From an optimization exercise on the open Yosys and OpenROAD flow, aimed at small area, a short achievable clock period and few clock cycles; shortcuts taken in it are not production practice. At most, simulation tests tie the RTL to the original design; equivalence was not proved. Some runs may be left out. An edit can pass the tests and still lose a function that they never use. The RTL of runs 2 to 11 was laid out without a check of its function.

==> run_1/m1.png <==
Scale bar: 50 um.
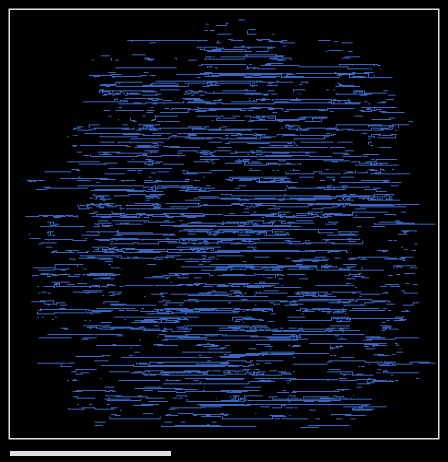
==> run_1/m2.png <==
Scale bar: 50 um.
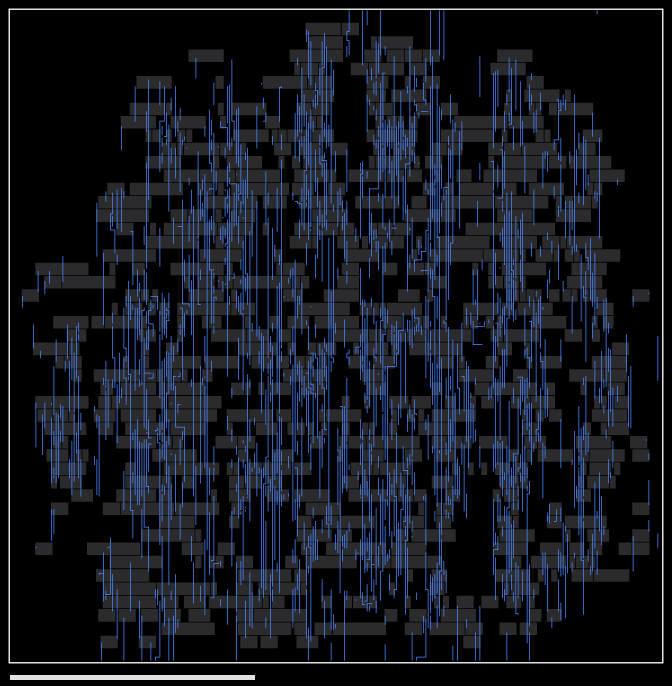
==> run_1/m3.png <==
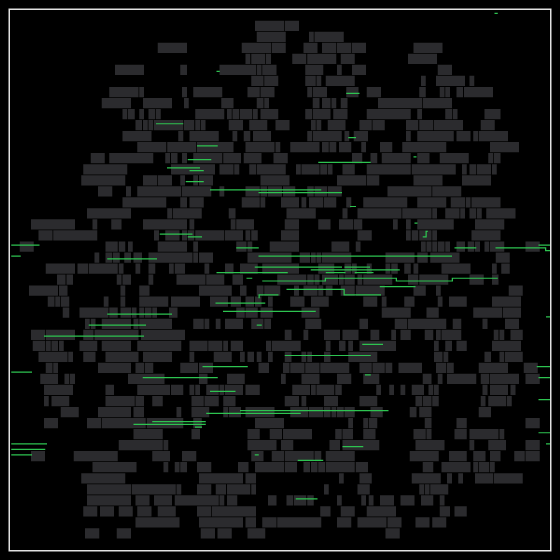
==> run_1/m4.png <==
Scale bar: 50 um.
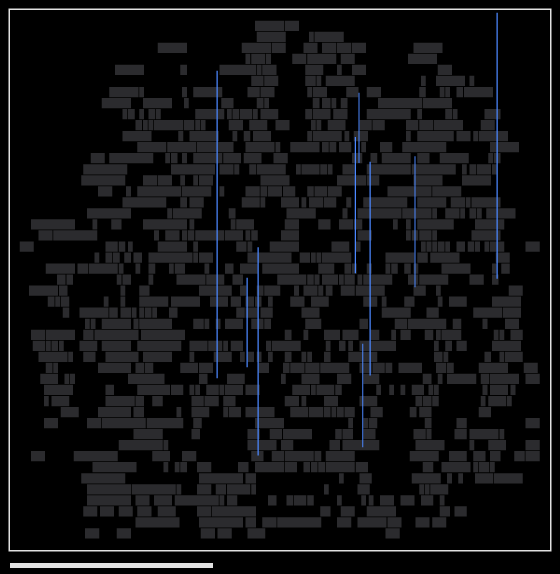
===== design/flow/run.sh =====
#!/bin/bash
# synth_recipe.tcl (not shown) runs the flow's synth.tcl, then flattens the netlist and writes it again
# the make line also repeats each setting of config.mk as NAME=value (left out here)
make -C /OpenROAD-flow-scripts/flow DESIGN_CONFIG=/design/flow/config.mk WORK_HOME=/design/flow/orfs CLKGATE_MAP_FILE= SYNTH_SCRIPT=/design/flow/synth_recipe.tcl finish

===== design/flow/config.mk =====
export PLATFORM = sky130hd
export DESIGN_NAME = top_module
export DESIGN_NICKNAME = top_module
export VERILOG_FILES = /design/flow/design.v
export SDC_FILE = /design/flow/constraint.sdc
export NUM_CORES = 4
export LEC_CHECK = 0
export CAP_MARGIN = 20
export CORE_MARGIN = 2
export CORE_UTILIZATION = 40
export PLACE_DENSITY = 0.6
export SLEW_MARGIN = 20

===== design/flow/constraint.sdc =====
create_clock -name core_clock -period 5.0 [get_ports {clk}]
set_input_delay 1.0000 -clock core_clock [delete_from_list [all_inputs] [get_ports {clk}]]
set_output_delay 1.0000 -clock core_clock [all_outputs]
set_load 0.01 [all_outputs]

===== design/flow/design.v =====
module halfadder(S,C,x,y);
    input x,y;
    output S,C;
    xor(S,x,y);
    and(C,x,y);
endmodule
module fulladder(S,C,x,y,z);
   input x,y,z;
   output S,C;
   wire S1,D1,D2;
   halfadder HA1(S1,D1,x,y),
            HA2(S,D2,S1,z);
   or(C,D1,D2);
endmodule
`timescale 1ns / 1ps
module EightBitAdder(s,x,y,c,ov);
    input [7:0] x,y;
    input c;
    output ov;
    output [8:0] s;
    wire c1,c2,c3,c4,c5,c6;
    fulladder   FA1 (s[0],c1,x[0],y[0],c),
                FA2 (s[1],c2,x[1],y[1],c1),
                FA3 (s[2],c3,x[2],y[2],c2),
                FA4 (s[3],c4,x[3],y[3],c3),
                FA5 (s[4],c5,x[4],y[4],c4),
                FA6 (s[5],c6,x[5],y[5],c5),
                FA7 (s[6],ov,x[6],y[6],c6),
                FA8 (s[7],s[8],x[7],y[7],ov);
endmodule
`timescale 1ns / 1ps
module index_adder(next_index,index);
    input [3:0] index;
    output [3:0] next_index;
    wire c0,c1,c2,c3;
    halfadder IA1 (next_index[0],c0,index[0],1'b1),
                IA2 (next_index[1],c1,index[1],c0),
                IA3 (next_index[2],c2,index[2],c1),
                IA4 (next_index[3],c3,index[3],c2);
endmodule
`timescale 1ns / 1ps
module signchanger(nega,a);
    input [7:0] a;
    output [7:0] nega;
    wire [7:0] b,c;
    not(b[0],a[0]);
    not(b[1],a[1]);
    not(b[2],a[2]);
    not(b[3],a[3]);
    not(b[4],a[4]);
    not(b[5],a[5]);
    not(b[6],a[6]);
    not(b[7],a[7]);
    halfadder IA1 (nega[0],c[0],b[0],1'b1),
                IA2 (nega[1],c[1],b[1],c[0]),
                IA3 (nega[2],c[2],b[2],c[1]),
                IA4 (nega[3],c[3],b[3],c[2]),
                IA5 (nega[4],c[4],b[4],c[3]),
                IA6 (nega[5],c[5],b[5],c[4]),
                IA7 (nega[6],c[6],b[6],c[5]),
                IA8 (nega[7],c[7],b[7],c[6]);
endmodule
`timescale 1ns / 1ps
module EightBitAND(r,a,b);
    input [7:0]a,b;
    output [7:0]r;
    and(r[0],a[0],b[0]);
    and(r[1],a[1],b[1]);
    and(r[2],a[2],b[2]);
    and(r[3],a[3],b[3]);
    and(r[4],a[4],b[4]);
    and(r[5],a[5],b[5]);
    and(r[6],a[6],b[6]);
    and(r[7],a[7],b[7]);
endmodule
`timescale 1ns / 1ps
module EightBitOR(r,a,b);
    input [7:0]a,b;
    output [7:0]r;
    or(r[0],a[0],b[0]);
    or(r[1],a[1],b[1]);
    or(r[2],a[2],b[2]);
    or(r[3],a[3],b[3]);
    or(r[4],a[4],b[4]);
    or(r[5],a[5],b[5]);
    or(r[6],a[6],b[6]);
    or(r[7],a[7],b[7]);
endmodule
`timescale 1ns / 1ps
module EightBitXOR(r,a,b);
    input [7:0]a,b;
    output [7:0]r;
    xor(r[0],a[0],b[0]);
    xor(r[1],a[1],b[1]);
    xor(r[2],a[2],b[2]);
    xor(r[3],a[3],b[3]);
    xor(r[4],a[4],b[4]);
    xor(r[5],a[5],b[5]);
    xor(r[6],a[6],b[6]);
    xor(r[7],a[7],b[7]);
endmodule
`timescale 1ns / 1ps
module EightBitNOT(b,a);
    input [7:0] a;
    output [7:0]b;
    not(b[0],a[0]);
    not(b[1],a[1]);
    not(b[2],a[2]);
    not(b[3],a[3]);
    not(b[4],a[4]);
    not(b[5],a[5]);
    not(b[6],a[6]);
    not(b[7],a[7]);
endmodule
`timescale 1ns / 1ps
module EightBitMultiplier(mu_res,comp,x,y,not_y,clk,en,res);
    input [7:0] x,y,not_y;
    input clk,en,res;
    output [15:0] mu_res;
    output reg comp;
    reg signed [16:0] pro;
    reg [3:0] index;
    reg [7:0] add_b;
    wire [8:0] sum;
    wire [3:0] next_index;
    wire cont2,interm,interm2;
    reg clk_con,carry,isaneg;
    reg signed [16:0] pro_w;
    reg [3:0] index_w;
    reg [7:0] add_b_w;
    reg comp_w,clk_con_w,carry_w,isaneg_w;
    assign mu_res = pro[16:1];
    EightBitAdder mult_adder (sum,pro[16:9],add_b,carry,);
    index_adder MIA (next_index,index);
    or(interm2,index[1],index[0]);
    or(interm,index[2],interm2);
    or(cont2,index[3],interm);
    always @(posedge clk)
    begin
        pro_w = pro;
        index_w = index;
        add_b_w = add_b;
        comp_w = comp;
        clk_con_w = clk_con;
        carry_w = carry;
        isaneg_w = isaneg;
        if(!res)
        begin
            if(en)
            begin
                if(!cont2)
                begin
                    pro_w[8:1] = x;
                    isaneg_w = x[7];
                end
                if(!index[3])
                begin
                    if(!clk_con)
                    begin
                        if(isaneg_w)
                        begin
                            if(pro_w[0])
                            begin
                                if(pro_w[1])
                                begin
                                    add_b_w = 8'b0;
                                    carry_w = 1'b0;
                                end
                                else
                                begin
                                    add_b_w = y;
                                    carry_w = 1'b0;
                                end
                            end
                            else
                            begin
                                if(pro_w[1])
                                begin
                                    add_b_w = not_y;
                                    carry_w = 1'b1;
                                end
                                else
                                begin
                                    add_b_w = 8'b0;
                                    carry_w = 1'b0;
                                end
                            end
                        end
                        else
                        begin
                            if(pro_w[1])
                            begin
                                add_b_w = y;
                                carry_w = 1'b0;
                            end
                            else
                            begin
                                add_b_w = 8'b0;
                                carry_w = 1'b0;
                            end
                        end
                        clk_con_w = ~clk_con;
                    end
                    else
                    begin
                        pro_w[16:9] = sum[7:0];
                        pro_w = pro_w >>> 1;
                        pro_w[16] = sum[8] ^ pro[16] ^ add_b[7];
                        index_w = next_index;
                        clk_con_w = ~clk_con_w;
                    end
                end
                else
                    comp_w = 1'b1;
            end
        end
        else
        begin 
            pro_w = 17'b0;
            index_w = 4'b0;
            comp_w = 1'b0;
            clk_con_w = 1'b0;
        end
        pro <= pro_w;
        index <= index_w;
        add_b <= add_b_w;
        comp <= comp_w;
        clk_con <= clk_con_w;
        carry <= carry_w;
        isaneg <= isaneg_w;
    end
endmodule
`timescale 1ns / 1ps
module EightBitDivisor(sol,comp,x,y,noty,clk,en,res);
    input [7:0] x,y,noty;
    input clk,en,res;
    output [15:0] sol;
    output reg comp;
    reg signed [15:0] sol;
    reg [3:0] index;
    reg [7:0] add_b;
    wire [8:0] sum;
    wire [3:0] next_index;
    wire cont2,interm,interm2,interm3,end_indi;
    reg clk_con,carry,sign,in_store;
    reg signed [15:0] sol_w;
    reg [3:0] index_w;
    reg [7:0] add_b_w;
    reg comp_w,clk_con_w,carry_w,sign_w,in_store_w;
    EightBitAdder div_adder (sum,sol[15:8],add_b,carry,);
    index_adder DIA (next_index,index);
    and(interm3,index[1],index[0]);
    and(end_indi,index[2],interm3);
    or(interm2,index[1],index[0]);
    or(interm,index[2],interm2);
    or(cont2,index[3],interm);
    always @(posedge clk)
    begin
        sol_w = sol;
        index_w = index;
        add_b_w = add_b;
        comp_w = comp;
        clk_con_w = clk_con;
        carry_w = carry;
        sign_w = sign;
        in_store_w = in_store;
        if(!res)
        begin
            if(en)
            begin
                if(!in_store)
                begin
                    sol_w[7:0] = x;
                    in_store_w = 1'b1;
                end
                if(!index[3])
                begin
                    if(!clk_con)
                    begin
                        sol_w = sol_w <<< 1;
                        if(!sign)
                        begin
                            add_b_w = noty;
                            carry_w = 1'b1;
                        end
                        else
                        begin
                            add_b_w = y;
                            carry_w = 1'b0;
                        end
                        clk_con_w = ~clk_con;
                    end
                    else
                    begin
                        if(!end_indi)
                        begin
                            sol_w[15:8] = sum[7:0];
                            sol_w[0] = ~sol_w[15];
                        end
                        else
                        begin
                            sol_w[15:8] = sum[7:0];
                            sol_w[0] = ~sum[7];
                        end
                        sign_w = sol_w[15];
                        index_w = next_index;
                        clk_con_w = ~clk_con;
                    end
                end
                else
                    comp_w = 1'b1;
            end
        end
        else
        begin
            sol_w = 16'b0;
            index_w = 4'b0;
            comp_w = 1'b0;
            clk_con_w = 1'b0;
            carry_w = 1'b0;
            sign_w = 1'b0;
            in_store_w = 1'b0;
        end
        sol <= sol_w;
        index <= index_w;
        add_b <= add_b_w;
        comp <= comp_w;
        clk_con <= clk_con_w;
        carry <= carry_w;
        sign <= sign_w;
        in_store <= in_store_w;
    end
endmodule
`timescale 1ns / 1ps
module top_module(ans,sign,overflow,car,done,a,b,con,start,clk,rst);
    input [7:0] a;
    input [7:0] b;
    input [2:0] con;
    input start;
    input clk;
    input rst;
    output reg sign,car,overflow,done;
    output [15:0] ans;
    wire [15:0] mult_res,div_res;
    wire [8:0] sum;
    wire [7:0] rfix,negr,rem,notb,not_negb,and_ans,or_ans,xor_ans,nega,negb,negqo,div_a,div_b,div_notb,y;
    wire [8:0] rsum;
    wire mult_com,div_com,ov,carry,mult_enab,mult_reset,div_enab,div_reset;
    reg [7:0] ra,rb;
    reg [2:0] op;
    reg [15:0] sol;
    reg [1:0] state;
    assign ans = sol;
    parameter ADD = 3'b000;
    parameter SUB = 3'b001;
    parameter MUL = 3'b010;
    parameter DIV = 3'b011;
    parameter AND = 3'b100;
    parameter OR = 3'b101;
    parameter NOT = 3'b110;
    parameter XOR = 3'b111;
    localparam IDLE = 2'd0;
    localparam RUN = 2'd1;
    localparam DIVFIX = 2'd2;
    assign y = (op == SUB) ? notb : rb;
    assign carry = (op == SUB);
    assign mult_enab = (state == RUN) && (op == MUL);
    assign mult_reset = !mult_enab;
    assign div_enab = (state == RUN) && (op == DIV);
    assign div_reset = !div_enab;
    EightBitAdder adder (sum,ra,y,carry,ov);
    EightBitMultiplier mult (mult_res,mult_com,ra,rb,notb,clk,mult_enab,mult_reset);
    EightBitDivisor div (div_res,div_com,div_a,div_b,div_notb,clk,div_enab,div_reset);
    EightBitAND and_gate (and_ans,ra,rb);
    EightBitOR or_gate (or_ans,ra,rb);
    EightBitNOT not_gate (notb,rb);
    EightBitXOR xor_gate (xor_ans,ra,rb);
    signchanger s1 (nega,ra);
    signchanger s2 (negb,rb);
    signchanger s3 (negqo,sol[7:0]);
    EightBitNOT not_gate2 (not_negb,negb);
    assign div_a = ra[7]?nega:ra;
    assign div_b = rb[7]?negb:rb;
    assign div_notb = rb[7]?not_negb:notb;
    EightBitAdder rem_adder (rsum,sol[15:8],div_b,1'b0,);
    assign rfix = sol[15]?rsum[7:0]:sol[15:8];
    signchanger s4 (negr,rfix);
    assign rem = ra[7]?negr:rfix;
    always @(posedge clk)
    begin
        done <= 1'b0;
        if(rst)
        begin
            state <= IDLE;
            sol <= 16'b0;
            sign <= 1'b0;
            car <= 1'b0;
            overflow <= 1'b0;
        end
        else
        begin
            case(state)
                IDLE :
                begin
                    if(start)
                    begin
                        ra <= a;
                        rb <= b;
                        op <= con;
                        state <= RUN;
                    end
                end
                RUN :
                begin
                    case(op)
                        ADD, SUB :
                        begin
                            sol <= {8'b00000000, sum[7:0]};
                            car <= sum[8];
                            sign <= sum[7];
                            overflow <= sum[8] ^ ov;
                            done <= 1'b1;
                            state <= IDLE;
                        end
                        MUL :
                        begin
                            if(mult_com)
                            begin
                                sol <= mult_res;
                                sign <= mult_res[15];
                                car <= 1'b0;
                                overflow <= 1'b0;
                                done <= 1'b1;
                                state <= IDLE;
                            end
                        end
                        DIV :
                        begin
                            if(div_com)
                            begin
                                sol <= div_res;
                                state <= DIVFIX;
                            end
                        end
                        AND :
                        begin
                            sol <= {8'b00000000, and_ans};
                            sign <= and_ans[7];
                            car <= 1'b0;
                            overflow <= 1'b0;
                            done <= 1'b1;
                            state <= IDLE;
                        end
                        OR :
                        begin
                            sol <= {8'b00000000, or_ans};
                            sign <= or_ans[7];
                            car <= 1'b0;
                            overflow <= 1'b0;
                            done <= 1'b1;
                            state <= IDLE;
                        end
                        NOT :
                        begin
                            sol <= {8'b00000000, notb};
                            sign <= notb[7];
                            car <= 1'b0;
                            overflow <= 1'b0;
                            done <= 1'b1;
                            state <= IDLE;
                        end
                        default :
                        begin
                            sol <= {8'b00000000, xor_ans};
                            sign <= xor_ans[7];
                            car <= 1'b0;
                            overflow <= 1'b0;
                            done <= 1'b1;
                            state <= IDLE;
                        end
                    endcase
                end
                default :
                begin
                    if(ra[7] ^ rb[7])
                    begin
                        sol[7:0] <= negqo;
                        sign <= negqo[7];
                    end
                    else
                        sign <= sol[7];
                    sol[15:8] <= rem;
                    car <= 1'b0;
                    overflow <= 1'b0;
                    done <= 1'b1;
                    state <= IDLE;
                end
            endcase
        end
    end
endmodule

==> results.json, run 1 <==
{
  "rows": 47,
  "synth_simple_gate_area_share_pct": 13.16,
  "htreeDepth": 3,
  "worst-path-max-fanout": 3,
  "avgSynthCellArea_sq_um": 9.950,
  "syn_area_sq_um": 6666,
  "hpwl_um": 12880,
  "drv_slew": 0,
  "nFillCells": 1571,
  "overflow": 0,
  "worstReg2RegEnd": "sign",
  "tightestPinTransition_ps": 774.8,
  "ys_warn_count": 3,
  "antennaDiodeCount": 0,
  "hold_violations": 0,
  "syn_nets": 767,
  "setup_violations": 0,
  "ys.flop_type": "dfxtp_1",
  "viasPerCell": 5.371,
  "clk_latency_ps": 360,
  "cts_resized": 0,
  "num-multi-input-gates": 470,
  "synth_cell_types": 57,
  "crit_buf_inv": 0,
  "drt-pass1-iter-count": 4,
  "fmax_ghz": 0.2121,
  "synthCells": 670,
  "clock_path_buffers": 2,
  "tns_ps": 0,
  "synth-xor-area-share_pct": 2.890,
  "min_from": "sol[5]",
  "use_met1_pct": 29.22,
  "cp_top_family": "adder cells",
  "holdCritPathClass": "reg -> reg",
  "critPathArrivalTime_ps": 4980,
  "routabilityCongestion": 0.8947,
  "dieWidth_um": 133.1,
  "synth_compound_area_share_pct": 11.86,
  "synth_top_family_by_area": "adder cells",
  "critical_path_class": "reg -> reg",
  "start_util_pct": 40.63,
  "root_buffer": "clkbuf_16",
  "busiest_layer": "met2",
  "grt_pass1_vias": 4973,
  "grt_use_met3_pct": 2.511,
  "drc": 0,
  "biggestRegsByFlops": "mult.pro (17), div.sol (16), sol (16)",
  "setup_slack_ps": 284.5,
  "use_met2_pct": 32.56,
  "crit_chain": "nor3_4 -> xnor2_1 -> fa_1 -> fa_1 -> fa_1 -> fa_1 -> fa_1 -> fa_1 -> fa_1 -> a2bb2oi_1 -> o22ai_1 -> o221ai_1 -> a221oi_1",
  "taps": 220,
  "asyncSetResetFlopFracSynth_pct": 0,
  "fin_nets": 785,
  "core_region_area_sq_um": 16410,
  "slew_headroom_pct": 48.28,
  "wl_met2_um": 7898,
  "grt_max_degree": 30,
  "rsz0062_at_grt": "false",
  "status": "timing/DRC/antenna clean",
  "critPathRequiredTime_ps": 5270,
  "final_area_sq_um": 7511,
  "multi_input_area_share_pct": 50.19,
  "r2r_cells": 13,
  "largest_reg_flops": 17,
  "die-area_sq_um": 17710,
  "areaGrowthSynthToFinish_pct": 12.67,
  "clkSinkCount": 107,
  "route.top_layer_used": "met4",
  "post-route-util_pct": 45.78,
  "regArea_sq_um": 2512,
  "ant_nets": 0,
  "dp_slack_ps": 322.6,
  "grt_use_total_pct": 20.55,
  "numCtsBuffers": 9,
  "regMostFlops": "mult.pro",
  "cts_setup_buffers": 0,
  "period_minus_slack_ps": 4716,
  "tritoncts": "done",
  "numPortBuffers": 41,
  "antenna_found_initial": 0,
  "crit_path_frequent_cell": "fa_1",
  "place_inst": 897
}
Testbench counts for the RTL of run 1, summed over its fixed seeds: cycles 20,044.
## Picture notes: m1.png
The layer carries 8160 um of wire. 723 nets have wire on it.

## Picture notes: m2.png
The layer holds 46% of the routed length. The wires run mostly vertical.

## Picture notes: m3.png
46 nets have wire on it. The longest straight run is 47.4 um.

## Picture notes: m4.png
The longest straight run is 75.5 um. The layer holds 2.2% of the routed length.
Via Count: 4904
WL final: 17110 um

[run 1: logic make-up (layout without fill, tap and decap cells)]
| family | after synthesis | count (layout) |
|---|---|---|
| XOR/XNOR | 22 | 22 |
| buffers and inverters | 93 | 116 |
| multiplexers | 65 | 65 |
| AND/OR/NAND/NOR | 189 | 189 |
| AO/OA/AOI/OAI | 119 | 119 |
| adder cells (fa/ha/maj) | 75 | 75 |
| flip-flops | 107 | 107 |
[run 1: cells in the mapped netlist, types with 10 or more instances]
cell,count,area (sq um)
fa_1,29,580.6
mux2i_1,52,520.5
inv_1,45,168.9
xnor2_1,19,166.4
ha_1,46,575.6
dfxtp_1,70,1401
nand2_1,55,206.5
buf_2,10,50.05
edfxtp_1,37,1111
clkbuf_1,26,97.59
nor2_1,79,296.5
a21oi_1,40,200.2
o21ai_0,25,125.1
==> run 2: changes to the inputs <==
==> design/flow/design.v (replaced) <==
`timescale 1ns / 1ps
module top_module(ans,sign,overflow,car,done,a,b,con,start,clk,rst);
    input [7:0] a;
    input [7:0] b;
    input [2:0] con;
    input start;
    input clk;
    input rst;
    output reg sign,car,overflow,done;
    output [15:0] ans;
    localparam S_IDLE = 3'd0;
    localparam S_M1   = 3'd1;
    localparam S_M2   = 3'd2;
    localparam S_DA   = 3'd3;
    localparam S_DS   = 3'd4;
    localparam S_DF   = 3'd5;
    reg [15:0] R;       
    reg [7:0] A, B;     
    reg [2:0] st;
    reg [2:0] cnt;
    reg qneg;
    assign ans = R;
    wire        sub = (con == 3'b001);
    wire [7:0]  bx  = sub ? ~b : b;
    wire [8:0]  sum = {1'b0, a} + {1'b0, bx} + {8'd0, sub};
    wire        ov  = (a[7] == bx[7]) && (sum[7] != a[7]);
    reg  [7:0]  lres;
    always @* begin
        case (con)
            3'b000, 3'b001: lres = sum[7:0];
            3'b100: lres = a & b;
            3'b101: lres = a | b;
            3'b110: lres = ~b;
            default: lres = a ^ b;
        endcase
    end
    wire arith = (con[2:1] == 2'b00);
    function [9:0] booth_pp;      
        input [7:0] x;
        input [2:0] bits;         
        reg one, two, neg;
        reg [9:0] m;
        begin
            one = bits[1] ^ bits[0];
            two = (bits[2] & ~bits[1] & ~bits[0]) | (~bits[2] & bits[1] & bits[0]);
            neg = bits[2];
            m = one ? {{2{x[7]}}, x} : (two ? {x[7], x, 1'b0} : 10'd0);
            booth_pp = neg ? ~m : m;
        end
    endfunction
    wire [9:0] pp0 = booth_pp(A, {B[1:0], 1'b0});
    wire [9:0] pp1 = booth_pp(A, B[3:1]);
    wire [9:0] pp2 = booth_pp(A, B[5:3]);
    wire [9:0] pp3 = booth_pp(A, B[7:5]);
    wire [15:0] m1 = {{6{pp0[9]}}, pp0} + {{4{pp1[9]}}, pp1, 2'b00}
                   + {13'd0, B[3], 1'b0, B[1]};
    wire [15:0] m2 = R + {{2{pp2[9]}}, pp2, 4'b0000} + {pp3, 6'b000000}
                   + {9'd0, B[7], 1'b0, B[5], 4'b0000};
    wire [7:0] aa = A[7] ? (~A + 8'd1) : A;
    wire [7:0] bb = B[7] ? (~B + 8'd1) : B;
    function [3:0] blen;
        input [7:0] x;
        begin
            casez (x)
                8'b1???????: blen = 4'd8;
                8'b01??????: blen = 4'd7;
                8'b001?????: blen = 4'd6;
                8'b0001????: blen = 4'd5;
                8'b00001???: blen = 4'd4;
                8'b000001??: blen = 4'd3;
                8'b0000001?: blen = 4'd2;
                8'b00000001: blen = 4'd1;
                default:     blen = 4'd0;
            endcase
        end
    endfunction
    wire [3:0] la = blen(aa);
    wire [3:0] lb = blen(bb);
    wire [3:0] sh = la - lb;
    wire       qzero = (la < lb);
    wire       bzero = (B == 8'd0);
    wire [7:0] dal = bb << sh[2:0];
    wire [8:0] dt  = {1'b0, R[15:8]} - {1'b0, B};
    wire       qb  = ~dt[8];
    wire [7:0] qf  = qneg ? (~R[7:0] + 8'd1) : R[7:0];
    wire [7:0] rf  = A[7] ? (~R[15:8] + 8'd1) : R[15:8];
    always @(posedge clk) begin
        done <= 1'b0;
        if (rst) begin
            st <= S_IDLE;
        end else begin
            case (st)
                S_M1: begin
                    R <= m1;
                    st <= S_M2;
                end
                S_M2: begin
                    R <= m2;
                    sign <= m2[15];
                    car <= 1'b0;
                    overflow <= 1'b0;
                    done <= 1'b1;
                    st <= S_IDLE;
                end
                S_DA: begin
                    qneg <= A[7] ^ B[7];
                    car <= 1'b0;
                    overflow <= 1'b0;
                    if (bzero) begin
                        R <= {A, A[7] ? ((A == 8'h80) ? 8'h02 : 8'h01) : 8'hff};
                        sign <= ~A[7];
                        done <= 1'b1;
                        st <= S_IDLE;
                    end else if (qzero) begin
                        R <= {A, 8'h00};
                        sign <= 1'b0;
                        done <= 1'b1;
                        st <= S_IDLE;
                    end else begin
                        R <= {aa, 8'h00};
                        B <= dal;
                        cnt <= sh[2:0];
                        st <= S_DS;
                    end
                end
                S_DS: begin
                    R <= {qb ? dt[7:0] : R[15:8], R[6:0], qb};
                    B <= {1'b0, B[7:1]};
                    cnt <= cnt - 3'd1;
                    if (cnt == 3'd0)
                        st <= S_DF;
                end
                S_DF: begin
                    R <= {rf, qf};
                    sign <= qf[7];
                    done <= 1'b1;
                    st <= S_IDLE;
                end
                default: begin
                    if (start) begin
                        A <= a;
                        B <= b;
                        R <= {8'h00, lres};
                        sign <= lres[7];
                        car <= arith & sum[8];
                        overflow <= arith & ov;
                        if (con == 3'b010)
                            st <= S_M1;
                        else if (con == 3'b011)
                            st <= S_DA;
                        else
                            done <= 1'b1;
                    end
                end
            endcase
        end
    end
endmodule
==> results.json, run 2 <==
{
  "status": "timing/DRC/antenna clean",
  "cts_resized": 0,
  "clk_latency_ps": 310,
  "post-route-util_pct": 45.64,
  "routabilityCongestion": 0.9108,
  "rsz0062_at_grt": "false",
  "fin_nets": 1081,
  "drv_slew": 0,
  "grt_use_total_pct": 24.07,
  "multi_input_area_share_pct": 68.35,
  "final_cell_mix": "124 x a21oi_1, 85 x ha_1, 83 x nor2_1",
  "rows": 49,
  "start_util_pct": 40.83,
  "ant_nets": 0,
  "cts_setup_buffers": 0,
  "antenna_found_initial": 0,
  "synth_cell_types": 82,
  "period_minus_slack_ps": 4548,
  "r2r_cells": 15,
  "crit_chain": "xor2_1 -> nand2_1 -> o31ai_1 -> fa_1 -> inv_1 -> fa_1 -> inv_1 -> ha_1 -> fa_1 -> a211o_1 -> a21o_1 -> a21oi_1 -> xnor2_1 -> a211oi_1 -> o32ai_1",
  "wl_met2_um": 11350,
  "holdCritPathClass": "reg -> reg",
  "wl_met1_um": 10390,
  "synth_area_leaders": "edfxtp_1 16%, ha_1 15%, a21oi_1 8.5%",
  "final_area_sq_um": 8199,
  "ys.flop_type": "edfxtp_1",
  "ys_warn_count": 1,
  "critPathArrivalTime_ps": 4550,
  "clockNetworkAreaShare_pct": 2.167,
  "hpwl_um": 18740,
  "avgSynthCellArea_sq_um": 7.778,
  "numPortBuffers": 41,
  "drc": 0,
  "dieWidth_um": 139.4,
  "grt_use_met3_pct": 3.166,
  "core_region_area_sq_um": 17960,
  "antennaDiodeCount": 0,
  "biggestRegsByFlops": "R (16), A (8), B (8)",
  "synth_top_area_share_pct": 15.97,
  "areaGrowthSynthToFinish_pct": 11.79,
  "route.top_layer_used": "met4",
  "cp_top_family": "adder cells",
  "worst-path-max-fanout": 21,
  "num-multi-input-gates": 774,
  "layout.cells.most_common": "a21oi_1",
  "largest_reg_flops": 16,
  "min_from": "cnt[0]",
  "die-area_sq_um": 19440,
  "grt_pass1_vias": 6686,
  "dominant_cells": "multi-input combinational cells",
  "setup_violations": 0,
  "regMostFlops": "R",
  "place_inst": 1182,
  "synthCells": 943,
  "viasPerCell": 6.005,
  "htreeDepth": 2,
  "clock_path_buffers": 2,
  "root_buffer": "clkbuf_16",
  "taps": 229,
  "syn_nets": 1064,
  "syn_area_sq_um": 7335,
  "cp-start-kind": "flip-flop",
  "synth.most_common_cell": "a21oi_1",
  "critPathRequiredTime_ps": 5000,
  "fmax_ghz": 0.2199,
  "setup_slack_ps": 452.1,
  "asyncSetResetFlopFracSynth_pct": 0,
  "nFillCells": 1791,
  "tightestPinTransition_ps": 1047,
  "tritoncts": "done",
  "crit_path_frequent_cell": "fa_1",
  "critical_path_class": "reg -> reg",
  "tns_ps": 0,
  "synth_top_area_cell": "edfxtp_1",
  "overflow": 0,
  "synth_common_cells": "124 x a21oi_1, 85 x ha_1, 83 x nor2_1",
  "hold_violations": 0,
  "dp_slack_ps": 476.0,
  "grt_max_degree": 31,
  "slew_headroom_pct": 29.96,
  "numCtsBuffers": 5,
  "drt-pass1-iter-count": 5,
  "clkSinkCount": 43,
  "crit_buf_inv": 2
}
==> run 2: changes by cell type after synthesis, sizes merged, moves of 16 or more <==
| cell | delta |
|---|---|
| a21oi | +83 |
| clkbuf | +16 |
| dfxtp | -66 |
| ha | +39 |
| inv | +19 |
| mux2i | -43 |
| nand2 | +22 |
| o21ai | +25 |
| o31ai | +18 |
| xnor2 | +31 |
| xor2 | +43 |
==> run 2: worst max-delay path by stage <==
stage | slack [ps] | depth (start not counted) | start | to
after global routing | 160 | 15 | A[2] | R[12]
after global placement | 530 | 15 | A[2] | R[12]
after detailed placement | 480 | 15 | A[2] | R[12]
after floorplan | 130 | 19 | B[3] | R[12]
final | 450 | 15 | A[2] | R[12]
after CTS | 440 | 15 | A[2] | R[12]
==> run 2: logic make-up after synthesis <==
| group | count (synthesis) | share of synthesized area, % |
|---|---|---|
| AOI/OAI and AO/OA | 304 | 26.29 |
| xor gates and xnor gates | 97 | 11.77 |
| adders and majority gates | 99 | 18.32 |
| buffers and inverters | 126 | 6.670 |
| DFF | 43 | 17.06 |
| muxes | 14 | 2.303 |
| and+or+nand+nor | 260 | 17.59 |
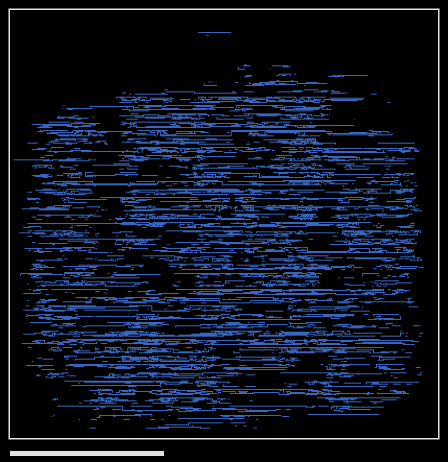
(run_2/m1.png)
Scale bar: 50 um.
The wires run mostly horizontal. 990 nets have wire on it. The layer holds 43% of the routed length. The layer carries 10400 um of wire. The longest straight run is 44.2 um.
WL final: 23950 um
Via Count: 7146
met1 Use GR: 32.84%

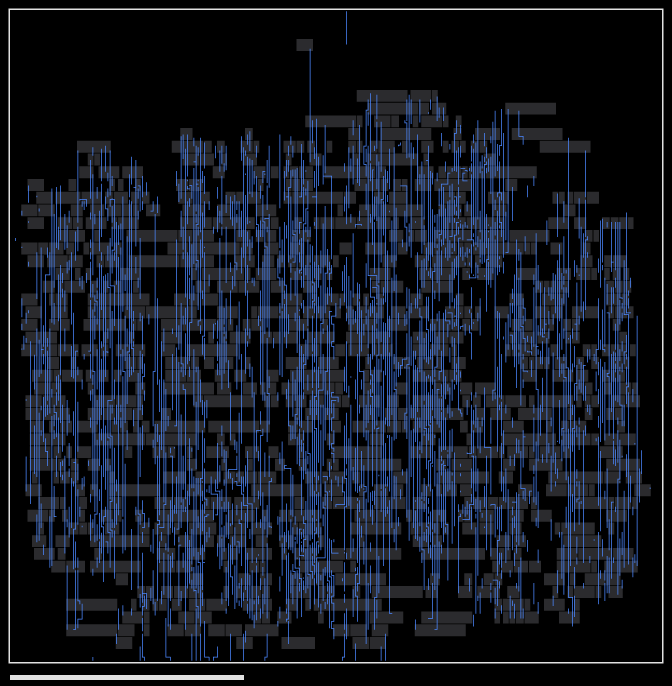
(run_2/m2.png)
Scale bar: 50 um.
The wires run mostly vertical. The layer holds 47% of the routed length. The longest straight run is 59.3 um. The layer carries 11400 um of wire.
met2 usage: 39.32%

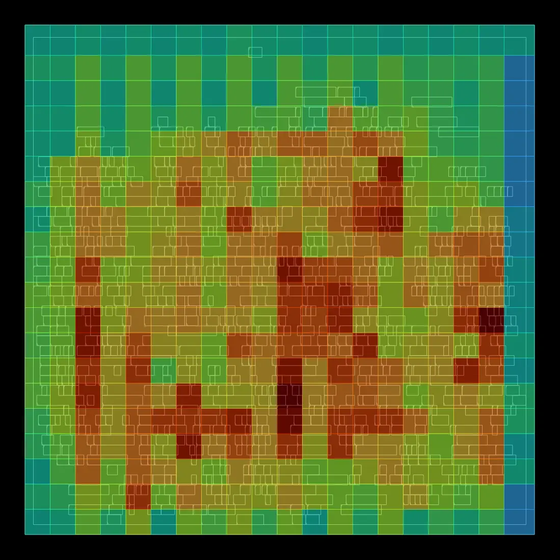
(run_2/congestion_map.png)
global route hottest layer: met2
wire length per cell: 20.13 um

==> run 3: changes to the inputs <==
--- a/design/flow/config.mk
+++ b/design/flow/config.mk
@@ -7,6 +7,7 @@
 export LEC_CHECK = 0
+export ABC_AREA = 1
 export CAP_MARGIN = 20
 export CORE_MARGIN = 2
-export CORE_UTILIZATION = 40
-export PLACE_DENSITY = 0.6
+export CORE_UTILIZATION = 65
+export PLACE_DENSITY = 0.75
 export SLEW_MARGIN = 20
==> results.json, run 3 <==
{
  "synth_common_cells": "277 x nand2_1, 171 x inv_1, 85 x ha_1",
  "layout.cells.most_common": "nand2_1",
  "asyncSetResetFlopFracSynth_pct": 0,
  "ys.flop_type": "edfxtp_1",
  "cts_resized": 0,
  "htreeDepth": 2,
  "overflow": 0,
  "tightestPinTransition_ps": 791.6,
  "crit_buf_inv": 4,
  "regMostFlops": "R",
  "status": "timing/DRC/antenna clean",
  "critical_path_class": "reg -> reg",
  "rsz0062_at_grt": "false",
  "core_region_area_sq_um": 10940,
  "grt_max_degree": 25,
  "crit_chain": "inv_1 -> ha_1 -> inv_1 -> nand3_4 -> nand2_1 -> xor2_1 -> fa_1 -> inv_1 -> fa_1 -> inv_1 -> ha_1 -> fa_1 -> nand3_1 -> nand2_1 -> nand2_1 -> nand2_1 -> nand2_1 -> nand2_1 -> o21ai_0 -> nand3_1 -> nand2_1 -> nand2_1",
  "drt-pass1-iter-count": 6,
  "dieWidth_um": 110.2,
  "biggestRegsByFlops": "R (16), A (8), B (8)",
  "critPathRequiredTime_ps": 5050,
  "rows": 38,
  "tritoncts": "done",
  "areaGrowthSynthToFinish_pct": 9.440,
  "period_minus_slack_ps": 4574,
  "synth_cell_types": 53,
  "hold_ws_ps": 608.7,
  "synth.most_common_cell": "nand2_1",
  "crit_path_frequent_cell": "nand2_1",
  "die-area_sq_um": 12140,
  "cp_num_cells": 22,
  "ant_nets": 0,
  "holdCritPathClass": "reg -> reg",
  "fin_skew_ps": 8.265,
  "final_cell_mix": "277 x nand2_1, 171 x inv_1, 85 x ha_1",
  "routabilityCongestion": 0.9744,
  "syn_nets": 1225,
  "cp-start-kind": "flip-flop",
  "r2r_cells": 22,
  "cts_setup_buffers": 0,
  "ys_warn_count": 1,
  "numPortBuffers": 41,
  "antenna_found_initial": 0,
  "synthCells": 1104,
  "worst-path-max-fanout": 16,
  "largest_reg_flops": 16,
  "fin_nets": 1262,
  "start_util_pct": 67.03,
  "setup_violations": 0,
  "root_buffer": "clkbuf_16",
  "avgSynthCellArea_sq_um": 6.639,
  "grt_pass1_vias": 7131,
  "drv_slew": 0,
  "grt_use_total_pct": 37.62,
  "antennaDiodeCount": 0,
  "clkSinkCount": 43,
  "synth_top_area_share_pct": 15.98,
  "clock_path_buffers": 2,
  "synth_area_leaders": "edfxtp_1 16%, ha_1 15%, nand2_1 14%",
  "hold_violations": 0,
  "cp_top_family": "adder cells",
  "fmax_ghz": 0.2186,
  "final_area_sq_um": 8021,
  "min_from": "st[0]",
  "drc": 0,
  "syn_area_sq_um": 7330,
  "nFillCells": 958,
  "numCtsBuffers": 5,
  "crit_start": "B[4]"
}
## run 3: cell types whose count changed after synthesis, sizes merged, moves of 36 or more
| cell | previous run | this run |
|---|---|---|
| a21oi | 124 | 57 |
| clkbuf | 42 | 6 |
| inv | 64 | 186 |
| nand2 | 77 | 289 |
| nand3 | 10 | 85 |
| o21ai | 50 | 96 |
| xnor2 | 50 | 5 |
## run 3: area by class of cell
type	count	area share (%)
clock inverter	3	0.2496
clock buffer	5	1.560
tap	140	2.184
multi-input combinational	854	65.62
inverter	186	8.735
sequential	43	15.60
timing repair buffer	51	6.052
## run 3: cells by family after synthesis
family	count (synthesis)	share of synthesized area, %
AOI/OAI and AO/OA	210	16.83
xor gates and xnor gates	51	6.197
adders and majority gates	99	18.33
buffers and inverters	207	11.18
DFF	43	17.07
and+or+nand+nor	494	30.39
## run 3: per-layer routing
| metal | share of wire, % | global-route usage [%] |
|---|---|---|
| met1 | 43 | 50.00 |
| met2 | 44 | 59.47 |
| met3 | 8.8 | 7.055 |
| met4 | 4.4 | 16.96 |
| met5 | 0 | 0 |
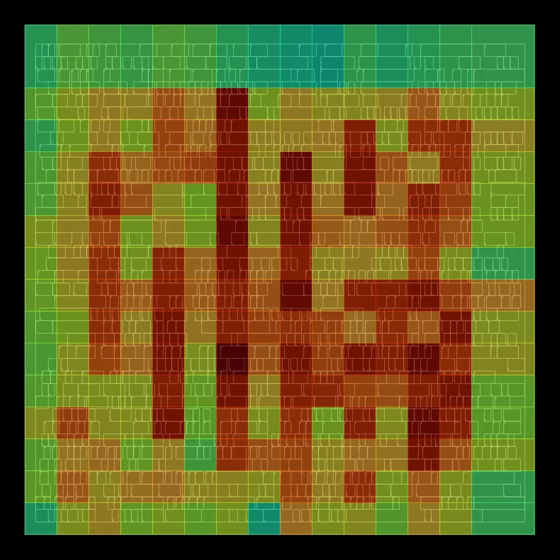
(run_3/congestion_map.png)
grt met3 use: 7.055%
met1 Use GR: 50.00%
fin util: 73.35%
wire length per cell: 17.32 um

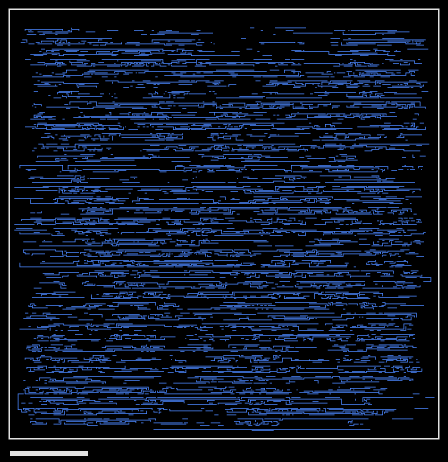
(run_3/m1.png)
Scale bar: 20 um.
The wires run mostly horizontal. 1174 nets have wire on it. The longest straight run is 56.6 um. The layer carries 9480 um of wire. The layer holds 43% of the routed length.

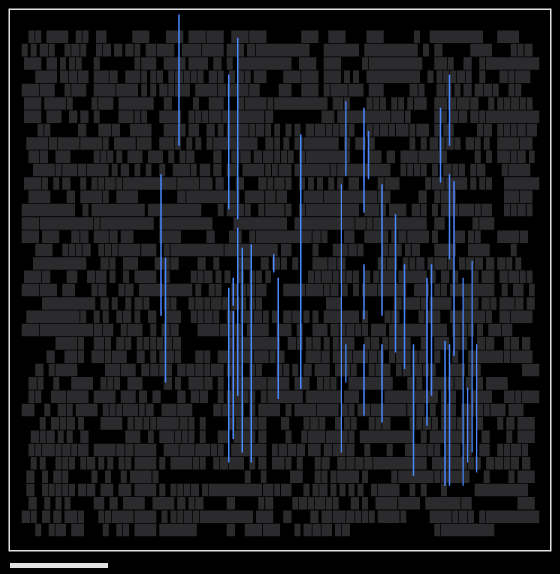
(run_3/m4.png)
Scale bar: 20 um.
The longest straight run is 54.4 um. The layer holds 4.4% of the routed length.
Via Count: 7651
WL final: 22210 um

==> run 4: changes to the inputs <==
--- a/design/flow/config.mk
+++ b/design/flow/config.mk
@@ -7,3 +7,3 @@
 export LEC_CHECK = 0
-export ABC_AREA = 1
+export ABC_CLOCK_PERIOD_IN_PS = 2500
 export CAP_MARGIN = 20
@@ -12,2 +12,3 @@
 export PLACE_DENSITY = 0.75
+export SETUP_SLACK_MARGIN = 2.2
 export SLEW_MARGIN = 20
==> results.json, run 4 <==
{
  "lastStage": "5_1_grt",
  "synth_top_area_cell": "edfxtp_1",
  "numCtsBuffers": 5,
  "place_area_sq_um": 8068,
  "ys_seq_elements": 43,
  "syn_area_sq_um": 7335,
  "crit_endpoint": "sign$_DFFE_PP_/DE",
  "synth.most_common_cell": "a21oi_1",
  "ys_warn_count": 1,
  "synth_edf_count": 39,
  "start_util_pct": 67.07,
  "synth_common_cells": "124 x a21oi_1, 85 x ha_1, 83 x nor2_1",
  "clkSinkCount": 43,
  "synth_cell_types": 82,
  "status": "did not finish",
  "io_pins": 42,
  "grt_use_total_pct": 71.56,
  "dieWidth_um": 110.2,
  "rows": 38,
  "clock_path_buffers": 2,
  "synthCells": 943,
  "place_inst": 1086,
  "htreeDepth": 2,
  "grt_max_degree": 33,
  "asyncSetResetFlopFracSynth_pct": 0,
  "synth_top_area_share_pct": 15.97,
  "worst-ep-kind": "register data pin",
  "routabilityCongestion": 1.037,
  "ys.flop_type": "edfxtp_1",
  "dieHeight_um": 110.2,
  "syn_nets": 1064,
  "error_line": "[ERROR GRT-0232] Routing congestion too high. Check the congestion heatmap in the GUI.",
  "root_buffer": "clkbuf_16",
  "holdBufCountCts": 0,
  "synth_area_leaders": "edfxtp_1 16%, ha_1 15%, a21oi_1 8.5%",
  "hpwl_um": 17940,
  "synth-seq-area-share_pct": 17.06,
  "overflow": 42,
  "numPortBuffers": 41,
  "dp_slack_ps": 491.9,
  "avgSynthCellArea_sq_um": 7.778
}
==> run 4: kinds of logic after synthesis <==
logic type	after synthesis	synth area share, %
AOI/OAI and AO/OA	304	26.29
xor gates and xnor gates	97	11.77
and+or+nand+nor	260	17.59
DFF	43	17.06
adders and majority gates	99	18.32
buffers and inverters	126	6.670
muxes	14	2.303
==> run 4: worst max path at each step <==
stage          from      to  slack [ps]  cells after the start
4_1_cts        B[1]  cnt[0]         890                     17
2_1_floorplan  B[3]   R[14]         770                     21
3_5_place_dp   B[2]   R[13]         490                     17
3_3_place_gp   B[2]   R[13]         690                     17
==> run 4: metal layers <==
metal	track usage (%)	GRT overflow
met5	16.07	0
met2	90.84	22
met1	71.29	2
met3	52.56	0
met4	72.86	18
==> run 4: what timing repair did <==
item                       in CTS
resized for setup             128
pin swaps                      46
cloned                          4
buffers inserted               51
setup endpoints to repair      52
==> run 5: changes to the inputs <==
--- a/design/flow/design.v
+++ b/design/flow/design.v
@@ -15,3 +15,2 @@
     localparam S_DS   = 3'd4;
-    localparam S_DF   = 3'd5;
     reg [15:0] R;       
@@ -20,3 +19,3 @@
     reg [2:0] cnt;
-    reg qneg;
+    reg D8;             
     assign ans = R;
@@ -58,4 +57,2 @@
                    + {9'd0, B[7], 1'b0, B[5], 4'b0000};
-    wire [7:0] aa = A[7] ? (~A + 8'd1) : A;
-    wire [7:0] bb = B[7] ? (~B + 8'd1) : B;
     function [3:0] blen;
@@ -76,4 +73,12 @@
     endfunction
-    wire [3:0] la = blen(aa);
-    wire [3:0] lb = blen(bb);
+    function [3:0] mlen;
+        input [7:0] x;
+        reg pw;
+        begin
+            pw = x[7] & (&(x[7:1] | ~x[6:0]));    
+            mlen = blen(x ^ {8{x[7]}}) + {3'd0, pw};
+        end
+    endfunction
+    wire [3:0] la = mlen(A);
+    wire [3:0] lb = mlen(B);
     wire [3:0] sh = la - lb;
@@ -81,7 +86,11 @@
     wire       bzero = (B == 8'd0);
-    wire [7:0] dal = bb << sh[2:0];
-    wire [8:0] dt  = {1'b0, R[15:8]} - {1'b0, B};
-    wire       qb  = ~dt[8];
-    wire [7:0] qf  = qneg ? (~R[7:0] + 8'd1) : R[7:0];
-    wire [7:0] rf  = A[7] ? (~R[15:8] + 8'd1) : R[15:8];
+    wire [8:0] dal = {B[7], B} << sh[2:0];
+    wire       dsub = (A[7] == D8);               
+    wire [9:0] dx   = {D8, D8, B} ^ {10{dsub}};
+    wire [9:0] dt   = {{2{R[15]}}, R[15:8]} + dx + {9'd0, dsub};
+    wire       dz   = (dt == 10'd0);
+    wire       qb   = A[7] ? (dt[9] | dz) : ~dt[9];
+    wire [7:0] qm1  = R[7:0] - 8'd1;
+    wire [7:0] qn   = qb ? {(dsub ? R[6:0] : qm1[6:0]), 1'b1} : {R[6:0], 1'b0};
+    wire [7:0] rn   = qb ? dt[7:0] : R[15:8];
     always @(posedge clk) begin
@@ -105,3 +114,2 @@
                 S_DA: begin
-                    qneg <= A[7] ^ B[7];
                     car <= 1'b0;
@@ -119,4 +127,4 @@
                     end else begin
-                        R <= {aa, 8'h00};
-                        B <= dal;
+                        R <= {A, 8'h00};
+                        {D8, B} <= dal;
                         cnt <= sh[2:0];
@@ -126,13 +134,10 @@
                 S_DS: begin
-                    R <= {qb ? dt[7:0] : R[15:8], R[6:0], qb};
-                    B <= {1'b0, B[7:1]};
+                    R <= {rn, qn};
+                    {D8, B} <= {D8, D8, B[7:1]};
                     cnt <= cnt - 3'd1;
-                    if (cnt == 3'd0)
-                        st <= S_DF;
-                end
-                S_DF: begin
-                    R <= {rf, qf};
-                    sign <= qf[7];
-                    done <= 1'b1;
-                    st <= S_IDLE;
+                    if (cnt == 3'd0) begin
+                        sign <= qn[7];
+                        done <= 1'b1;
+                        st <= S_IDLE;
+                    end
                 end
--- a/design/flow/config.mk
+++ b/design/flow/config.mk
@@ -10,5 +10,5 @@
 export CORE_MARGIN = 2
-export CORE_UTILIZATION = 65
-export PLACE_DENSITY = 0.75
-export SETUP_SLACK_MARGIN = 2.2
+export CORE_UTILIZATION = 50
+export PLACE_DENSITY = 0.65
+export SETUP_SLACK_MARGIN = 2.0
 export SLEW_MARGIN = 20
==> results.json, run 5 <==
{
  "synth_top_family_by_area": "compound AO/OA/AOI/OAI gates",
  "synthCells": 903,
  "antenna_found_initial": 0,
  "root_buffer": "clkbuf_16",
  "overflow": 0,
  "dieHeight_um": 123.4,
  "synth.most_common_cell": "nor2_1",
  "critPathRequiredTime_ps": 5060,
  "synth_edf_count": 39,
  "synth-xor-area-share_pct": 8.490,
  "synth-seq-area-share_pct": 17.54,
  "drt-pass1-iter-count": 5,
  "place_area_sq_um": 7913,
  "tns_ps": 0,
  "hpwl_um": 17920,
  "dieWidth_um": 123.4,
  "synth_top_area_cell": "edfxtp_1",
  "routabilityCongestion": 0.9437,
  "io_pins": 42,
  "htreeDepth": 2,
  "ys.flop_type": "edfxtp_1",
  "start_util_pct": 51.19,
  "dp_slack_ps": 417.9,
  "syn_area_sq_um": 7133,
  "synth_common_cells": "97 x nor2_1, 85 x ha_1, 67 x nand2_1",
  "synthAdderAreaFrac_pct": 18.98,
  "place_inst": 1091,
  "syn_nets": 1024,
  "crit_path_frequent_cell": "inv_2",
  "drc": 0,
  "holdCritPathClass": "reg -> reg",
  "maxCapViolations": 0,
  "clk_latency_ps": 310,
  "synth_top_area_share_pct": 16.42,
  "clock_path_buffers": 2,
  "numPortBuffers": 41,
  "ys_warn_count": 1,
  "grt_max_degree": 29,
  "asyncSetResetFlopFracSynth_pct": 0,
  "synth_simple_gate_area_share_pct": 17.47,
  "avgSynthCellArea_sq_um": 7.899,
  "synth_cell_types": 82,
  "synth_area_leaders": "edfxtp_1 16%, ha_1 15%, xnor2_1 5.4%",
  "ys_seq_elements": 43,
  "synth_mux_area_share_pct": 4.911,
  "rows": 43,
  "holdBufCountCts": 0,
  "status": "timing/DRC/antenna clean",
  "numCtsBuffers": 5,
  "synth_compound_area_share_pct": 26.28,
  "clkSinkCount": 43
}
## run 5: what timing repair did
| item | 4_1_cts | 5_1_grt |
|---|---|---|
| cloned | 2 | 0 |
| buffers inserted | 66 | 26 |
| endpoints found under the setup margin | 54 | 53 |
| pin swaps | 65 | 65 |
| gates resized for setup | 140 | 70 |
## run 5: worst paths after layout
| check | depth (start not counted) | slack, ps | end | from |
|---|---|---|---|---|
| max | 19 | 680 | R[14] | B[3] |
| min | 1 | 590 | cnt[0] | cnt[0] |
| max reg2reg | 19 | 680 | R[14] | B[3] |
| min reg2reg | 1 | 590 | cnt[0] | cnt[0] |
## run 5: layer usage
metal	GRT usage (%)	vias to the layer above	routed length [um]
met1	41.06	3705	10000
met3	4.797	99	1752
met5	0	-	0
met4	15.48	0	1307
met2	57.55	390	12470
li1	-	3525	-
## run 5: layout make-up
cell class	count	area, sq um
Multi-Input combinational cell	741	6345
Fill cell	1074	4225
Timing Repair Buffer	164	1500
Sequential cell	43	1251
Tap cell	180	225.2
Inverter	57	219.0
Clock buffer	5	125.1
Clock inverter	3	43.79
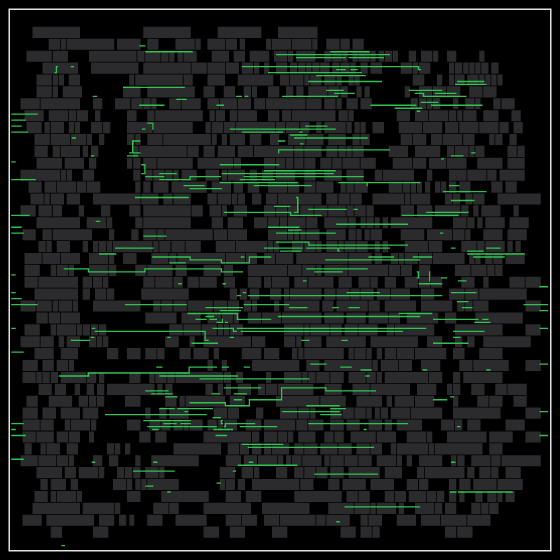
(run_5/m3.png)
The layer carries 1750 um of wire. The longest straight run is 44.2 um. 152 nets have wire on it. The layer holds 6.9% of the routed length.

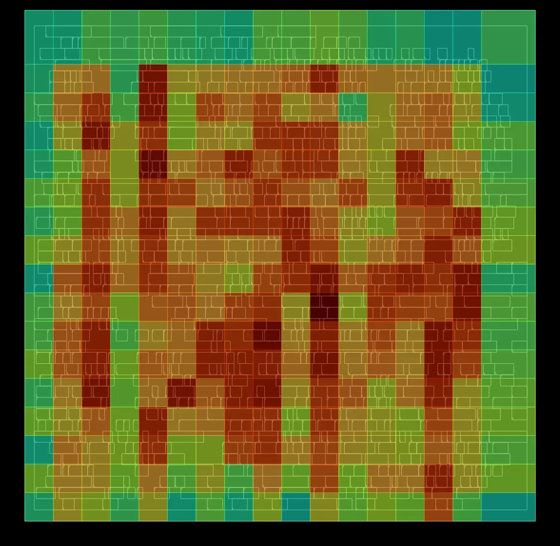
(run_5/congestion_map.png)
wire length per cell: 21.41 um
Total GRT Usage: 33.42%
met2 usage: 57.55%
grt met3 use: 4.797%

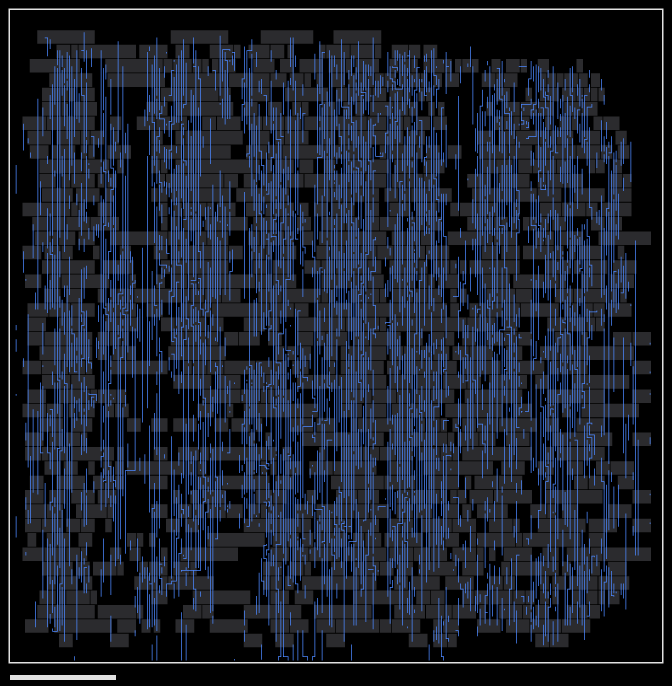
(run_5/m2.png)
Scale bar: 20 um.
The layer holds 49% of the routed length. 997 nets have wire on it.
Via Count: 7719
WL final: 25540 um

==> run_5/m4.png <==
Scale bar: 20 um.
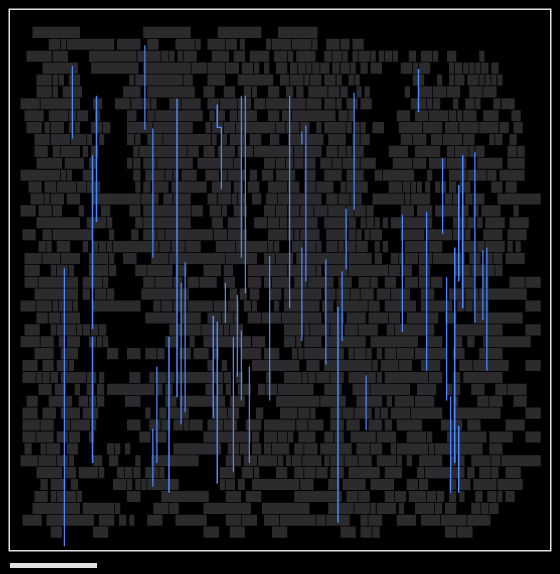

==> run 6: changes to the inputs <==
==> design/flow/design.v (replaced) <==
`timescale 1ns / 1ps
module top_module(ans,sign,overflow,car,done,a,b,con,start,clk,rst);
    input [7:0] a;
    input [7:0] b;
    input [2:0] con;
    input start;
    input clk;
    input rst;
    output reg sign,car,overflow,done;
    output [15:0] ans;
    reg [15:0] R;       
    reg [8:0]  X;       
    reg [2:0]  cnt;     
    reg        bm1;     
    reg        sa;      
    reg        mbusy, dbusy;
    assign ans = R;
    wire        sub = (con == 3'b001);
    wire [7:0]  bx  = sub ? ~b : b;
    wire [8:0]  sum = {1'b0, a} + {1'b0, bx} + {8'd0, sub};
    wire        ov  = (a[7] == bx[7]) && (sum[7] != a[7]);
    reg  [7:0]  lres;
    always @* begin
        case (con)
            3'b000, 3'b001: lres = sum[7:0];
            3'b100: lres = a & b;
            3'b101: lres = a | b;
            3'b110: lres = ~b;
            default: lres = a ^ b;
        endcase
    end
    wire arith = (con[2:1] == 2'b00);
    wire is_mul = (con == 3'b010);
    wire is_div = (con == 3'b011);
    function [3:0] blen;
        input [7:0] x;
        begin
            casez (x)
                8'b1???????: blen = 4'd8;
                8'b01??????: blen = 4'd7;
                8'b001?????: blen = 4'd6;
                8'b0001????: blen = 4'd5;
                8'b00001???: blen = 4'd4;
                8'b000001??: blen = 4'd3;
                8'b0000001?: blen = 4'd2;
                8'b00000001: blen = 4'd1;
                default:     blen = 4'd0;
            endcase
        end
    endfunction
    function [3:0] mlen;
        input [7:0] x;
        reg pw;
        begin
            pw = x[7] & (&(x[7:1] | ~x[6:0]));    
            mlen = blen(x ^ {8{x[7]}}) + {3'd0, pw};
        end
    endfunction
    wire [3:0] la = mlen(a);
    wire [3:0] lb = mlen(b);
    wire [3:0] sh = la - lb;
    wire       qzero = (la < lb);
    wire       bzero = (b == 8'd0);
    wire [8:0] dal = {b[7], b} << sh[2:0];
    wire       dsub = (sa == X[8]);              
    wire       bone = R[0] ^ bm1;
    wire       btwo = (R[1] & ~R[0] & ~bm1) | (~R[1] & R[0] & bm1);
    wire       one  = dbusy | bone;
    wire       two  = ~dbusy & btwo;
    wire       neg  = dbusy ? dsub : R[1];
    wire [9:0] mv   = one ? {X[8], X} : (two ? {X, 1'b0} : 10'd0);
    wire [9:0] p    = {{2{R[15]}}, R[15:8]};
    wire [9:0] q    = mv ^ {10{neg}};
    wire [9:0] y    = p + q + {9'd0, neg};
    wire       yz   = neg ? (p == mv) : ((p ^ mv) == {p[8:0] | mv[8:0], 1'b0});
    wire       qb   = sa ? (y[9] | yz) : ~y[9];
    wire [7:0] qm1  = R[7:0] - 8'd1;
    wire [7:0] qn   = qb ? {(dsub ? R[6:0] : qm1[6:0]), 1'b1} : {R[6:0], 1'b0};
    wire [7:0] rn   = qb ? y[7:0] : R[15:8];
    always @(posedge clk) begin
        done <= 1'b0;
        if (rst) begin
            mbusy <= 1'b0;
            dbusy <= 1'b0;
        end else if (mbusy) begin
            R <= {y, R[7:2]};
            bm1 <= R[1];
            cnt <= cnt - 3'd1;
            if (cnt == 3'd0) begin
                mbusy <= 1'b0;
                sign <= y[9];
                done <= 1'b1;
            end
        end else if (dbusy) begin
            R <= {rn, qn};
            X <= {X[8], X[8:1]};
            cnt <= cnt - 3'd1;
            if (cnt == 3'd0) begin
                dbusy <= 1'b0;
                sign <= qn[7];
                done <= 1'b1;
            end
        end else if (start) begin
            car <= arith & sum[8];
            overflow <= arith & ov;
            sa <= a[7];
            bm1 <= 1'b0;
            X <= is_mul ? {a[7], a} : dal;
            cnt <= is_mul ? 3'd3 : sh[2:0];
            if (is_mul) begin
                R <= {8'h00, b};
                mbusy <= 1'b1;
            end else if (is_div) begin
                if (bzero) begin
                    R <= {a, a[7] ? ((a == 8'h80) ? 8'h02 : 8'h01) : 8'hff};
                    sign <= ~a[7];
                    done <= 1'b1;
                end else begin
                    R <= {a, 8'h00};
                    sign <= 1'b0;
                    if (qzero)
                        done <= 1'b1;
                    else
                        dbusy <= 1'b1;
                end
            end else begin
                R <= {8'h00, lres};
                sign <= lres[7];
                done <= 1'b1;
            end
        end
    end
endmodule
--- a/design/flow/config.mk
+++ b/design/flow/config.mk
@@ -7,3 +7,2 @@
 export LEC_CHECK = 0
-export ABC_CLOCK_PERIOD_IN_PS = 2500
 export CAP_MARGIN = 20
@@ -12,3 +11,2 @@
 export PLACE_DENSITY = 0.65
-export SETUP_SLACK_MARGIN = 2.0
 export SLEW_MARGIN = 20
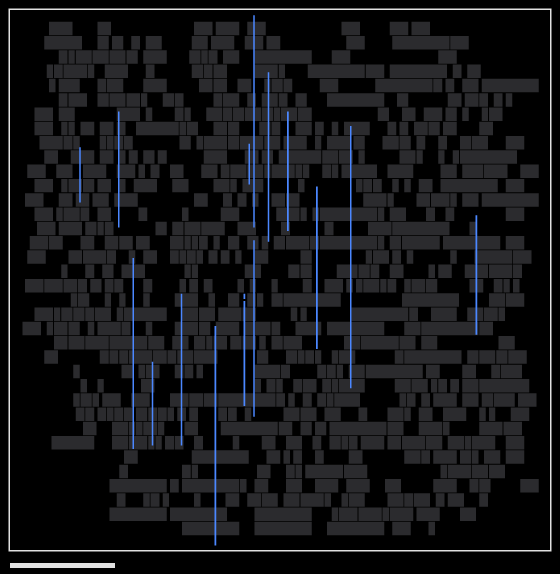
(run_6/m4.png)
Scale bar: 20 um.
14 nets have wire on it. The layer holds 2.8% of the routed length. The longest straight run is 49.6 um. The layer carries 412 um of wire. The wires run mostly vertical.
Via Count: 4823
WL final: 14830 um

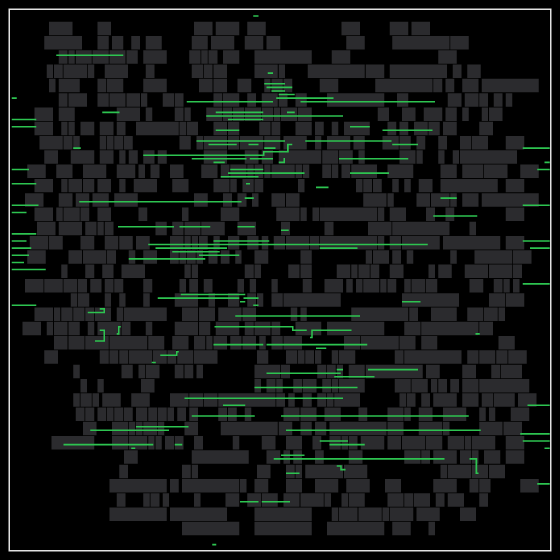
(run_6/m3.png)
92 nets have wire on it. The wires run mostly horizontal. The layer holds 6.5% of the routed length.

==> results.json, run 6 <==
{
  "ys_seq_elements": 36,
  "asyncSetResetFlopFracSynth_pct": 0,
  "dieWidth_um": 102.8,
  "overflow": 0,
  "multi_input_area_share_pct": 62.37,
  "crit_path_end": "X[7]",
  "r2r_cells": 13,
  "dominant_cells": "multi-input combinational cells",
  "num-multi-input-gates": 499,
  "route.top_layer_used": "met4",
  "synth_edf_count": 33,
  "ys.flop_type": "edfxtp_1",
  "cp_num_cells": 13,
  "multi_input_area_sq_um": 3517,
  "buffers": 73,
  "holdBufCountCts": 0,
  "clock_path_buffers": 2,
  "wl_met2_um": 7016,
  "regArea_sq_um": 1051,
  "taps": 133,
  "seq_share_pct": 18.64,
  "syn_nets": 696,
  "status": "timing/DRC/antenna clean",
  "crit_start": "b[1]",
  "worstReg2RegEnd": "R[6]",
  "regToRegSetupSlack_ps": 770,
  "drc": 0,
  "synth_top_area_share_pct": 20.31,
  "maxCapViolations": 0,
  "synth_area_leaders": "edfxtp_1 20%, ha_1 14%, a21oi_1 4.9%",
  "ys_warn_count": 1,
  "syn_area_sq_um": 4880,
  "numCtsBuffers": 5,
  "antenna_found_initial": 0,
  "dieHeight_um": 102.8,
  "non_clock_inverter_count": 41,
  "synth.most_common_cell": "ha_1",
  "cts_setup_buffers": 0,
  "avgSynthCellArea_sq_um": 7.934,
  "grt_max_degree": 38
}
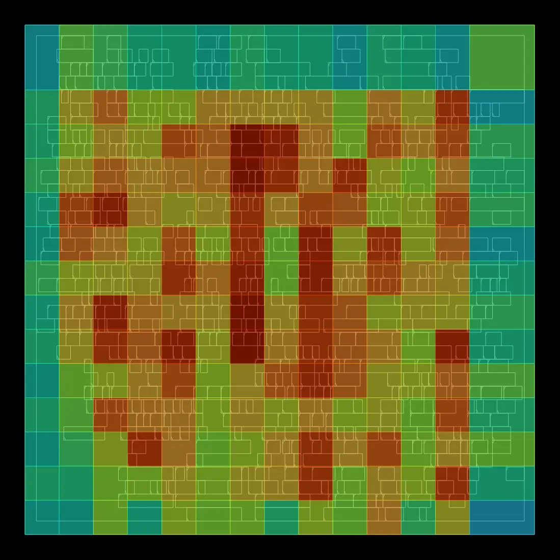
(run_6/congestion_map.png)
met2 usage: 48.57%
Total GRT Usage: 29.16%
met1 Use GR: 39.11%
wire length per cell: 18.78 um
fin util: 58.50%

-- run 6: kinds of logic after synthesis --
logic type               count (synthesis)  share of synthesized area, %
buffers and inverters                   80                         6.487
XOR/XNOR                                45                         8.077
multiplexers                            12                         3.615
AO/OA/AOI/OAI                          185                         24.69
AND/OR/NAND/NOR                        198                         20.00
flip-flops                              36                         21.54
adder cells (fa/ha/maj)                 59                         15.59
-- run 6: per-stage QoR --
step	area [sq um]
finish	5639
global route	5639
CTS	5639
detailed placement	5539
global placement	5534
floorplan	4880
-- run 6: worst min-delay path by stage --
stage / cells past startpoint / startpoint / end
floorplan: 1 / cnt[0] / cnt[0]
global placement: 1 / cnt[0] / cnt[0]
detailed placement: 1 / cnt[0] / cnt[0]
CTS: 1 / cnt[0] / cnt[0]
global route: 1 / cnt[0] / cnt[0]
finish: 1 / cnt[0] / cnt[0]
==> run 7: changes to the inputs <==
--- a/design/flow/config.mk
+++ b/design/flow/config.mk
@@ -7,2 +7,3 @@
 export LEC_CHECK = 0
+export ABC_CLOCK_PERIOD_IN_PS = 3000
 export CAP_MARGIN = 20
@@ -11,2 +12,3 @@
 export PLACE_DENSITY = 0.65
+export SETUP_SLACK_MARGIN = 1.5
 export SLEW_MARGIN = 20
==> results.json, run 7 <==
{
  "status": "timing/DRC/antenna clean",
  "viasPerCell": 6.166,
  "antenna_found_initial": 0,
  "start_util_pct": 50.62,
  "r2r_cells": 16,
  "htreeDepth": 2,
  "synth_area_leaders": "edfxtp_1 20%, ha_1 14%, a21oi_1 4.9%",
  "crit_start": "R[0]",
  "post-route-util_pct": 69.38,
  "regMostFlops": "R",
  "dieWidth_um": 102.8,
  "tritoncts": "done",
  "synth_edf_count": 33,
  "syn_nets": 696,
  "ys_seq_elements": 36,
  "setup_violations": 0,
  "asyncSetResetFlopFracSynth_pct": 0,
  "place_inst": 778,
  "synth-xor-area-share_pct": 8.077,
  "regToRegSetupSlack_ps": 1210,
  "critical_path_class": "reg -> reg",
  "cp_num_cells": 16,
  "biggestRegsByFlops": "R (16), X (9), cnt (3)",
  "drt-pass1-iter-count": 5,
  "final_area_sq_um": 6688,
  "synth_simple_gate_area_share_pct": 20.00,
  "fin_nets": 794,
  "ant_nets": 0,
  "place_area_sq_um": 5595,
  "die-area_sq_um": 10570,
  "dp_slack_ps": 236.3,
  "tns_ps": 0,
  "root_buffer": "clkbuf_8",
  "synth_compound_area_share_pct": 24.69,
  "largest_reg_flops": 16,
  "drv_slew": 0,
  "rsz0062_at_grt": "true",
  "worst-path-max-fanout": 7,
  "synth_top_area_share_pct": 20.31,
  "ys.flop_type": "edfxtp_1",
  "grt_max_degree": 34,
  "fmax_ghz": 0.2637,
  "hold_ws_ps": 578.4,
  "avgSynthCellArea_sq_um": 7.934,
  "grt_pass1_wl_um": 26120,
  "grt_use_total_pct": 32.43,
  "synthCells": 615,
  "drc": 0,
  "ys_warn_count": 1,
  "crit_path_end": "R[1]",
  "crit_buf_inv": 2,
  "syn_area_sq_um": 4880,
  "antennaDiodeCount": 0,
  "worstReg2RegEnd": "R[1]",
  "synth.most_common_cell": "ha_1",
  "holdBufCountCts": 0,
  "synth_mux_area_share_pct": 3.615,
  "cpPeakStageDelay_ps": 510,
  "maxCapViolations": 0,
  "overflow": 0,
  "synth_top_family_by_area": "compound AO/OA/AOI/OAI gates",
  "grt_pass1_vias": 4948,
  "critPathRequiredTime_ps": 5060,
  "critPathArrivalTime_ps": 3850,
  "synthAdderAreaFrac_pct": 15.59,
  "clock_path_buffers": 2,
  "clkSinkCount": 36,
  "dieHeight_um": 102.8,
  "slowest_stage": "edfxtp_1",
  "drive_above_1_share_pct": 32.35,
  "cp-start-kind": "flip-flop",
  "final_cell_mix": "73 x buf_4, 49 x nand2_1, 44 x ha_1",
  "numCtsBuffers": 5,
  "rows": 36,
  "reg2reg_from": "R[0]",
  "cp_top_family": "compound AO/OA/AOI/OAI gates",
  "post_drt_wl_per_cell_um": 20.16,
  "synth_top_area_cell": "edfxtp_1"
}
[run 7: layer usage]
layer  global-route usage, %  routed length (um)
met5                       0                   0
met4                   17.91                1080
met3                   3.254                 994
met2                   55.00                8113
met1                   40.50                6889
[run 7: what timing repair did]
action,CTS,global route
endpoints found under the setup margin,35,32
pin swaps,53,51
hold endpoints to repair,0,0
setup buffers,42,19
gates resized for setup,153,75
[run 7: worst min path at each step]
stage	from	end	slack, ps	cells after the start
final	cnt[0]	cnt[0]	580	1
after floorplan	cnt[0]	cnt[0]	540	1
after global placement	cnt[0]	cnt[0]	560	1
after detailed placement	cnt[0]	cnt[0]	570	1
after global routing	cnt[0]	cnt[0]	590	1
after CTS	cnt[0]	cnt[0]	580	1
[run 7: area by class of cell]
type | instances | area [sq um]
flip-flops and latches | 36 | 1054
clock buffers | 5 | 68.82
well taps | 133 | 166.4
clock inverters | 3 | 42.54
multi-input cells | 499 | 4069
fillers | 795 | 2952
repair buffers | 130 | 1110
inverters | 41 | 177.7
[run 7: cell families after synthesis]
| kind of cell | count (synthesis) |
|---|---|
| flops | 36 |
| buf+inv | 80 |
| fa+ha+maj | 59 |
| xor+xnor | 45 |
| compound gates | 185 |
| simple gates | 198 |
| mux | 12 |
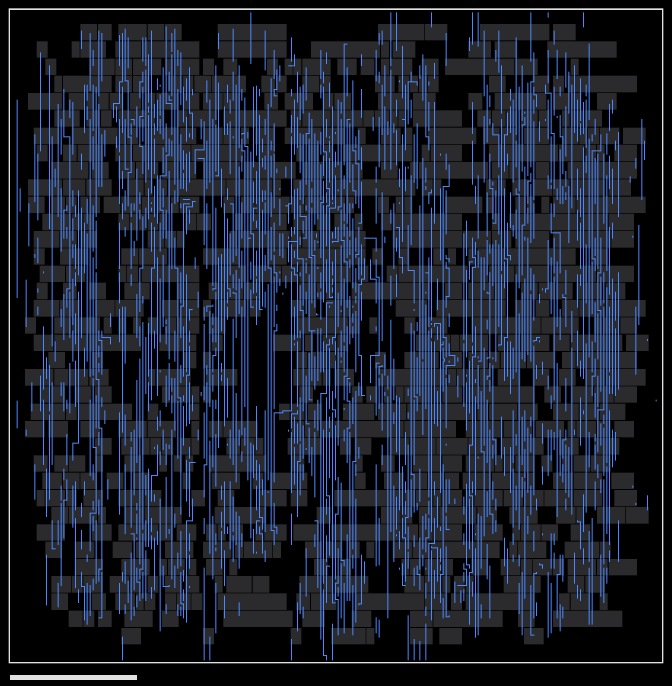
(run_7/m2.png)
Scale bar: 20 um.
The longest straight run is 52.5 um. The layer holds 48% of the routed length. The wires run mostly vertical. 672 nets have wire on it.
Via Count: 5223
WL final: 17080 um
met2 usage: 55.00%

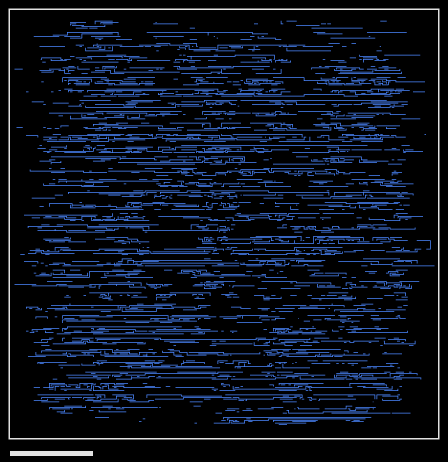
(run_7/m1.png)
Scale bar: 20 um.
The layer holds 40% of the routed length. The layer carries 6890 um of wire. The longest straight run is 44.6 um.

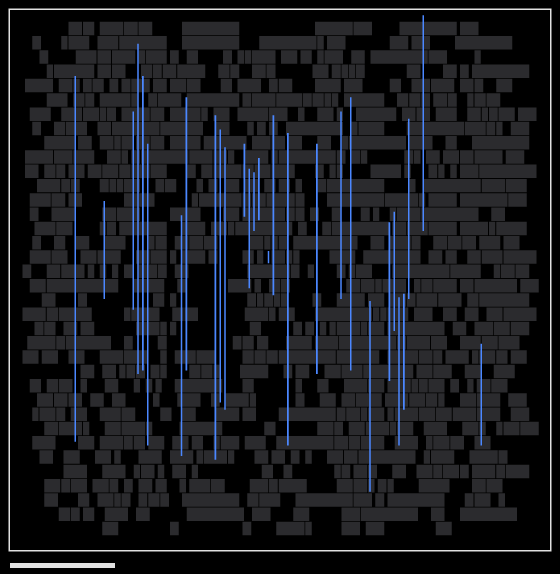
(run_7/m4.png)
Scale bar: 20 um.
The layer carries 1080 um of wire. The longest straight run is 69.4 um. The wires run mostly vertical.

==> run 8: changes to the inputs <==
==> design/flow/flow/run.sh (new file) <==
#!/bin/bash
# Standard layout, with fast input/output buffers and sizing not tied to the cell footprint.
set -euo pipefail
bash standard.sh MATCH_CELL_FOOTPRINT=0 "BUFFER_PORTS_ARGS=-buffer_cell sky130_fd_sc_hd__buf_2" finish > standard_flow.log 2>&1
==> design/flow/standard.sh (new file) <==
#!/bin/bash
# synth_recipe.tcl (not shown) runs the flow's synth.tcl, then flattens the netlist and writes it again
# the make line also repeats each setting of config.mk as NAME=value (left out here)
make -C /OpenROAD-flow-scripts/flow DESIGN_CONFIG=/design/flow/config.mk WORK_HOME=/design/flow/orfs CLKGATE_MAP_FILE= SYNTH_SCRIPT=/design/flow/synth_recipe.tcl "${@:-finish}"
removed: design/flow/run.sh
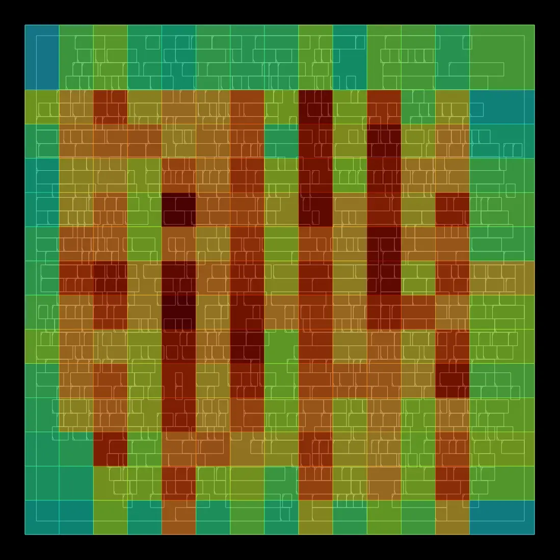
(run_8/congestion_map.png)
met2 usage: 51.58%
wire length per cell: 19.88 um

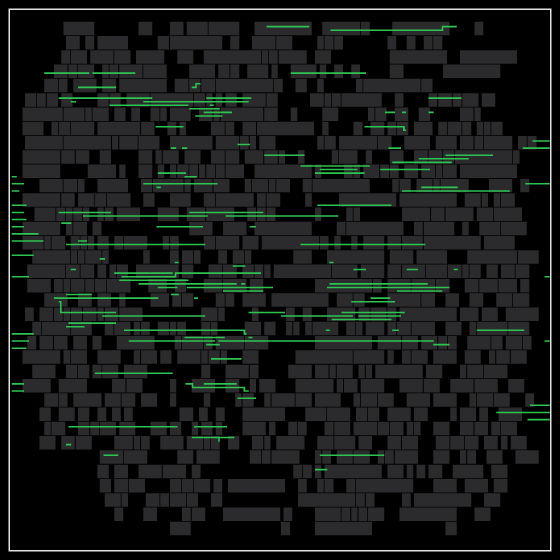
(run_8/m3.png)
The wires run mostly horizontal. The layer holds 6.1% of the routed length. 89 nets have wire on it. The longest straight run is 40.7 um. The layer carries 1000 um of wire.

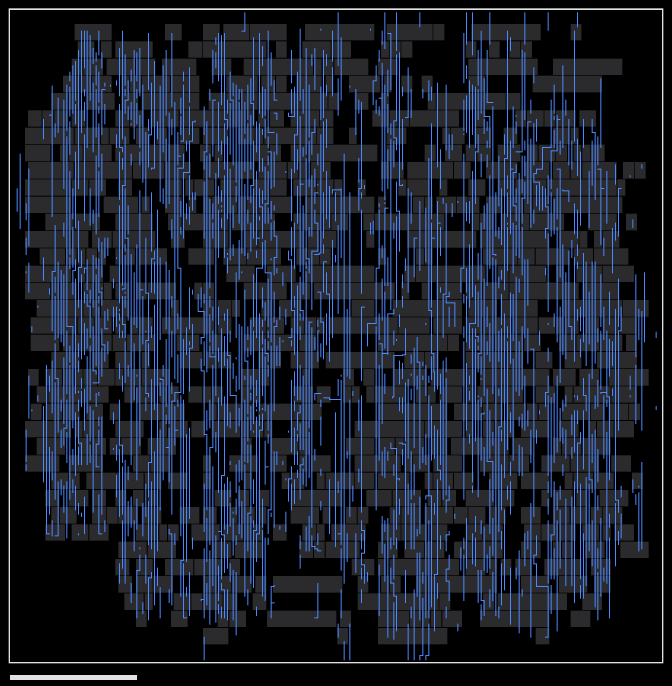
(run_8/m2.png)
Scale bar: 20 um.
The longest straight run is 67.7 um. 659 nets have wire on it. The layer carries 8070 um of wire. The layer holds 49% of the routed length. The wires run mostly vertical.
Via Count: 5132
WL final: 16480 um

==> results.json, run 8 <==
{
  "synth_top_area_share_pct": 20.31,
  "crit_buf_inv": 3,
  "synth.most_common_cell": "ha_1",
  "synth_top_area_cell": "edfxtp_1",
  "regToRegSetupSlack_ps": 1150,
  "synth_top_family_by_area": "compound AO/OA/AOI/OAI gates",
  "cp_top_family": "adder cells",
  "maxCapViolations": 0,
  "antenna_found_initial": 0,
  "drt-pass1-iter-count": 5,
  "rsz0062_at_grt": "true",
  "crit_chain": "buf_12 -> clkinv_8 -> ha_4 -> nor3_4 -> o311ai_2 -> ha_1 -> ha_4 -> fa_2 -> buf_8 -> mux4_2 -> mux2i_1 -> a211oi_1 -> a21o_1",
  "syn_area_sq_um": 4880,
  "min_from": "cnt[0]",
  "ys_seq_elements": 36,
  "whs_path_depth": 1,
  "reg2reg_from": "R[0]",
  "worstReg2RegEnd": "R[6]",
  "clock_path_buffers": 2,
  "hold_ws_ps": 574.5,
  "nFillCells": 792,
  "fmax_ghz": 0.2583,
  "root_buffer": "clkbuf_8",
  "drive_above_1_share_pct": 33.76,
  "critPathArrivalTime_ps": 3940,
  "fin_nets": 776,
  "syn_nets": 696,
  "die-area_sq_um": 10570,
  "critPathRequiredTime_ps": 5070,
  "r2r_cells": 14,
  "worst-path-max-fanout": 10,
  "holdBufCountCts": 0,
  "regArea_sq_um": 1052,
  "final_cell_mix": "60 x buf_4, 49 x ha_1, 48 x nand2_1",
  "regMostFlops": "R",
  "ant_nets": 0,
  "grt_pass1_vias": 4818,
  "place_area_sq_um": 5229,
  "status": "timing/DRC/antenna clean",
  "cpPeakStageDelay_ps": 580,
  "largest_reg_flops": 16,
  "synth-xor-area-share_pct": 8.077,
  "synth_simple_gate_area_share_pct": 20.00,
  "post-route-util_pct": 67.42,
  "synth_compound_area_share_pct": 24.69,
  "antennaDiodeCount": 0,
  "grt_max_degree": 38,
  "synth_edf_count": 33,
  "dp_slack_ps": 650.3,
  "crit_start": "b[7]",
  "biggestRegsByFlops": "R (16), X (9), cnt (3)",
  "tritoncts": "done",
  "synth_mux_area_share_pct": 3.615,
  "ys_warn_count": 1,
  "critical_path_class": "in -> reg",
  "overflow": 0,
  "period_minus_slack_ps": 3871,
  "rows": 36,
  "cp-start-kind": "input pin",
  "asyncSetResetFlopFracSynth_pct": 0,
  "drc": 0,
  "ys.flop_type": "edfxtp_1",
  "final_area_sq_um": 6499,
  "grt_use_total_pct": 31.09,
  "synthAdderAreaFrac_pct": 15.59,
  "drv_slew": 0,
  "dieHeight_um": 102.8,
  "slowest_stage": "fa_2",
  "tns_ps": 0,
  "avgSynthCellArea_sq_um": 7.934,
  "htreeDepth": 2,
  "synthCells": 615,
  "start_util_pct": 50.62,
  "clkSinkCount": 36,
  "numCtsBuffers": 5,
  "setup_violations": 0,
  "synth_area_leaders": "edfxtp_1 20%, ha_1 14%, a21oi_1 4.9%"
}
==> run 8: final cells by class <==
cell class / instances / area share, %
Multi-Input combinational cell: 499 / 61.73
Sequential cell: 36 / 16.19
Timing Repair Buffer: 112 / 14.86
Inverter: 41 / 3.003
Tap cell: 133 / 2.561
Clock buffer: 6 / 1.117
Clock inverter: 2 / 0.5391
==> run 8: layer usage <==
metal  share of wire, %  GRT usage, %
met1                 41         40.34
met2                 49         51.58
met3                6.1         3.390
met4                4.1         15.49
met5                  0             0
==> run 8: how the worst max path moves through the flow <==
stage,cells after the start,end
floorplan,14,X[7]
global placement,13,X[7]
detailed placement,13,X[7]
CTS,14,R[6]
global route,14,R[6]
finish,13,X[7]
==> run 8: what timing repair did <==
item / in CTS / in global routing
resized for setup: 126 / 70
pin swaps: 26 / 47
hold endpoints to repair: 0 / 0
buffers inserted: 42 / 21
endpoints found under the setup margin: 31 / 29
==> run 8: kinds of logic after synthesis <==
family,Yosys count
and+or+nand+nor,198
AOI/OAI and AO/OA,185
buffers and inverters,80
adders and majority gates,59
xor gates and xnor gates,45
DFF,36
muxes,12
==> run 9: changes to the inputs <==
==> design/flow/design.v (replaced) <==
`timescale 1ns / 1ps
module top_module(ans,sign,overflow,car,done,a,b,con,start,clk,rst);
    input [7:0] a;
    input [7:0] b;
    input [2:0] con;
    input start;
    input clk;
    input rst;
    output reg sign,car,overflow,done;
    output [15:0] ans;
    reg [15:0] R;       
    reg [8:0]  X;       
    reg [2:0]  cnt;     
    reg        c_one, c_two, c_neg;    
    reg        sa;      
    reg        mbusy, dbusy;
    assign ans = R;
    wire idle = ~mbusy & ~dbusy;
    wire is_add = (con == 3'b000);
    wire is_sub = (con == 3'b001);
    wire is_mul = (con == 3'b010);
    wire is_div = (con == 3'b011);
    wire is_and = (con == 3'b100);
    wire is_or  = (con == 3'b101);
    wire is_not = (con == 3'b110);
    wire is_xor = (con == 3'b111);
    wire arith  = is_add | is_sub;
    wire [7:0]  bx  = b ^ {8{is_sub}};
    wire [8:0]  sum = {1'b0, a} + {1'b0, bx} + {8'd0, is_sub};
    wire        ov  = (a[7] == bx[7]) && (sum[7] != a[7]);
    function [3:0] blen;
        input [7:0] x;
        begin
            casez (x)
                8'b1???????: blen = 4'd8;
                8'b01??????: blen = 4'd7;
                8'b001?????: blen = 4'd6;
                8'b0001????: blen = 4'd5;
                8'b00001???: blen = 4'd4;
                8'b000001??: blen = 4'd3;
                8'b0000001?: blen = 4'd2;
                8'b00000001: blen = 4'd1;
                default:     blen = 4'd0;
            endcase
        end
    endfunction
    function [3:0] mlen;
        input [7:0] x;
        reg pw;
        begin
            pw = x[7] & (&(x[7:1] | ~x[6:0]));    
            mlen = blen(x ^ {8{x[7]}}) + {3'd0, pw};
        end
    endfunction
    wire [3:0] la = mlen(a);
    wire [3:0] lb = mlen(b);
    wire [3:0] sh = la - lb;
    wire       qzero = (la < lb);
    wire       bzero = (b == 8'd0);
    wire [8:0] dal = {b[7], b} << sh[2:0];
    wire [7:0] dz_lo = a[7] ? ((a == 8'h80) ? 8'h02 : 8'h01) : 8'hff;
    wire [7:0] cap_lo = ({8{arith}}  & sum[7:0])
                      | ({8{is_and}} & (a & b))
                      | ({8{is_or}}  & (a | b))
                      | ({8{is_not}} & ~b)
                      | ({8{is_xor}} & (a ^ b))
                      | ({8{is_mul}} & b)
                      | ({8{is_div & bzero}} & dz_lo);
    wire [7:0] cap_hi = {8{is_div}} & a;
    wire       cap_sign = is_div ? (bzero & ~a[7]) : cap_lo[7];
    wire [9:0] mv   = ({10{c_one}} & {X[8], X}) | ({10{c_two}} & {X, 1'b0});
    wire [9:0] p    = {{2{R[15]}}, R[15:8]};
    wire [9:0] q    = mv ^ {10{c_neg}};
    wire [9:0] y    = p + q + {9'd0, c_neg};
    wire       yz   = c_neg ? (p == mv) : ((p ^ mv) == {p[8:0] | mv[8:0], 1'b0});
    wire       qb   = sa ? (y[9] | yz) : ~y[9];
    reg  [7:0] qm1;
    reg        nz;
    integer    i;
    always @* begin
        nz = 1'b0;
        for (i = 0; i < 8; i = i + 1) begin
            qm1[i] = R[i] ^ ~nz;
            nz = nz | R[i];
        end
    end
    wire [7:0] qn   = qb ? {(c_neg ? R[6:0] : qm1[6:0]), 1'b1} : {R[6:0], 1'b0};
    wire [7:0] rn   = qb ? y[7:0] : R[15:8];
    wire [15:0] mulv = {y, R[7:2]};
    wire [15:0] divv = {rn, qn};
    wire        last = (cnt == 3'd0);
    always @(posedge clk) begin
        R <= ({16{mbusy}} & mulv) | ({16{dbusy}} & divv) | ({16{idle}} & {cap_hi, cap_lo});
        sign <= (mbusy & y[9]) | (dbusy & qn[7]) | (idle & cap_sign);
        car <= idle & arith & sum[8];
        overflow <= idle & arith & ov;
        cnt <= idle ? (is_mul ? 3'd3 : sh[2:0]) : cnt - 3'd1;
        if (mbusy) begin
            c_one <= R[2] ^ R[1];
            c_two <= (R[3] & ~R[2] & ~R[1]) | (~R[3] & R[2] & R[1]);
            c_neg <= R[3];
        end else if (idle) begin
            c_one <= ~is_mul | b[0];
            c_two <= is_mul & b[1] & ~b[0];
            c_neg <= is_mul ? b[1] : (a[7] == b[7]);
        end
        if (idle) begin
            X <= is_mul ? {a[7], a} : dal;
            sa <= a[7];
        end else if (dbusy) begin
            X <= {X[8], X[8:1]};
        end
        done <= ~rst & ((idle & start & ~is_mul & ~(is_div & ~bzero & ~qzero))
                        | (~idle & last));
        if (rst) begin
            mbusy <= 1'b0;
            dbusy <= 1'b0;
        end else if (idle) begin
            mbusy <= start & is_mul;
            dbusy <= start & is_div & ~bzero & ~qzero;
        end else if (last) begin
            mbusy <= 1'b0;
            dbusy <= 1'b0;
        end
    end
endmodule
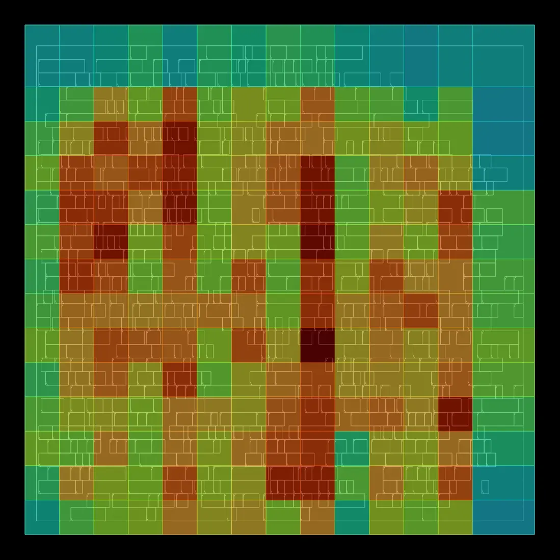
(run_9/congestion_map.png)
Total GRT Usage: 27.64%
met1 Use GR: 36.24%
grt met3 use: 3.215%
fin util: 61.75%
wire length per cell: 18.39 um

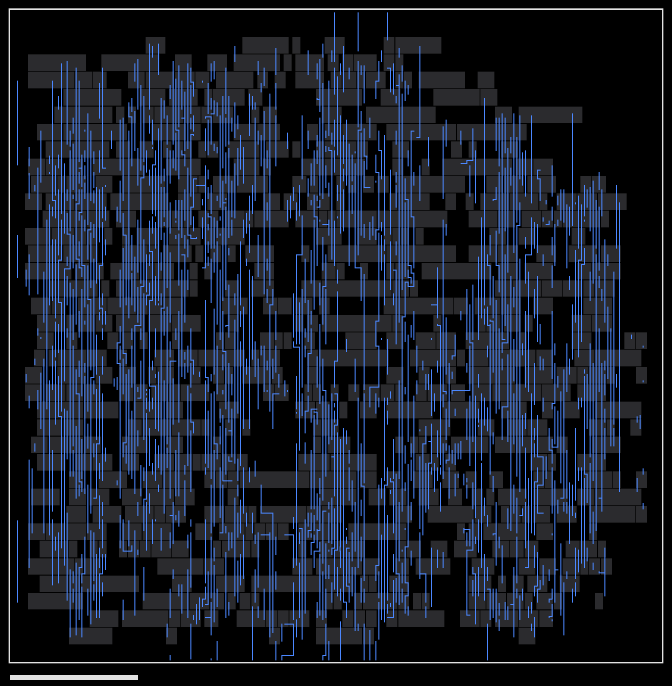
(run_9/m2.png)
Scale bar: 20 um.
The longest straight run is 45.2 um. The layer holds 50% of the routed length. 608 nets have wire on it.

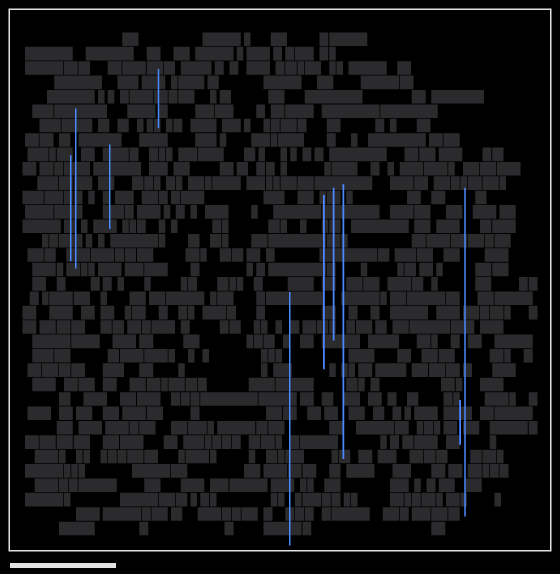
(run_9/m4.png)
Scale bar: 20 um.
10 nets have wire on it. The layer holds 2.1% of the routed length. The wires run mostly vertical. The layer carries 307 um of wire. The longest straight run is 61.9 um.
WL final: 14380 um
Via Count: 4765

==> results.json, run 9 <==
{
  "ys.flop_type": "dfxtp_1",
  "regArea_sq_um": 890.9,
  "nClkBuffers": 8,
  "rsz0062_at_grt": "true",
  "place_area_sq_um": 5137,
  "ys_seq_elements": 38,
  "setup_violations": 0,
  "start_util_pct": 51.82,
  "root_buffer": "clkbuf_8",
  "status": "timing/DRC/antenna clean",
  "critical_path_class": "in -> reg",
  "tritoncts": "done",
  "holdBufCountCts": 0,
  "dieHeight_um": 102.1,
  "numCtsBuffers": 5,
  "ant_nets": 0,
  "reg2reg_from": "c_one",
  "period_minus_slack_ps": 3696,
  "ys_warn_count": 1,
  "seq_cell_count": 38,
  "drc": 0,
  "asyncSetResetFlopFracSynth_pct": 0,
  "worstReg2RegEnd": "R[0]",
  "cp-start-kind": "input pin",
  "final_cell_mix": "56 x nand2_1, 52 x ha_1, 46 x nor2_1",
  "htreeDepth": 2,
  "synthCells": 613,
  "biggestRegsByFlops": "R (16), X (9), cnt (3)",
  "grt_max_degree": 30,
  "synth_area_leaders": "ha_1 15%, dfxtp_1 10%, edfxtp_1 8.1%",
  "rows": 35,
  "critPathArrivalTime_ps": 3710,
  "crit_start": "b[7]",
  "crit_chain": "buf_12 -> inv_8 -> ha_4 -> nand2b_4 -> a2111oi_4 -> ha_4 -> ha_4 -> fa_2 -> mux2i_2 -> mux2i_1 -> nand2_1 -> a21oi_1 -> a21oi_1 -> o21ai_0",
  "clkSinkCount": 38,
  "dominant_cells": "multi-input combinational cells",
  "drive_above_1_share_pct": 22.51
}
## run 9: changes by cell type after synthesis, moves of 11 or more
cell,previous run,this run
nor4_1,13,1
nand4_1,4,18
nand3_1,22,11
edfxtp_1,33,13
o21ai_0,43,29
dfxtp_1,3,25
## run 9: layer usage
layer	vias to the layer above	wire length [um]	part of all wire [%]
met5	-	0	0
met4	0	306	2.1
met3	21	647	4.5
met2	159	7120	50
met1	2263	6303	44
li1	2322	-	-
## run 9: stage by stage
stage	util [%]	hold WS [ps]
after floorplan	-	403.8
after global placement	55.34	417.6
after detailed placement	55.34	421.3
after CTS	58.98	431.4
after global routing	61.75	452.1
final	61.75	428.2
## run 9: kinds of logic after synthesis
family | after synthesis | synth area share (%)
buf+inv | 85 | 7.334
simple gates | 186 | 18.60
xor+xnor | 46 | 8.765
fa+ha+maj | 62 | 16.59
flops | 38 | 18.52
compound gates | 181 | 27.02
mux | 15 | 3.173
## run 9: critical path: cells and delay by family
family / cells / cell delay (ps)
adders and majority gates: 4 / 1250
muxes: 2 / 420
AOI/OAI and AO/OA: 4 / 660
buffers and inverters: 2 / 150
and+or+nand+nor: 2 / 230
==> run 10: changes to the inputs <==
--- a/design/flow/config.mk
+++ b/design/flow/config.mk
@@ -7,3 +7,2 @@
 export LEC_CHECK = 0
-export ABC_CLOCK_PERIOD_IN_PS = 3000
 export CAP_MARGIN = 20
@@ -12,3 +11,2 @@
 export PLACE_DENSITY = 0.65
-export SETUP_SLACK_MARGIN = 1.5
 export SLEW_MARGIN = 20
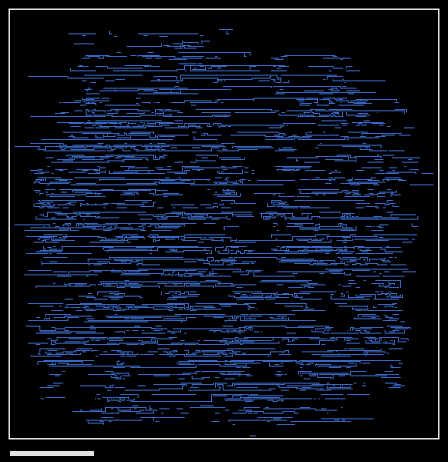
(run_10/m1.png)
Scale bar: 20 um.
The wires run mostly horizontal. The layer carries 6420 um of wire. The longest straight run is 32.4 um. 643 nets have wire on it.

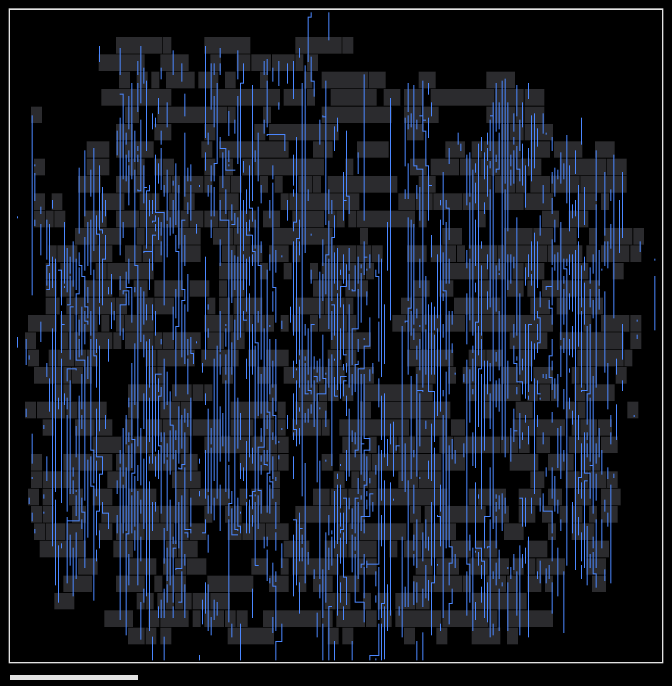
(run_10/m2.png)
Scale bar: 20 um.
The layer holds 47% of the routed length. 573 nets have wire on it. The layer carries 6420 um of wire. The longest straight run is 66.6 um. The wires run mostly vertical.

==> results.json, run 10 <==
{
  "whs_path_depth": 1,
  "holdPathEnd": "cnt[0]",
  "clkSinkCount": 38,
  "grt_max_degree": 30,
  "status": "timing/DRC/antenna clean",
  "holdBufCountCts": 0,
  "cp_num_cells": 16,
  "place_area_sq_um": 5057,
  "final_cell_mix": "59 x ha_1, 56 x nand2_1, 49 x nor2_1",
  "rsz0062_at_grt": "false",
  "slowest_stage": "fa_1",
  "route.top_layer_used": "met4",
  "htreeDepth": 2,
  "crit_buf_inv": 2,
  "synth-xor-area-share_pct": 8.765,
  "dp_slack_ps": 590.3,
  "setup_violations": 0,
  "asyncSetResetFlopFracSynth_pct": 0,
  "ys.flop_type": "dfxtp_1",
  "ys_warn_count": 1,
  "reg2reg_from": "c_neg",
  "io_pins": 42,
  "synth_mux_area_share_pct": 3.173,
  "critPathArrivalTime_ps": 4160,
  "grt_use_total_pct": 27.44,
  "dieHeight_um": 102.1,
  "tritoncts": "done",
  "cp_top_family": "adder cells",
  "post-route-util_pct": 55.96,
  "cp-start-kind": "input pin",
  "drive_above_1_share_pct": 12.68,
  "synth_common_cells": "59 x ha_1, 56 x nand2_1, 49 x nor2_1",
  "tightestPinTransition_ps": 797.7,
  "hold_ws_ps": 427.6,
  "drc": 0,
  "critical_path_class": "in -> reg",
  "wl_met2_um": 6422,
  "synth_top_family_by_area": "compound AO/OA/AOI/OAI gates",
  "period_minus_slack_ps": 4109,
  "synthAdderAreaFrac_pct": 16.59,
  "biggestRegsByFlops": "R (16), X (9), cnt (3)",
  "numCtsBuffers": 5,
  "synth_compound_area_share_pct": 27.02,
  "start_util_pct": 51.82,
  "ant_nets": 0,
  "synth_area_leaders": "ha_1 15%, dfxtp_1 10%, edfxtp_1 8.1%",
  "root_buffer": "clkbuf_8",
  "worstReg2RegEnd": "R[0]",
  "use_met1_pct": 38.21,
  "synthCells": 613,
  "crit_chain": "buf_2 -> nor2_1 -> a21oi_1 -> nor3_1 -> a41oi_1 -> a2111oi_0 -> ha_1 -> ha_1 -> fa_1 -> buf_4 -> mux2i_1 -> mux2i_1 -> nand2_1 -> a21oi_1 -> a21oi_1 -> o21ai_0",
  "post_drt_wl_per_cell_um": 18.09,
  "rows": 35
}
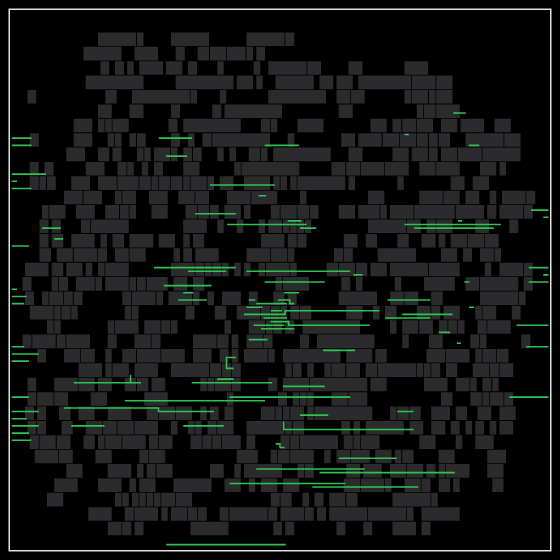
(run_10/m3.png)
The layer carries 658 um of wire. The longest straight run is 26.2 um. 72 nets have wire on it. The layer holds 4.8% of the routed length. The wires run mostly horizontal.
Via Count: 4661
WL final: 13750 um
grt met3 use: 1.642%

## run 10: cell counts after synthesis
No cell type changed its count.
## run 10: how the worst max path moves through the flow
stage | slack (ps) | start | to
finish | 890 | b[3] | X[4]
global route | 490 | b[3] | X[5]
CTS | 900 | b[3] | X[4]
detailed placement | 590 | b[3] | X[4]
global placement | 700 | b[7] | X[4]
floorplan | 700 | b[7] | X[5]
## run 10: final cells by class
| type | instances | area (sq um) |
|---|---|---|
| clock buffer | 7 | 107.6 |
| clock inverter | 1 | 30.03 |
| fill | 936 | 4089 |
| inverter | 46 | 172.7 |
| multi-input combinational | 490 | 3567 |
| sequential | 38 | 890.9 |
| tap | 129 | 161.4 |
| timing repair buffer | 49 | 265.3 |
==> run 11: changes to the inputs <==
--- a/design/flow/design.v
+++ b/design/flow/design.v
@@ -28,3 +28,5 @@
     wire [7:0]  bx  = b ^ {8{is_sub}};
-    wire [8:0]  sum = {1'b0, a} + {1'b0, bx} + {8'd0, is_sub};
+    wire [9:0]  ain = is_mul ? {{2{a[7]}}, a} : {2'b00, a};
+    wire [9:0]  bin = is_mul ? {a[7], a, 1'b0} : {2'b00, bx};
+    wire [9:0]  sum = ain + bin + {9'd0, is_sub};
     wire        ov  = (a[7] == bx[7]) && (sum[7] != a[7]);
@@ -61,2 +63,5 @@
     wire [7:0] dz_lo = a[7] ? ((a == 8'h80) ? 8'h02 : 8'h01) : 8'hff;
+    wire [9:0] a1  = {{2{a[7]}}, a};
+    wire [9:0] a2  = {a[7], a, 1'b0};
+    wire [9:0] m0  = b[1] ? (b[0] ? sum : a2) : (b[0] ? a1 : 10'd0);
     wire [7:0] cap_lo = ({8{arith}}  & sum[7:0])
@@ -66,5 +71,5 @@
                       | ({8{is_xor}} & (a ^ b))
-                      | ({8{is_mul}} & b)
+                      | ({8{is_mul}} & {m0[1:0], b[7:2]})
                       | ({8{is_div & bzero}} & dz_lo);
-    wire [7:0] cap_hi = {8{is_div}} & a;
+    wire [7:0] cap_hi = ({8{is_div}} & a) | ({8{is_mul}} & m0[9:2]);
     wire       cap_sign = is_div ? (bzero & ~a[7]) : cap_lo[7];
@@ -96,3 +101,3 @@
         overflow <= idle & arith & ov;
-        cnt <= idle ? (is_mul ? 3'd3 : sh[2:0]) : cnt - 3'd1;
+        cnt <= idle ? (is_mul ? 3'd2 : sh[2:0]) : cnt - 3'd1;
         if (mbusy) begin
@@ -102,5 +107,5 @@
         end else if (idle) begin
-            c_one <= ~is_mul | b[0];
-            c_two <= is_mul & b[1] & ~b[0];
-            c_neg <= is_mul ? b[1] : (a[7] == b[7]);
+            c_one <= ~is_mul | b[2];
+            c_two <= is_mul & b[3] & ~b[2];
+            c_neg <= is_mul ? b[3] : (a[7] == b[7]);
         end
--- a/design/flow/config.mk
+++ b/design/flow/config.mk
@@ -7,2 +7,3 @@
 export LEC_CHECK = 0
+export ABC_CLOCK_PERIOD_IN_PS = 3000
 export CAP_MARGIN = 20
@@ -11,2 +12,3 @@
 export PLACE_DENSITY = 0.65
+export SETUP_SLACK_MARGIN = 1.5
 export SLEW_MARGIN = 20
==> results.json, run 11 <==
{
  "status": "timing/DRC/antenna clean",
  "crit_start": "a[7]",
  "htreeDepth": 2,
  "nClkBuffers": 8,
  "root_buffer": "clkbuf_8",
  "crit_buf_inv": 5,
  "overflow": 0,
  "rsz0062_at_grt": "true",
  "crit_path_end_kind": "flip-flop",
  "io_pins": 42,
  "dominant_cells": "multi-input combinational cells",
  "drive_above_1_share_pct": 30.36,
  "synthCells": 634,
  "non_clock_inverter_count": 45,
  "critical_path_class": "in -> reg",
  "setup_violations": 0,
  "ys.flop_type": "dfxtp_1",
  "nFillCells": 838,
  "viasPerCell": 6.350,
  "synth_edf_count": 13,
  "numCtsBuffers": 5,
  "numPortBuffers": 41,
  "biggestRegsByFlops": "R (16), X (9), cnt (3)",
  "cp-start-kind": "input pin",
  "slew_headroom_pct": 31.17,
  "grt_use_met3_pct": 3.797,
  "syn_area_sq_um": 4903,
  "start_util_pct": 50.87,
  "layout.nonclk_buf_share_pct": 13.76,
  "synth_top_area_share_pct": 14.80,
  "cts_resized": 119,
  "hpwl_um": 11490,
  "busiest_layer": "met2",
  "antenna_found_initial": 0,
  "clockNetworkAreaShare_pct": 2.068,
  "layout.cells.most_common": "nor2_1",
  "holdBufCountCts": 0,
  "ant_nets": 0,
  "regArea_sq_um": 890.9,
  "grt_pass1_wl_um": 25880,
  "maxCapViolations": 0,
  "asyncSetResetFlopFracSynth_pct": 0,
  "min_from": "cnt[0]",
  "cpPeakStageDelay_ps": 520,
  "seq_cell_count": 38,
  "place_area_sq_um": 5276,
  "multi_input_area_share_pct": 64.51,
  "hold_violations": 0,
  "grt_max_degree": 27,
  "holdCritPathClass": "reg -> reg",
  "multi_input_area_sq_um": 4136,
  "synth-seq-area-share_pct": 18.17,
  "reg2reg_from": "c_neg",
  "dieWidth_um": 103.0,
  "clk_latency_ps": 300,
  "cts_setup_buffers": 27,
  "use_met1_pct": 39.20,
  "ys_seq_elements": 38,
  "largest_reg_flops": 16,
  "wl_met2_um": 8098,
  "critPathArrivalTime_ps": 3930,
  "tritoncts": "done",
  "grt_pass1_vias": 5053,
  "dieHeight_um": 103.0,
  "wl_met1_um": 6875,
  "min_period_over_period_pct": 75.23,
  "routabilityCongestion": 1.052,
  "final_cell_mix": "56 x nor2_1, 55 x nand2_1, 49 x ha_1",
  "fin_skew_ps": 11.52,
  "clkSinkCount": 38,
  "drc": 0,
  "critPathRequiredTime_ps": 5170,
  "ys_warn_count": 1,
  "cp_top_family": "adder cells",
  "slowest_stage": "fa_2",
  "seq_share_pct": 13.89,
  "route.top_layer_used": "met4",
  "buffers": 96,
  "crit_chain": "buf_12 -> inv_8 -> ha_4 -> or3_1 -> a221oi_2 -> ha_2 -> inv_2 -> ha_4 -> fa_2 -> buf_6 -> buf_6 -> mux2i_2 -> mux2i_1 -> nand2_1 -> a311oi_2 -> a21o_1",
  "syn_nets": 718,
  "rows": 36,
  "synth_area_leaders": "ha_1 15%, dfxtp_1 10%, edfxtp_1 8.0%",
  "tightestPinTransition_ps": 1031,
  "die-area_sq_um": 10620,
  "period_minus_slack_ps": 3762,
  "taps": 133,
  "num-multi-input-gates": 508,
  "synth_common_cells": "61 x nor2_1, 60 x nand2_1, 58 x ha_1",
  "drt_iter0_markers": 398
}
## run 11: through the flow
step	hold slack [ps]	std cells	setup WS, ps	util [%]
after detailed placement	457.6	775	602.9	54.74
after global routing	486.0	828	1134	66.52
after CTS	468.8	811	1356	62.72
after floorplan	426.6	634	1174	-
after global placement	448.1	775	677.2	54.74
final	467.7	828	1238	66.52
## run 11: logic make-up (layout without fill, tap and decap cells)
logic type	after synthesis	in the layout	share of synthesized area [%]
flops	38	38	18.17
compound gates	180	180	26.00
fa+ha+maj	62	62	16.43
mux	26	26	5.639
simple gates	193	193	18.27
xor+xnor	47	47	8.548
buf+inv	88	149	6.941
## run 11: worst paths after layout
check,slack [ps],cells past startpoint,end
max reg2reg,1580,11,R[14]
min reg2reg,470,1,cnt[0]
min,470,1,cnt[0]
max,1240,16,X[4]
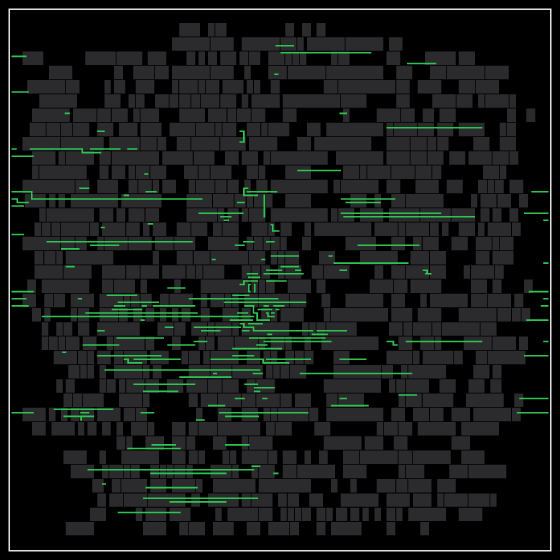
(run_11/m3.png)
The longest straight run is 40.2 um. The layer holds 5.9% of the routed length.

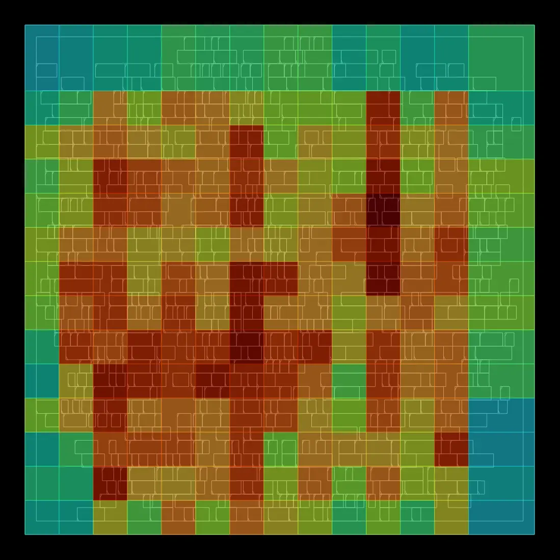
(run_11/congestion_map.png)
wire length per cell: 20.15 um
fin util: 66.52%
Total GRT Usage: 31.47%

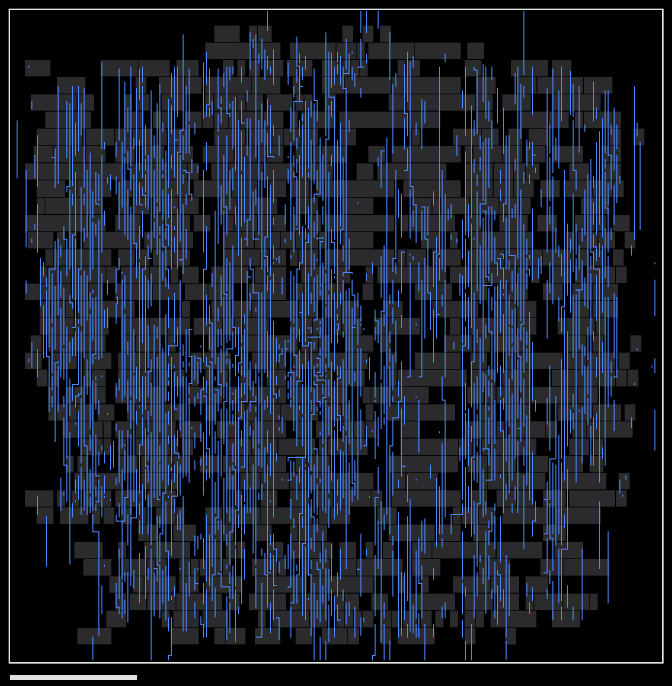
(run_11/m2.png)
Scale bar: 20 um.
The layer holds 49% of the routed length. The layer carries 8100 um of wire. The wires run mostly vertical.
WL final: 16690 um
Via Count: 5258
met2 usage: 54.70%

==> run_11/m1.png <==
Scale bar: 20 um.
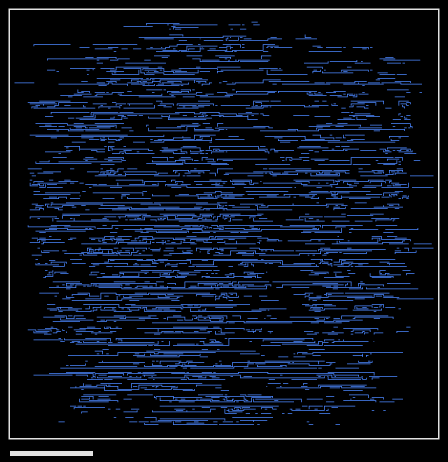

==> run 12: changes to the inputs <==
--- a/design/flow/design.v
+++ b/design/flow/design.v
@@ -32,32 +32,30 @@
     wire        ov  = (a[7] == bx[7]) && (sum[7] != a[7]);
-    function [3:0] blen;
+    function [7:0] mthermo;
         input [7:0] x;
+        integer k;
         begin
-            casez (x)
-                8'b1???????: blen = 4'd8;
-                8'b01??????: blen = 4'd7;
-                8'b001?????: blen = 4'd6;
-                8'b0001????: blen = 4'd5;
-                8'b00001???: blen = 4'd4;
-                8'b000001??: blen = 4'd3;
-                8'b0000001?: blen = 4'd2;
-                8'b00000001: blen = 4'd1;
-                default:     blen = 4'd0;
-            endcase
+            for (k = 0; k < 8; k = k + 1)
+                mthermo[k] = x[7] ? ~((&((x >> k) | (8'hff << (8 - k)))) & (|(x << (8 - k))))
+                                  : |(x >> k);
         end
     endfunction
-    function [3:0] mlen;
-        input [7:0] x;
-        reg pw;
-        begin
-            pw = x[7] & (&(x[7:1] | ~x[6:0]));    
-            mlen = blen(x ^ {8{x[7]}}) + {3'd0, pw};
+    wire [7:0] ta = mthermo(a);
+    wire [7:0] tb = mthermo(b);
+    wire [7:0] u  = ta & ~tb;
+    wire       qzero = |(tb & ~ta);
+    wire       bzero = (b == 8'd0);
+    wire [7:1] ge;
+    genvar g;
+    generate
+        for (g = 1; g < 8; g = g + 1) begin : run
+            assign ge[g] = |(u & (u >> (g - 1)));
         end
-    endfunction
-    wire [3:0] la = mlen(a);
-    wire [3:0] lb = mlen(b);
-    wire [3:0] sh = la - lb;
-    wire       qzero = (la < lb);
-    wire       bzero = (b == 8'd0);
-    wire [8:0] dal = {b[7], b} << sh[2:0];
+    endgenerate
+    wire [2:0] sh;
+    assign sh[2] = ge[4];
+    assign sh[1] = (ge[2] & ~ge[4]) | ge[6];
+    assign sh[0] = (ge[1] & ~ge[2]) | (ge[3] & ~ge[4]) | (ge[5] & ~ge[6]) | ge[7];
+    wire [8:0] d1  = sh[2] ? {b[4:0], 4'd0} : {b[7], b};
+    wire [8:0] d2  = sh[1] ? {d1[6:0], 2'd0} : d1;
+    wire [8:0] dal = sh[0] ? {d2[7:0], 1'b0} : d2;
     wire [7:0] dz_lo = a[7] ? ((a == 8'h80) ? 8'h02 : 8'h01) : 8'hff;
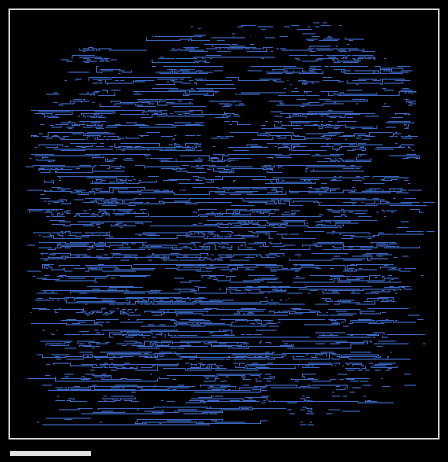
(run_12/m1.png)
Scale bar: 20 um.
The longest straight run is 42.8 um. 761 nets have wire on it. The layer carries 7310 um of wire. The layer holds 41% of the routed length. The wires run mostly horizontal.

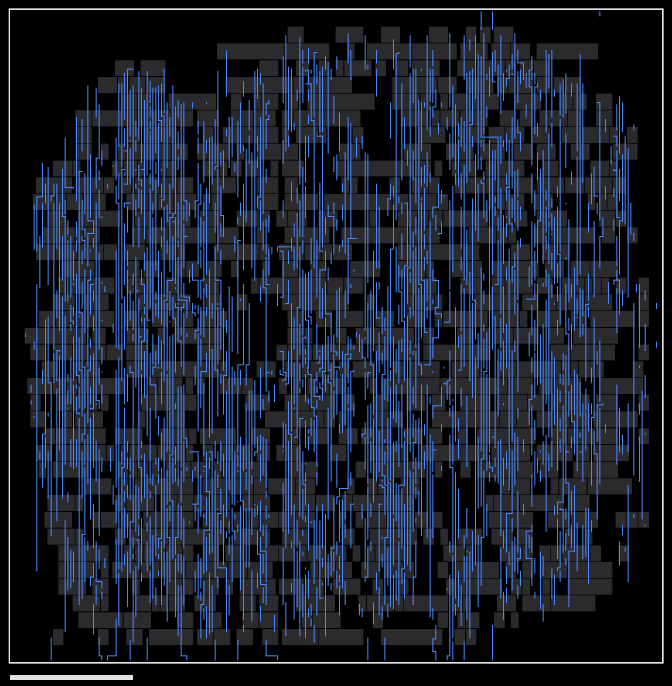
(run_12/m2.png)
Scale bar: 20 um.
The layer holds 49% of the routed length. The longest straight run is 50.7 um. The wires run mostly vertical. 697 nets have wire on it. The layer carries 8880 um of wire.

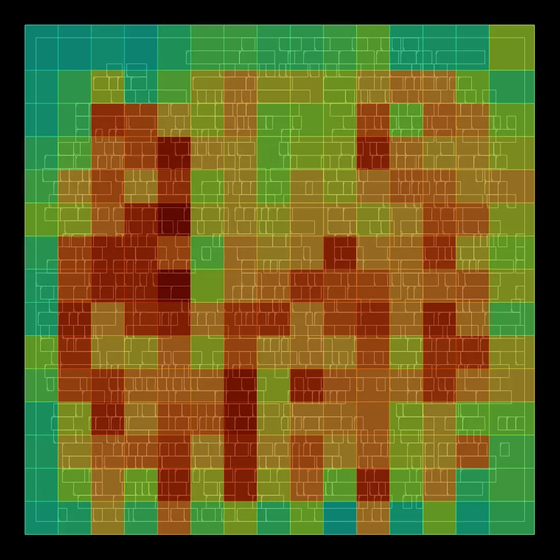
(run_12/congestion_map.png)
Total GRT Usage: 29.78%
wire length per cell: 20.27 um
grt met3 use: 3.311%

==> results.json, run 12 <==
{
  "status": "timing/DRC/antenna clean",
  "drt_iter0_markers": 483,
  "critPathRequiredTime_ps": 5040,
  "viasPerCell": 6.317,
  "holdBufCountCts": 0,
  "clkSinkCount": 38,
  "maxCapViolations": 0,
  "regToRegSetupSlack_ps": 1550,
  "fin_skew_ps": 11.63,
  "dieHeight_um": 106.0,
  "synthCells": 669,
  "ant_nets": 0,
  "start_util_pct": 50.86,
  "wirelength_um": 18020,
  "dr_total_vias": 5616,
  "nFillCells": 893,
  "use_met1_pct": 37.82,
  "asyncSetResetFlopFracSynth_pct": 0,
  "tightestPinTransition_ps": 897.3,
  "synth_top_area_share_pct": 11.30,
  "io_pins": 42,
  "synth_common_cells": "64 x nand2_1, 60 x a21oi_1, 50 x nor2_1",
  "root_buffer": "clkbuf_8",
  "busiest_layer": "met2",
  "routabilityCongestion": 0.9591,
  "ys_seq_elements": 38,
  "place_area_sq_um": 5395,
  "setup_slack_ps": 1469,
  "worstReg2RegEnd": "R[7]",
  "syn_nets": 741,
  "period_minus_slack_ps": 3531,
  "clk_latency_ps": 290,
  "slew_headroom_pct": 40.11,
  "use_met2_pct": 52.40,
  "largest_reg_flops": 16,
  "synth_simple_gate_area_share_pct": 20.15,
  "drc": 0,
  "critPathArrivalTime_ps": 3570,
  "ys_warn_count": 1,
  "final_cell_mix": "69 x buf_4, 60 x nand2_1, 50 x a21oi_1",
  "drive_above_1_share_pct": 31.61,
  "final_cells": 889,
  "grt_max_degree": 30,
  "regArea_sq_um": 890.9,
  "multi_input_area_sq_um": 4267,
  "grt_pass1_vias": 5024,
  "holdCritPathClass": "reg -> reg",
  "hold_violations": 0,
  "synth_mux_area_share_pct": 6.540,
  "rsz0062_at_grt": "true",
  "grt_pass1_wl_um": 26520,
  "hold_ws_ps": 460.7,
  "tritoncts": "done",
  "layout.cells.most_common": "buf_4",
  "numCtsBuffers": 5,
  "place_inst": 810,
  "cp-start-kind": "input pin",
  "min_from": "cnt[0]",
  "crit_path_end_kind": "flip-flop",
  "die-area_sq_um": 11240
}
Testbench counts for the RTL of run 12, summed over its fixed seeds: cycles 4,866.
-- run 12: cell count changes in the layout (fill, tap and decap cells not counted), moves of 5 or more --
cell      previous run  this run
a21oi_1             37        50
buf_4               44        69
clkbuf_4             1         7
ha_4                 7         0
inv_1               32        40
nand2_1             55        60
nor2_1              56        45
o21ai_0             23        33
o311ai_2             7         0
-- run 12: cell type report --
cell class	instances	area share, %
clock inverter	2	0.2091
clock buffer	6	1.103
timing repair buffer	122	15.00
sequential	38	13.54
multi-input combinational	540	64.83
tap	136	2.586
inverter	45	2.738
-- run 12: worst max-delay path, stage by stage --
cell      delay (ps)
clkbuf_4         300
nand4_4          130
or4_4            520
o211ai_1         200
buf_4            180
a21oi_1           70
a211oi_2         240
a21oi_2          120
a211oi_4         270
buf_6            160
mux2i_2          220
o221ai_1         140

==> gallery <==
Metal 3.
Plate I
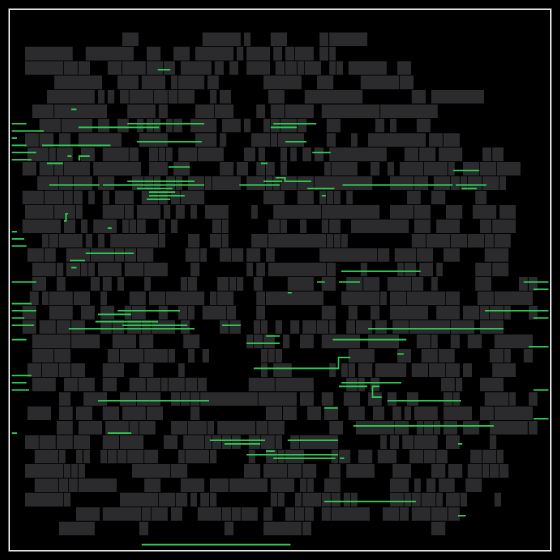
Plate II
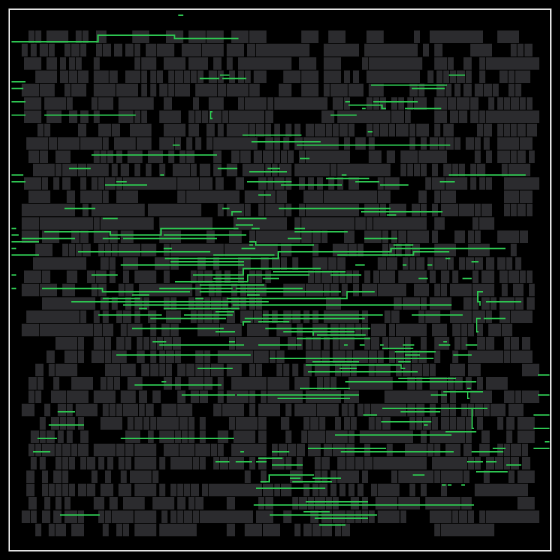
Plate III
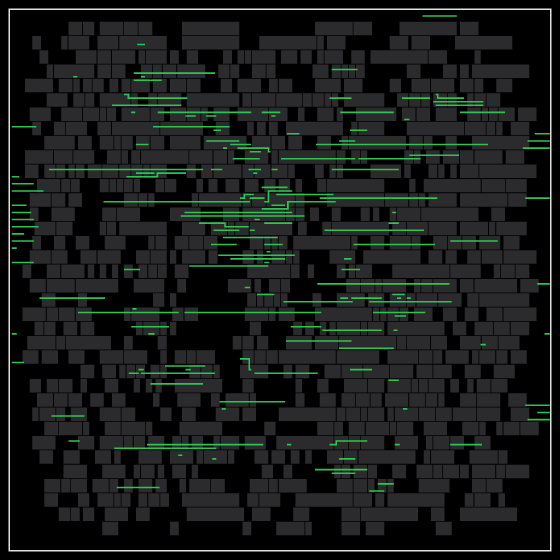
Plate IV
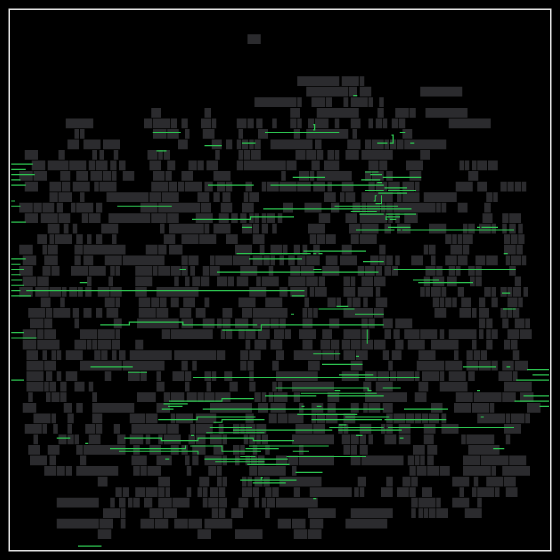
Plate V
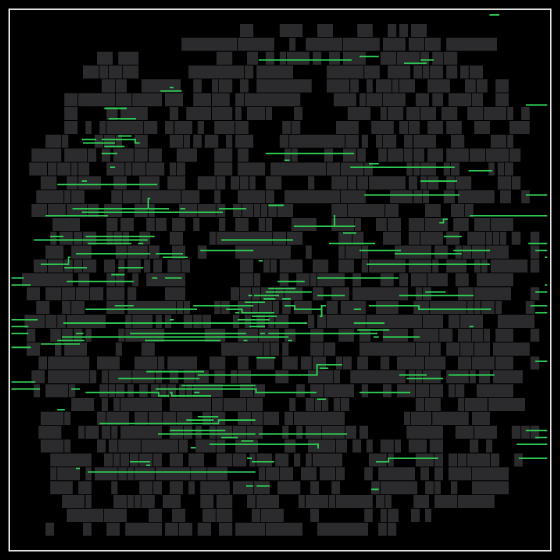
- Plate III = run 7
- Plate V = run 12
- Plate I = run 9
- Plate II = run 3
- Plate IV = run 2


==> screenshots <==
Signal wires on met1.
Scale bar: 20 um.
panel A
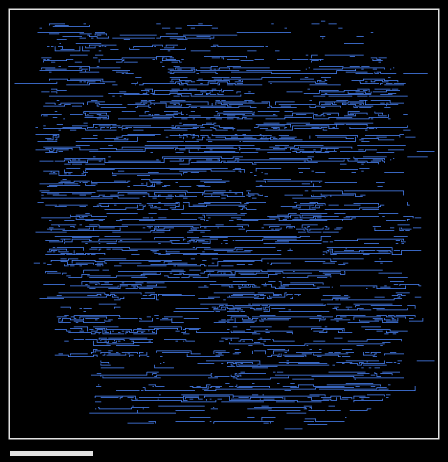
panel B
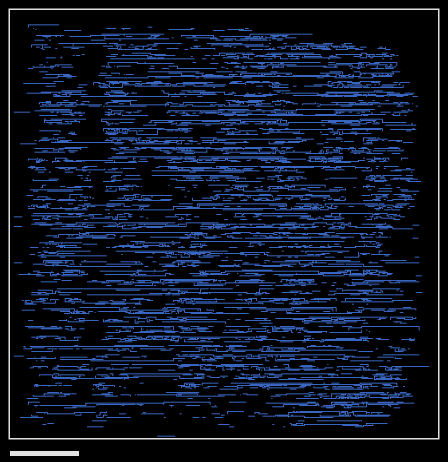
panel C
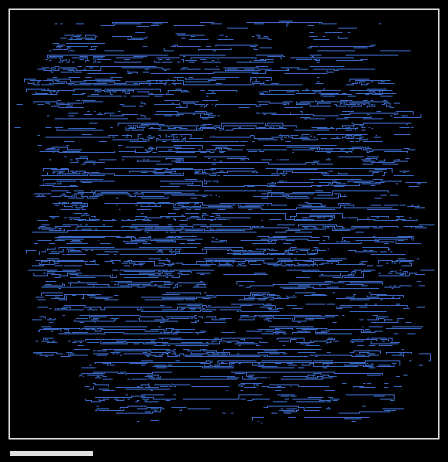
- largest die: panel B
panel C: run 8
panel B: run 5
panel A: run 6

Key to panel A:
The layer carries 6450 um of wire. The layer holds 43% of the routed length. The longest straight run is 34.0 um. The wires run mostly horizontal. 671 nets have wire on it.

==> what the ideal ports hide <==
In the flow no input, the clock included, has a driving cell. The finished layouts below were timed again as built, in two steps. Step 1 (the two cells are an assumption about what drives the block):
set clk [get_ports {clk}]
set_driving_cell -lib_cell sky130_fd_sc_hd__clkbuf_16 $clk
set_driving_cell -lib_cell sky130_fd_sc_hd__buf_2 [delete_from_list [all_inputs] $clk]
Step 2, shift: input delay + t, output delay - t, t = (earliest + latest rising clock arrival at the registers) / 2. This alone moves slack from input paths to output paths. Three values: ideal ports, drivers, drivers and shift; two values: the first two.
| run | t (ns) | setup slack, ns | hold slack, ns | worst register clock-pin slew, ns | worst slew at a driven data input, ns |
|---|---|---|---|---|---|
| run 1 | 0.401 | 0.284 / 0.284 / 0.284 | 0.475 / 0.475 / 0.475 | 0.07 / 0.07 | 0.05 |
| run 2 | 0.344 | 0.452 / 0.452 / 0.452 | 0.623 / 0.623 / 0.623 | 0.07 / 0.07 | 0.03 |
| run 3 | 0.332 | 0.426 / 0.426 / 0.426 | 0.609 / 0.609 / 0.609 | 0.07 / 0.07 | 0.05 |
| run 5 | 0.346 | 0.679 / 0.679 / 0.679 | 0.593 / 0.593 / 0.593 | 0.07 / 0.07 | 0.04 |
| run 6 | 0.326 | 0.478 / 0.482 / 0.156 | 0.585 / 0.585 / 0.585 | 0.08 / 0.08 | 0.06 |
| run 7 | 0.324 | 1.208 / 1.208 / 0.906 | 0.578 / 0.578 / 0.578 | 0.08 / 0.08 | 0.06 |
| run 8 | 0.330 | 1.129 / 1.098 / 0.768 | 0.574 / 0.574 / 0.574 | 0.08 / 0.08 | 0.06 |
| run 9 | 0.322 | 1.304 / 1.269 / 0.948 | 0.428 / 0.428 / 0.428 | 0.09 / 0.09 | 0.07 |
| run 10 | 0.328 | 0.891 / 0.902 / 0.574 | 0.428 / 0.428 / 0.428 | 0.09 / 0.09 | 0.04 |
| run 11 | 0.322 | 1.238 / 1.188 / 0.866 | 0.468 / 0.468 / 0.468 | 0.08 / 0.08 | 0.15 |
| run 12 | 0.319 | 1.469 / 1.448 / 1.129 | 0.461 / 0.461 / 0.461 | 0.09 / 0.09 | 0.08 |
After both steps setup and hold are still met in every run listed. The setup slack of run 11, which loses most, moves by -0.050 ns with the drivers and by -0.372 ns with both steps.
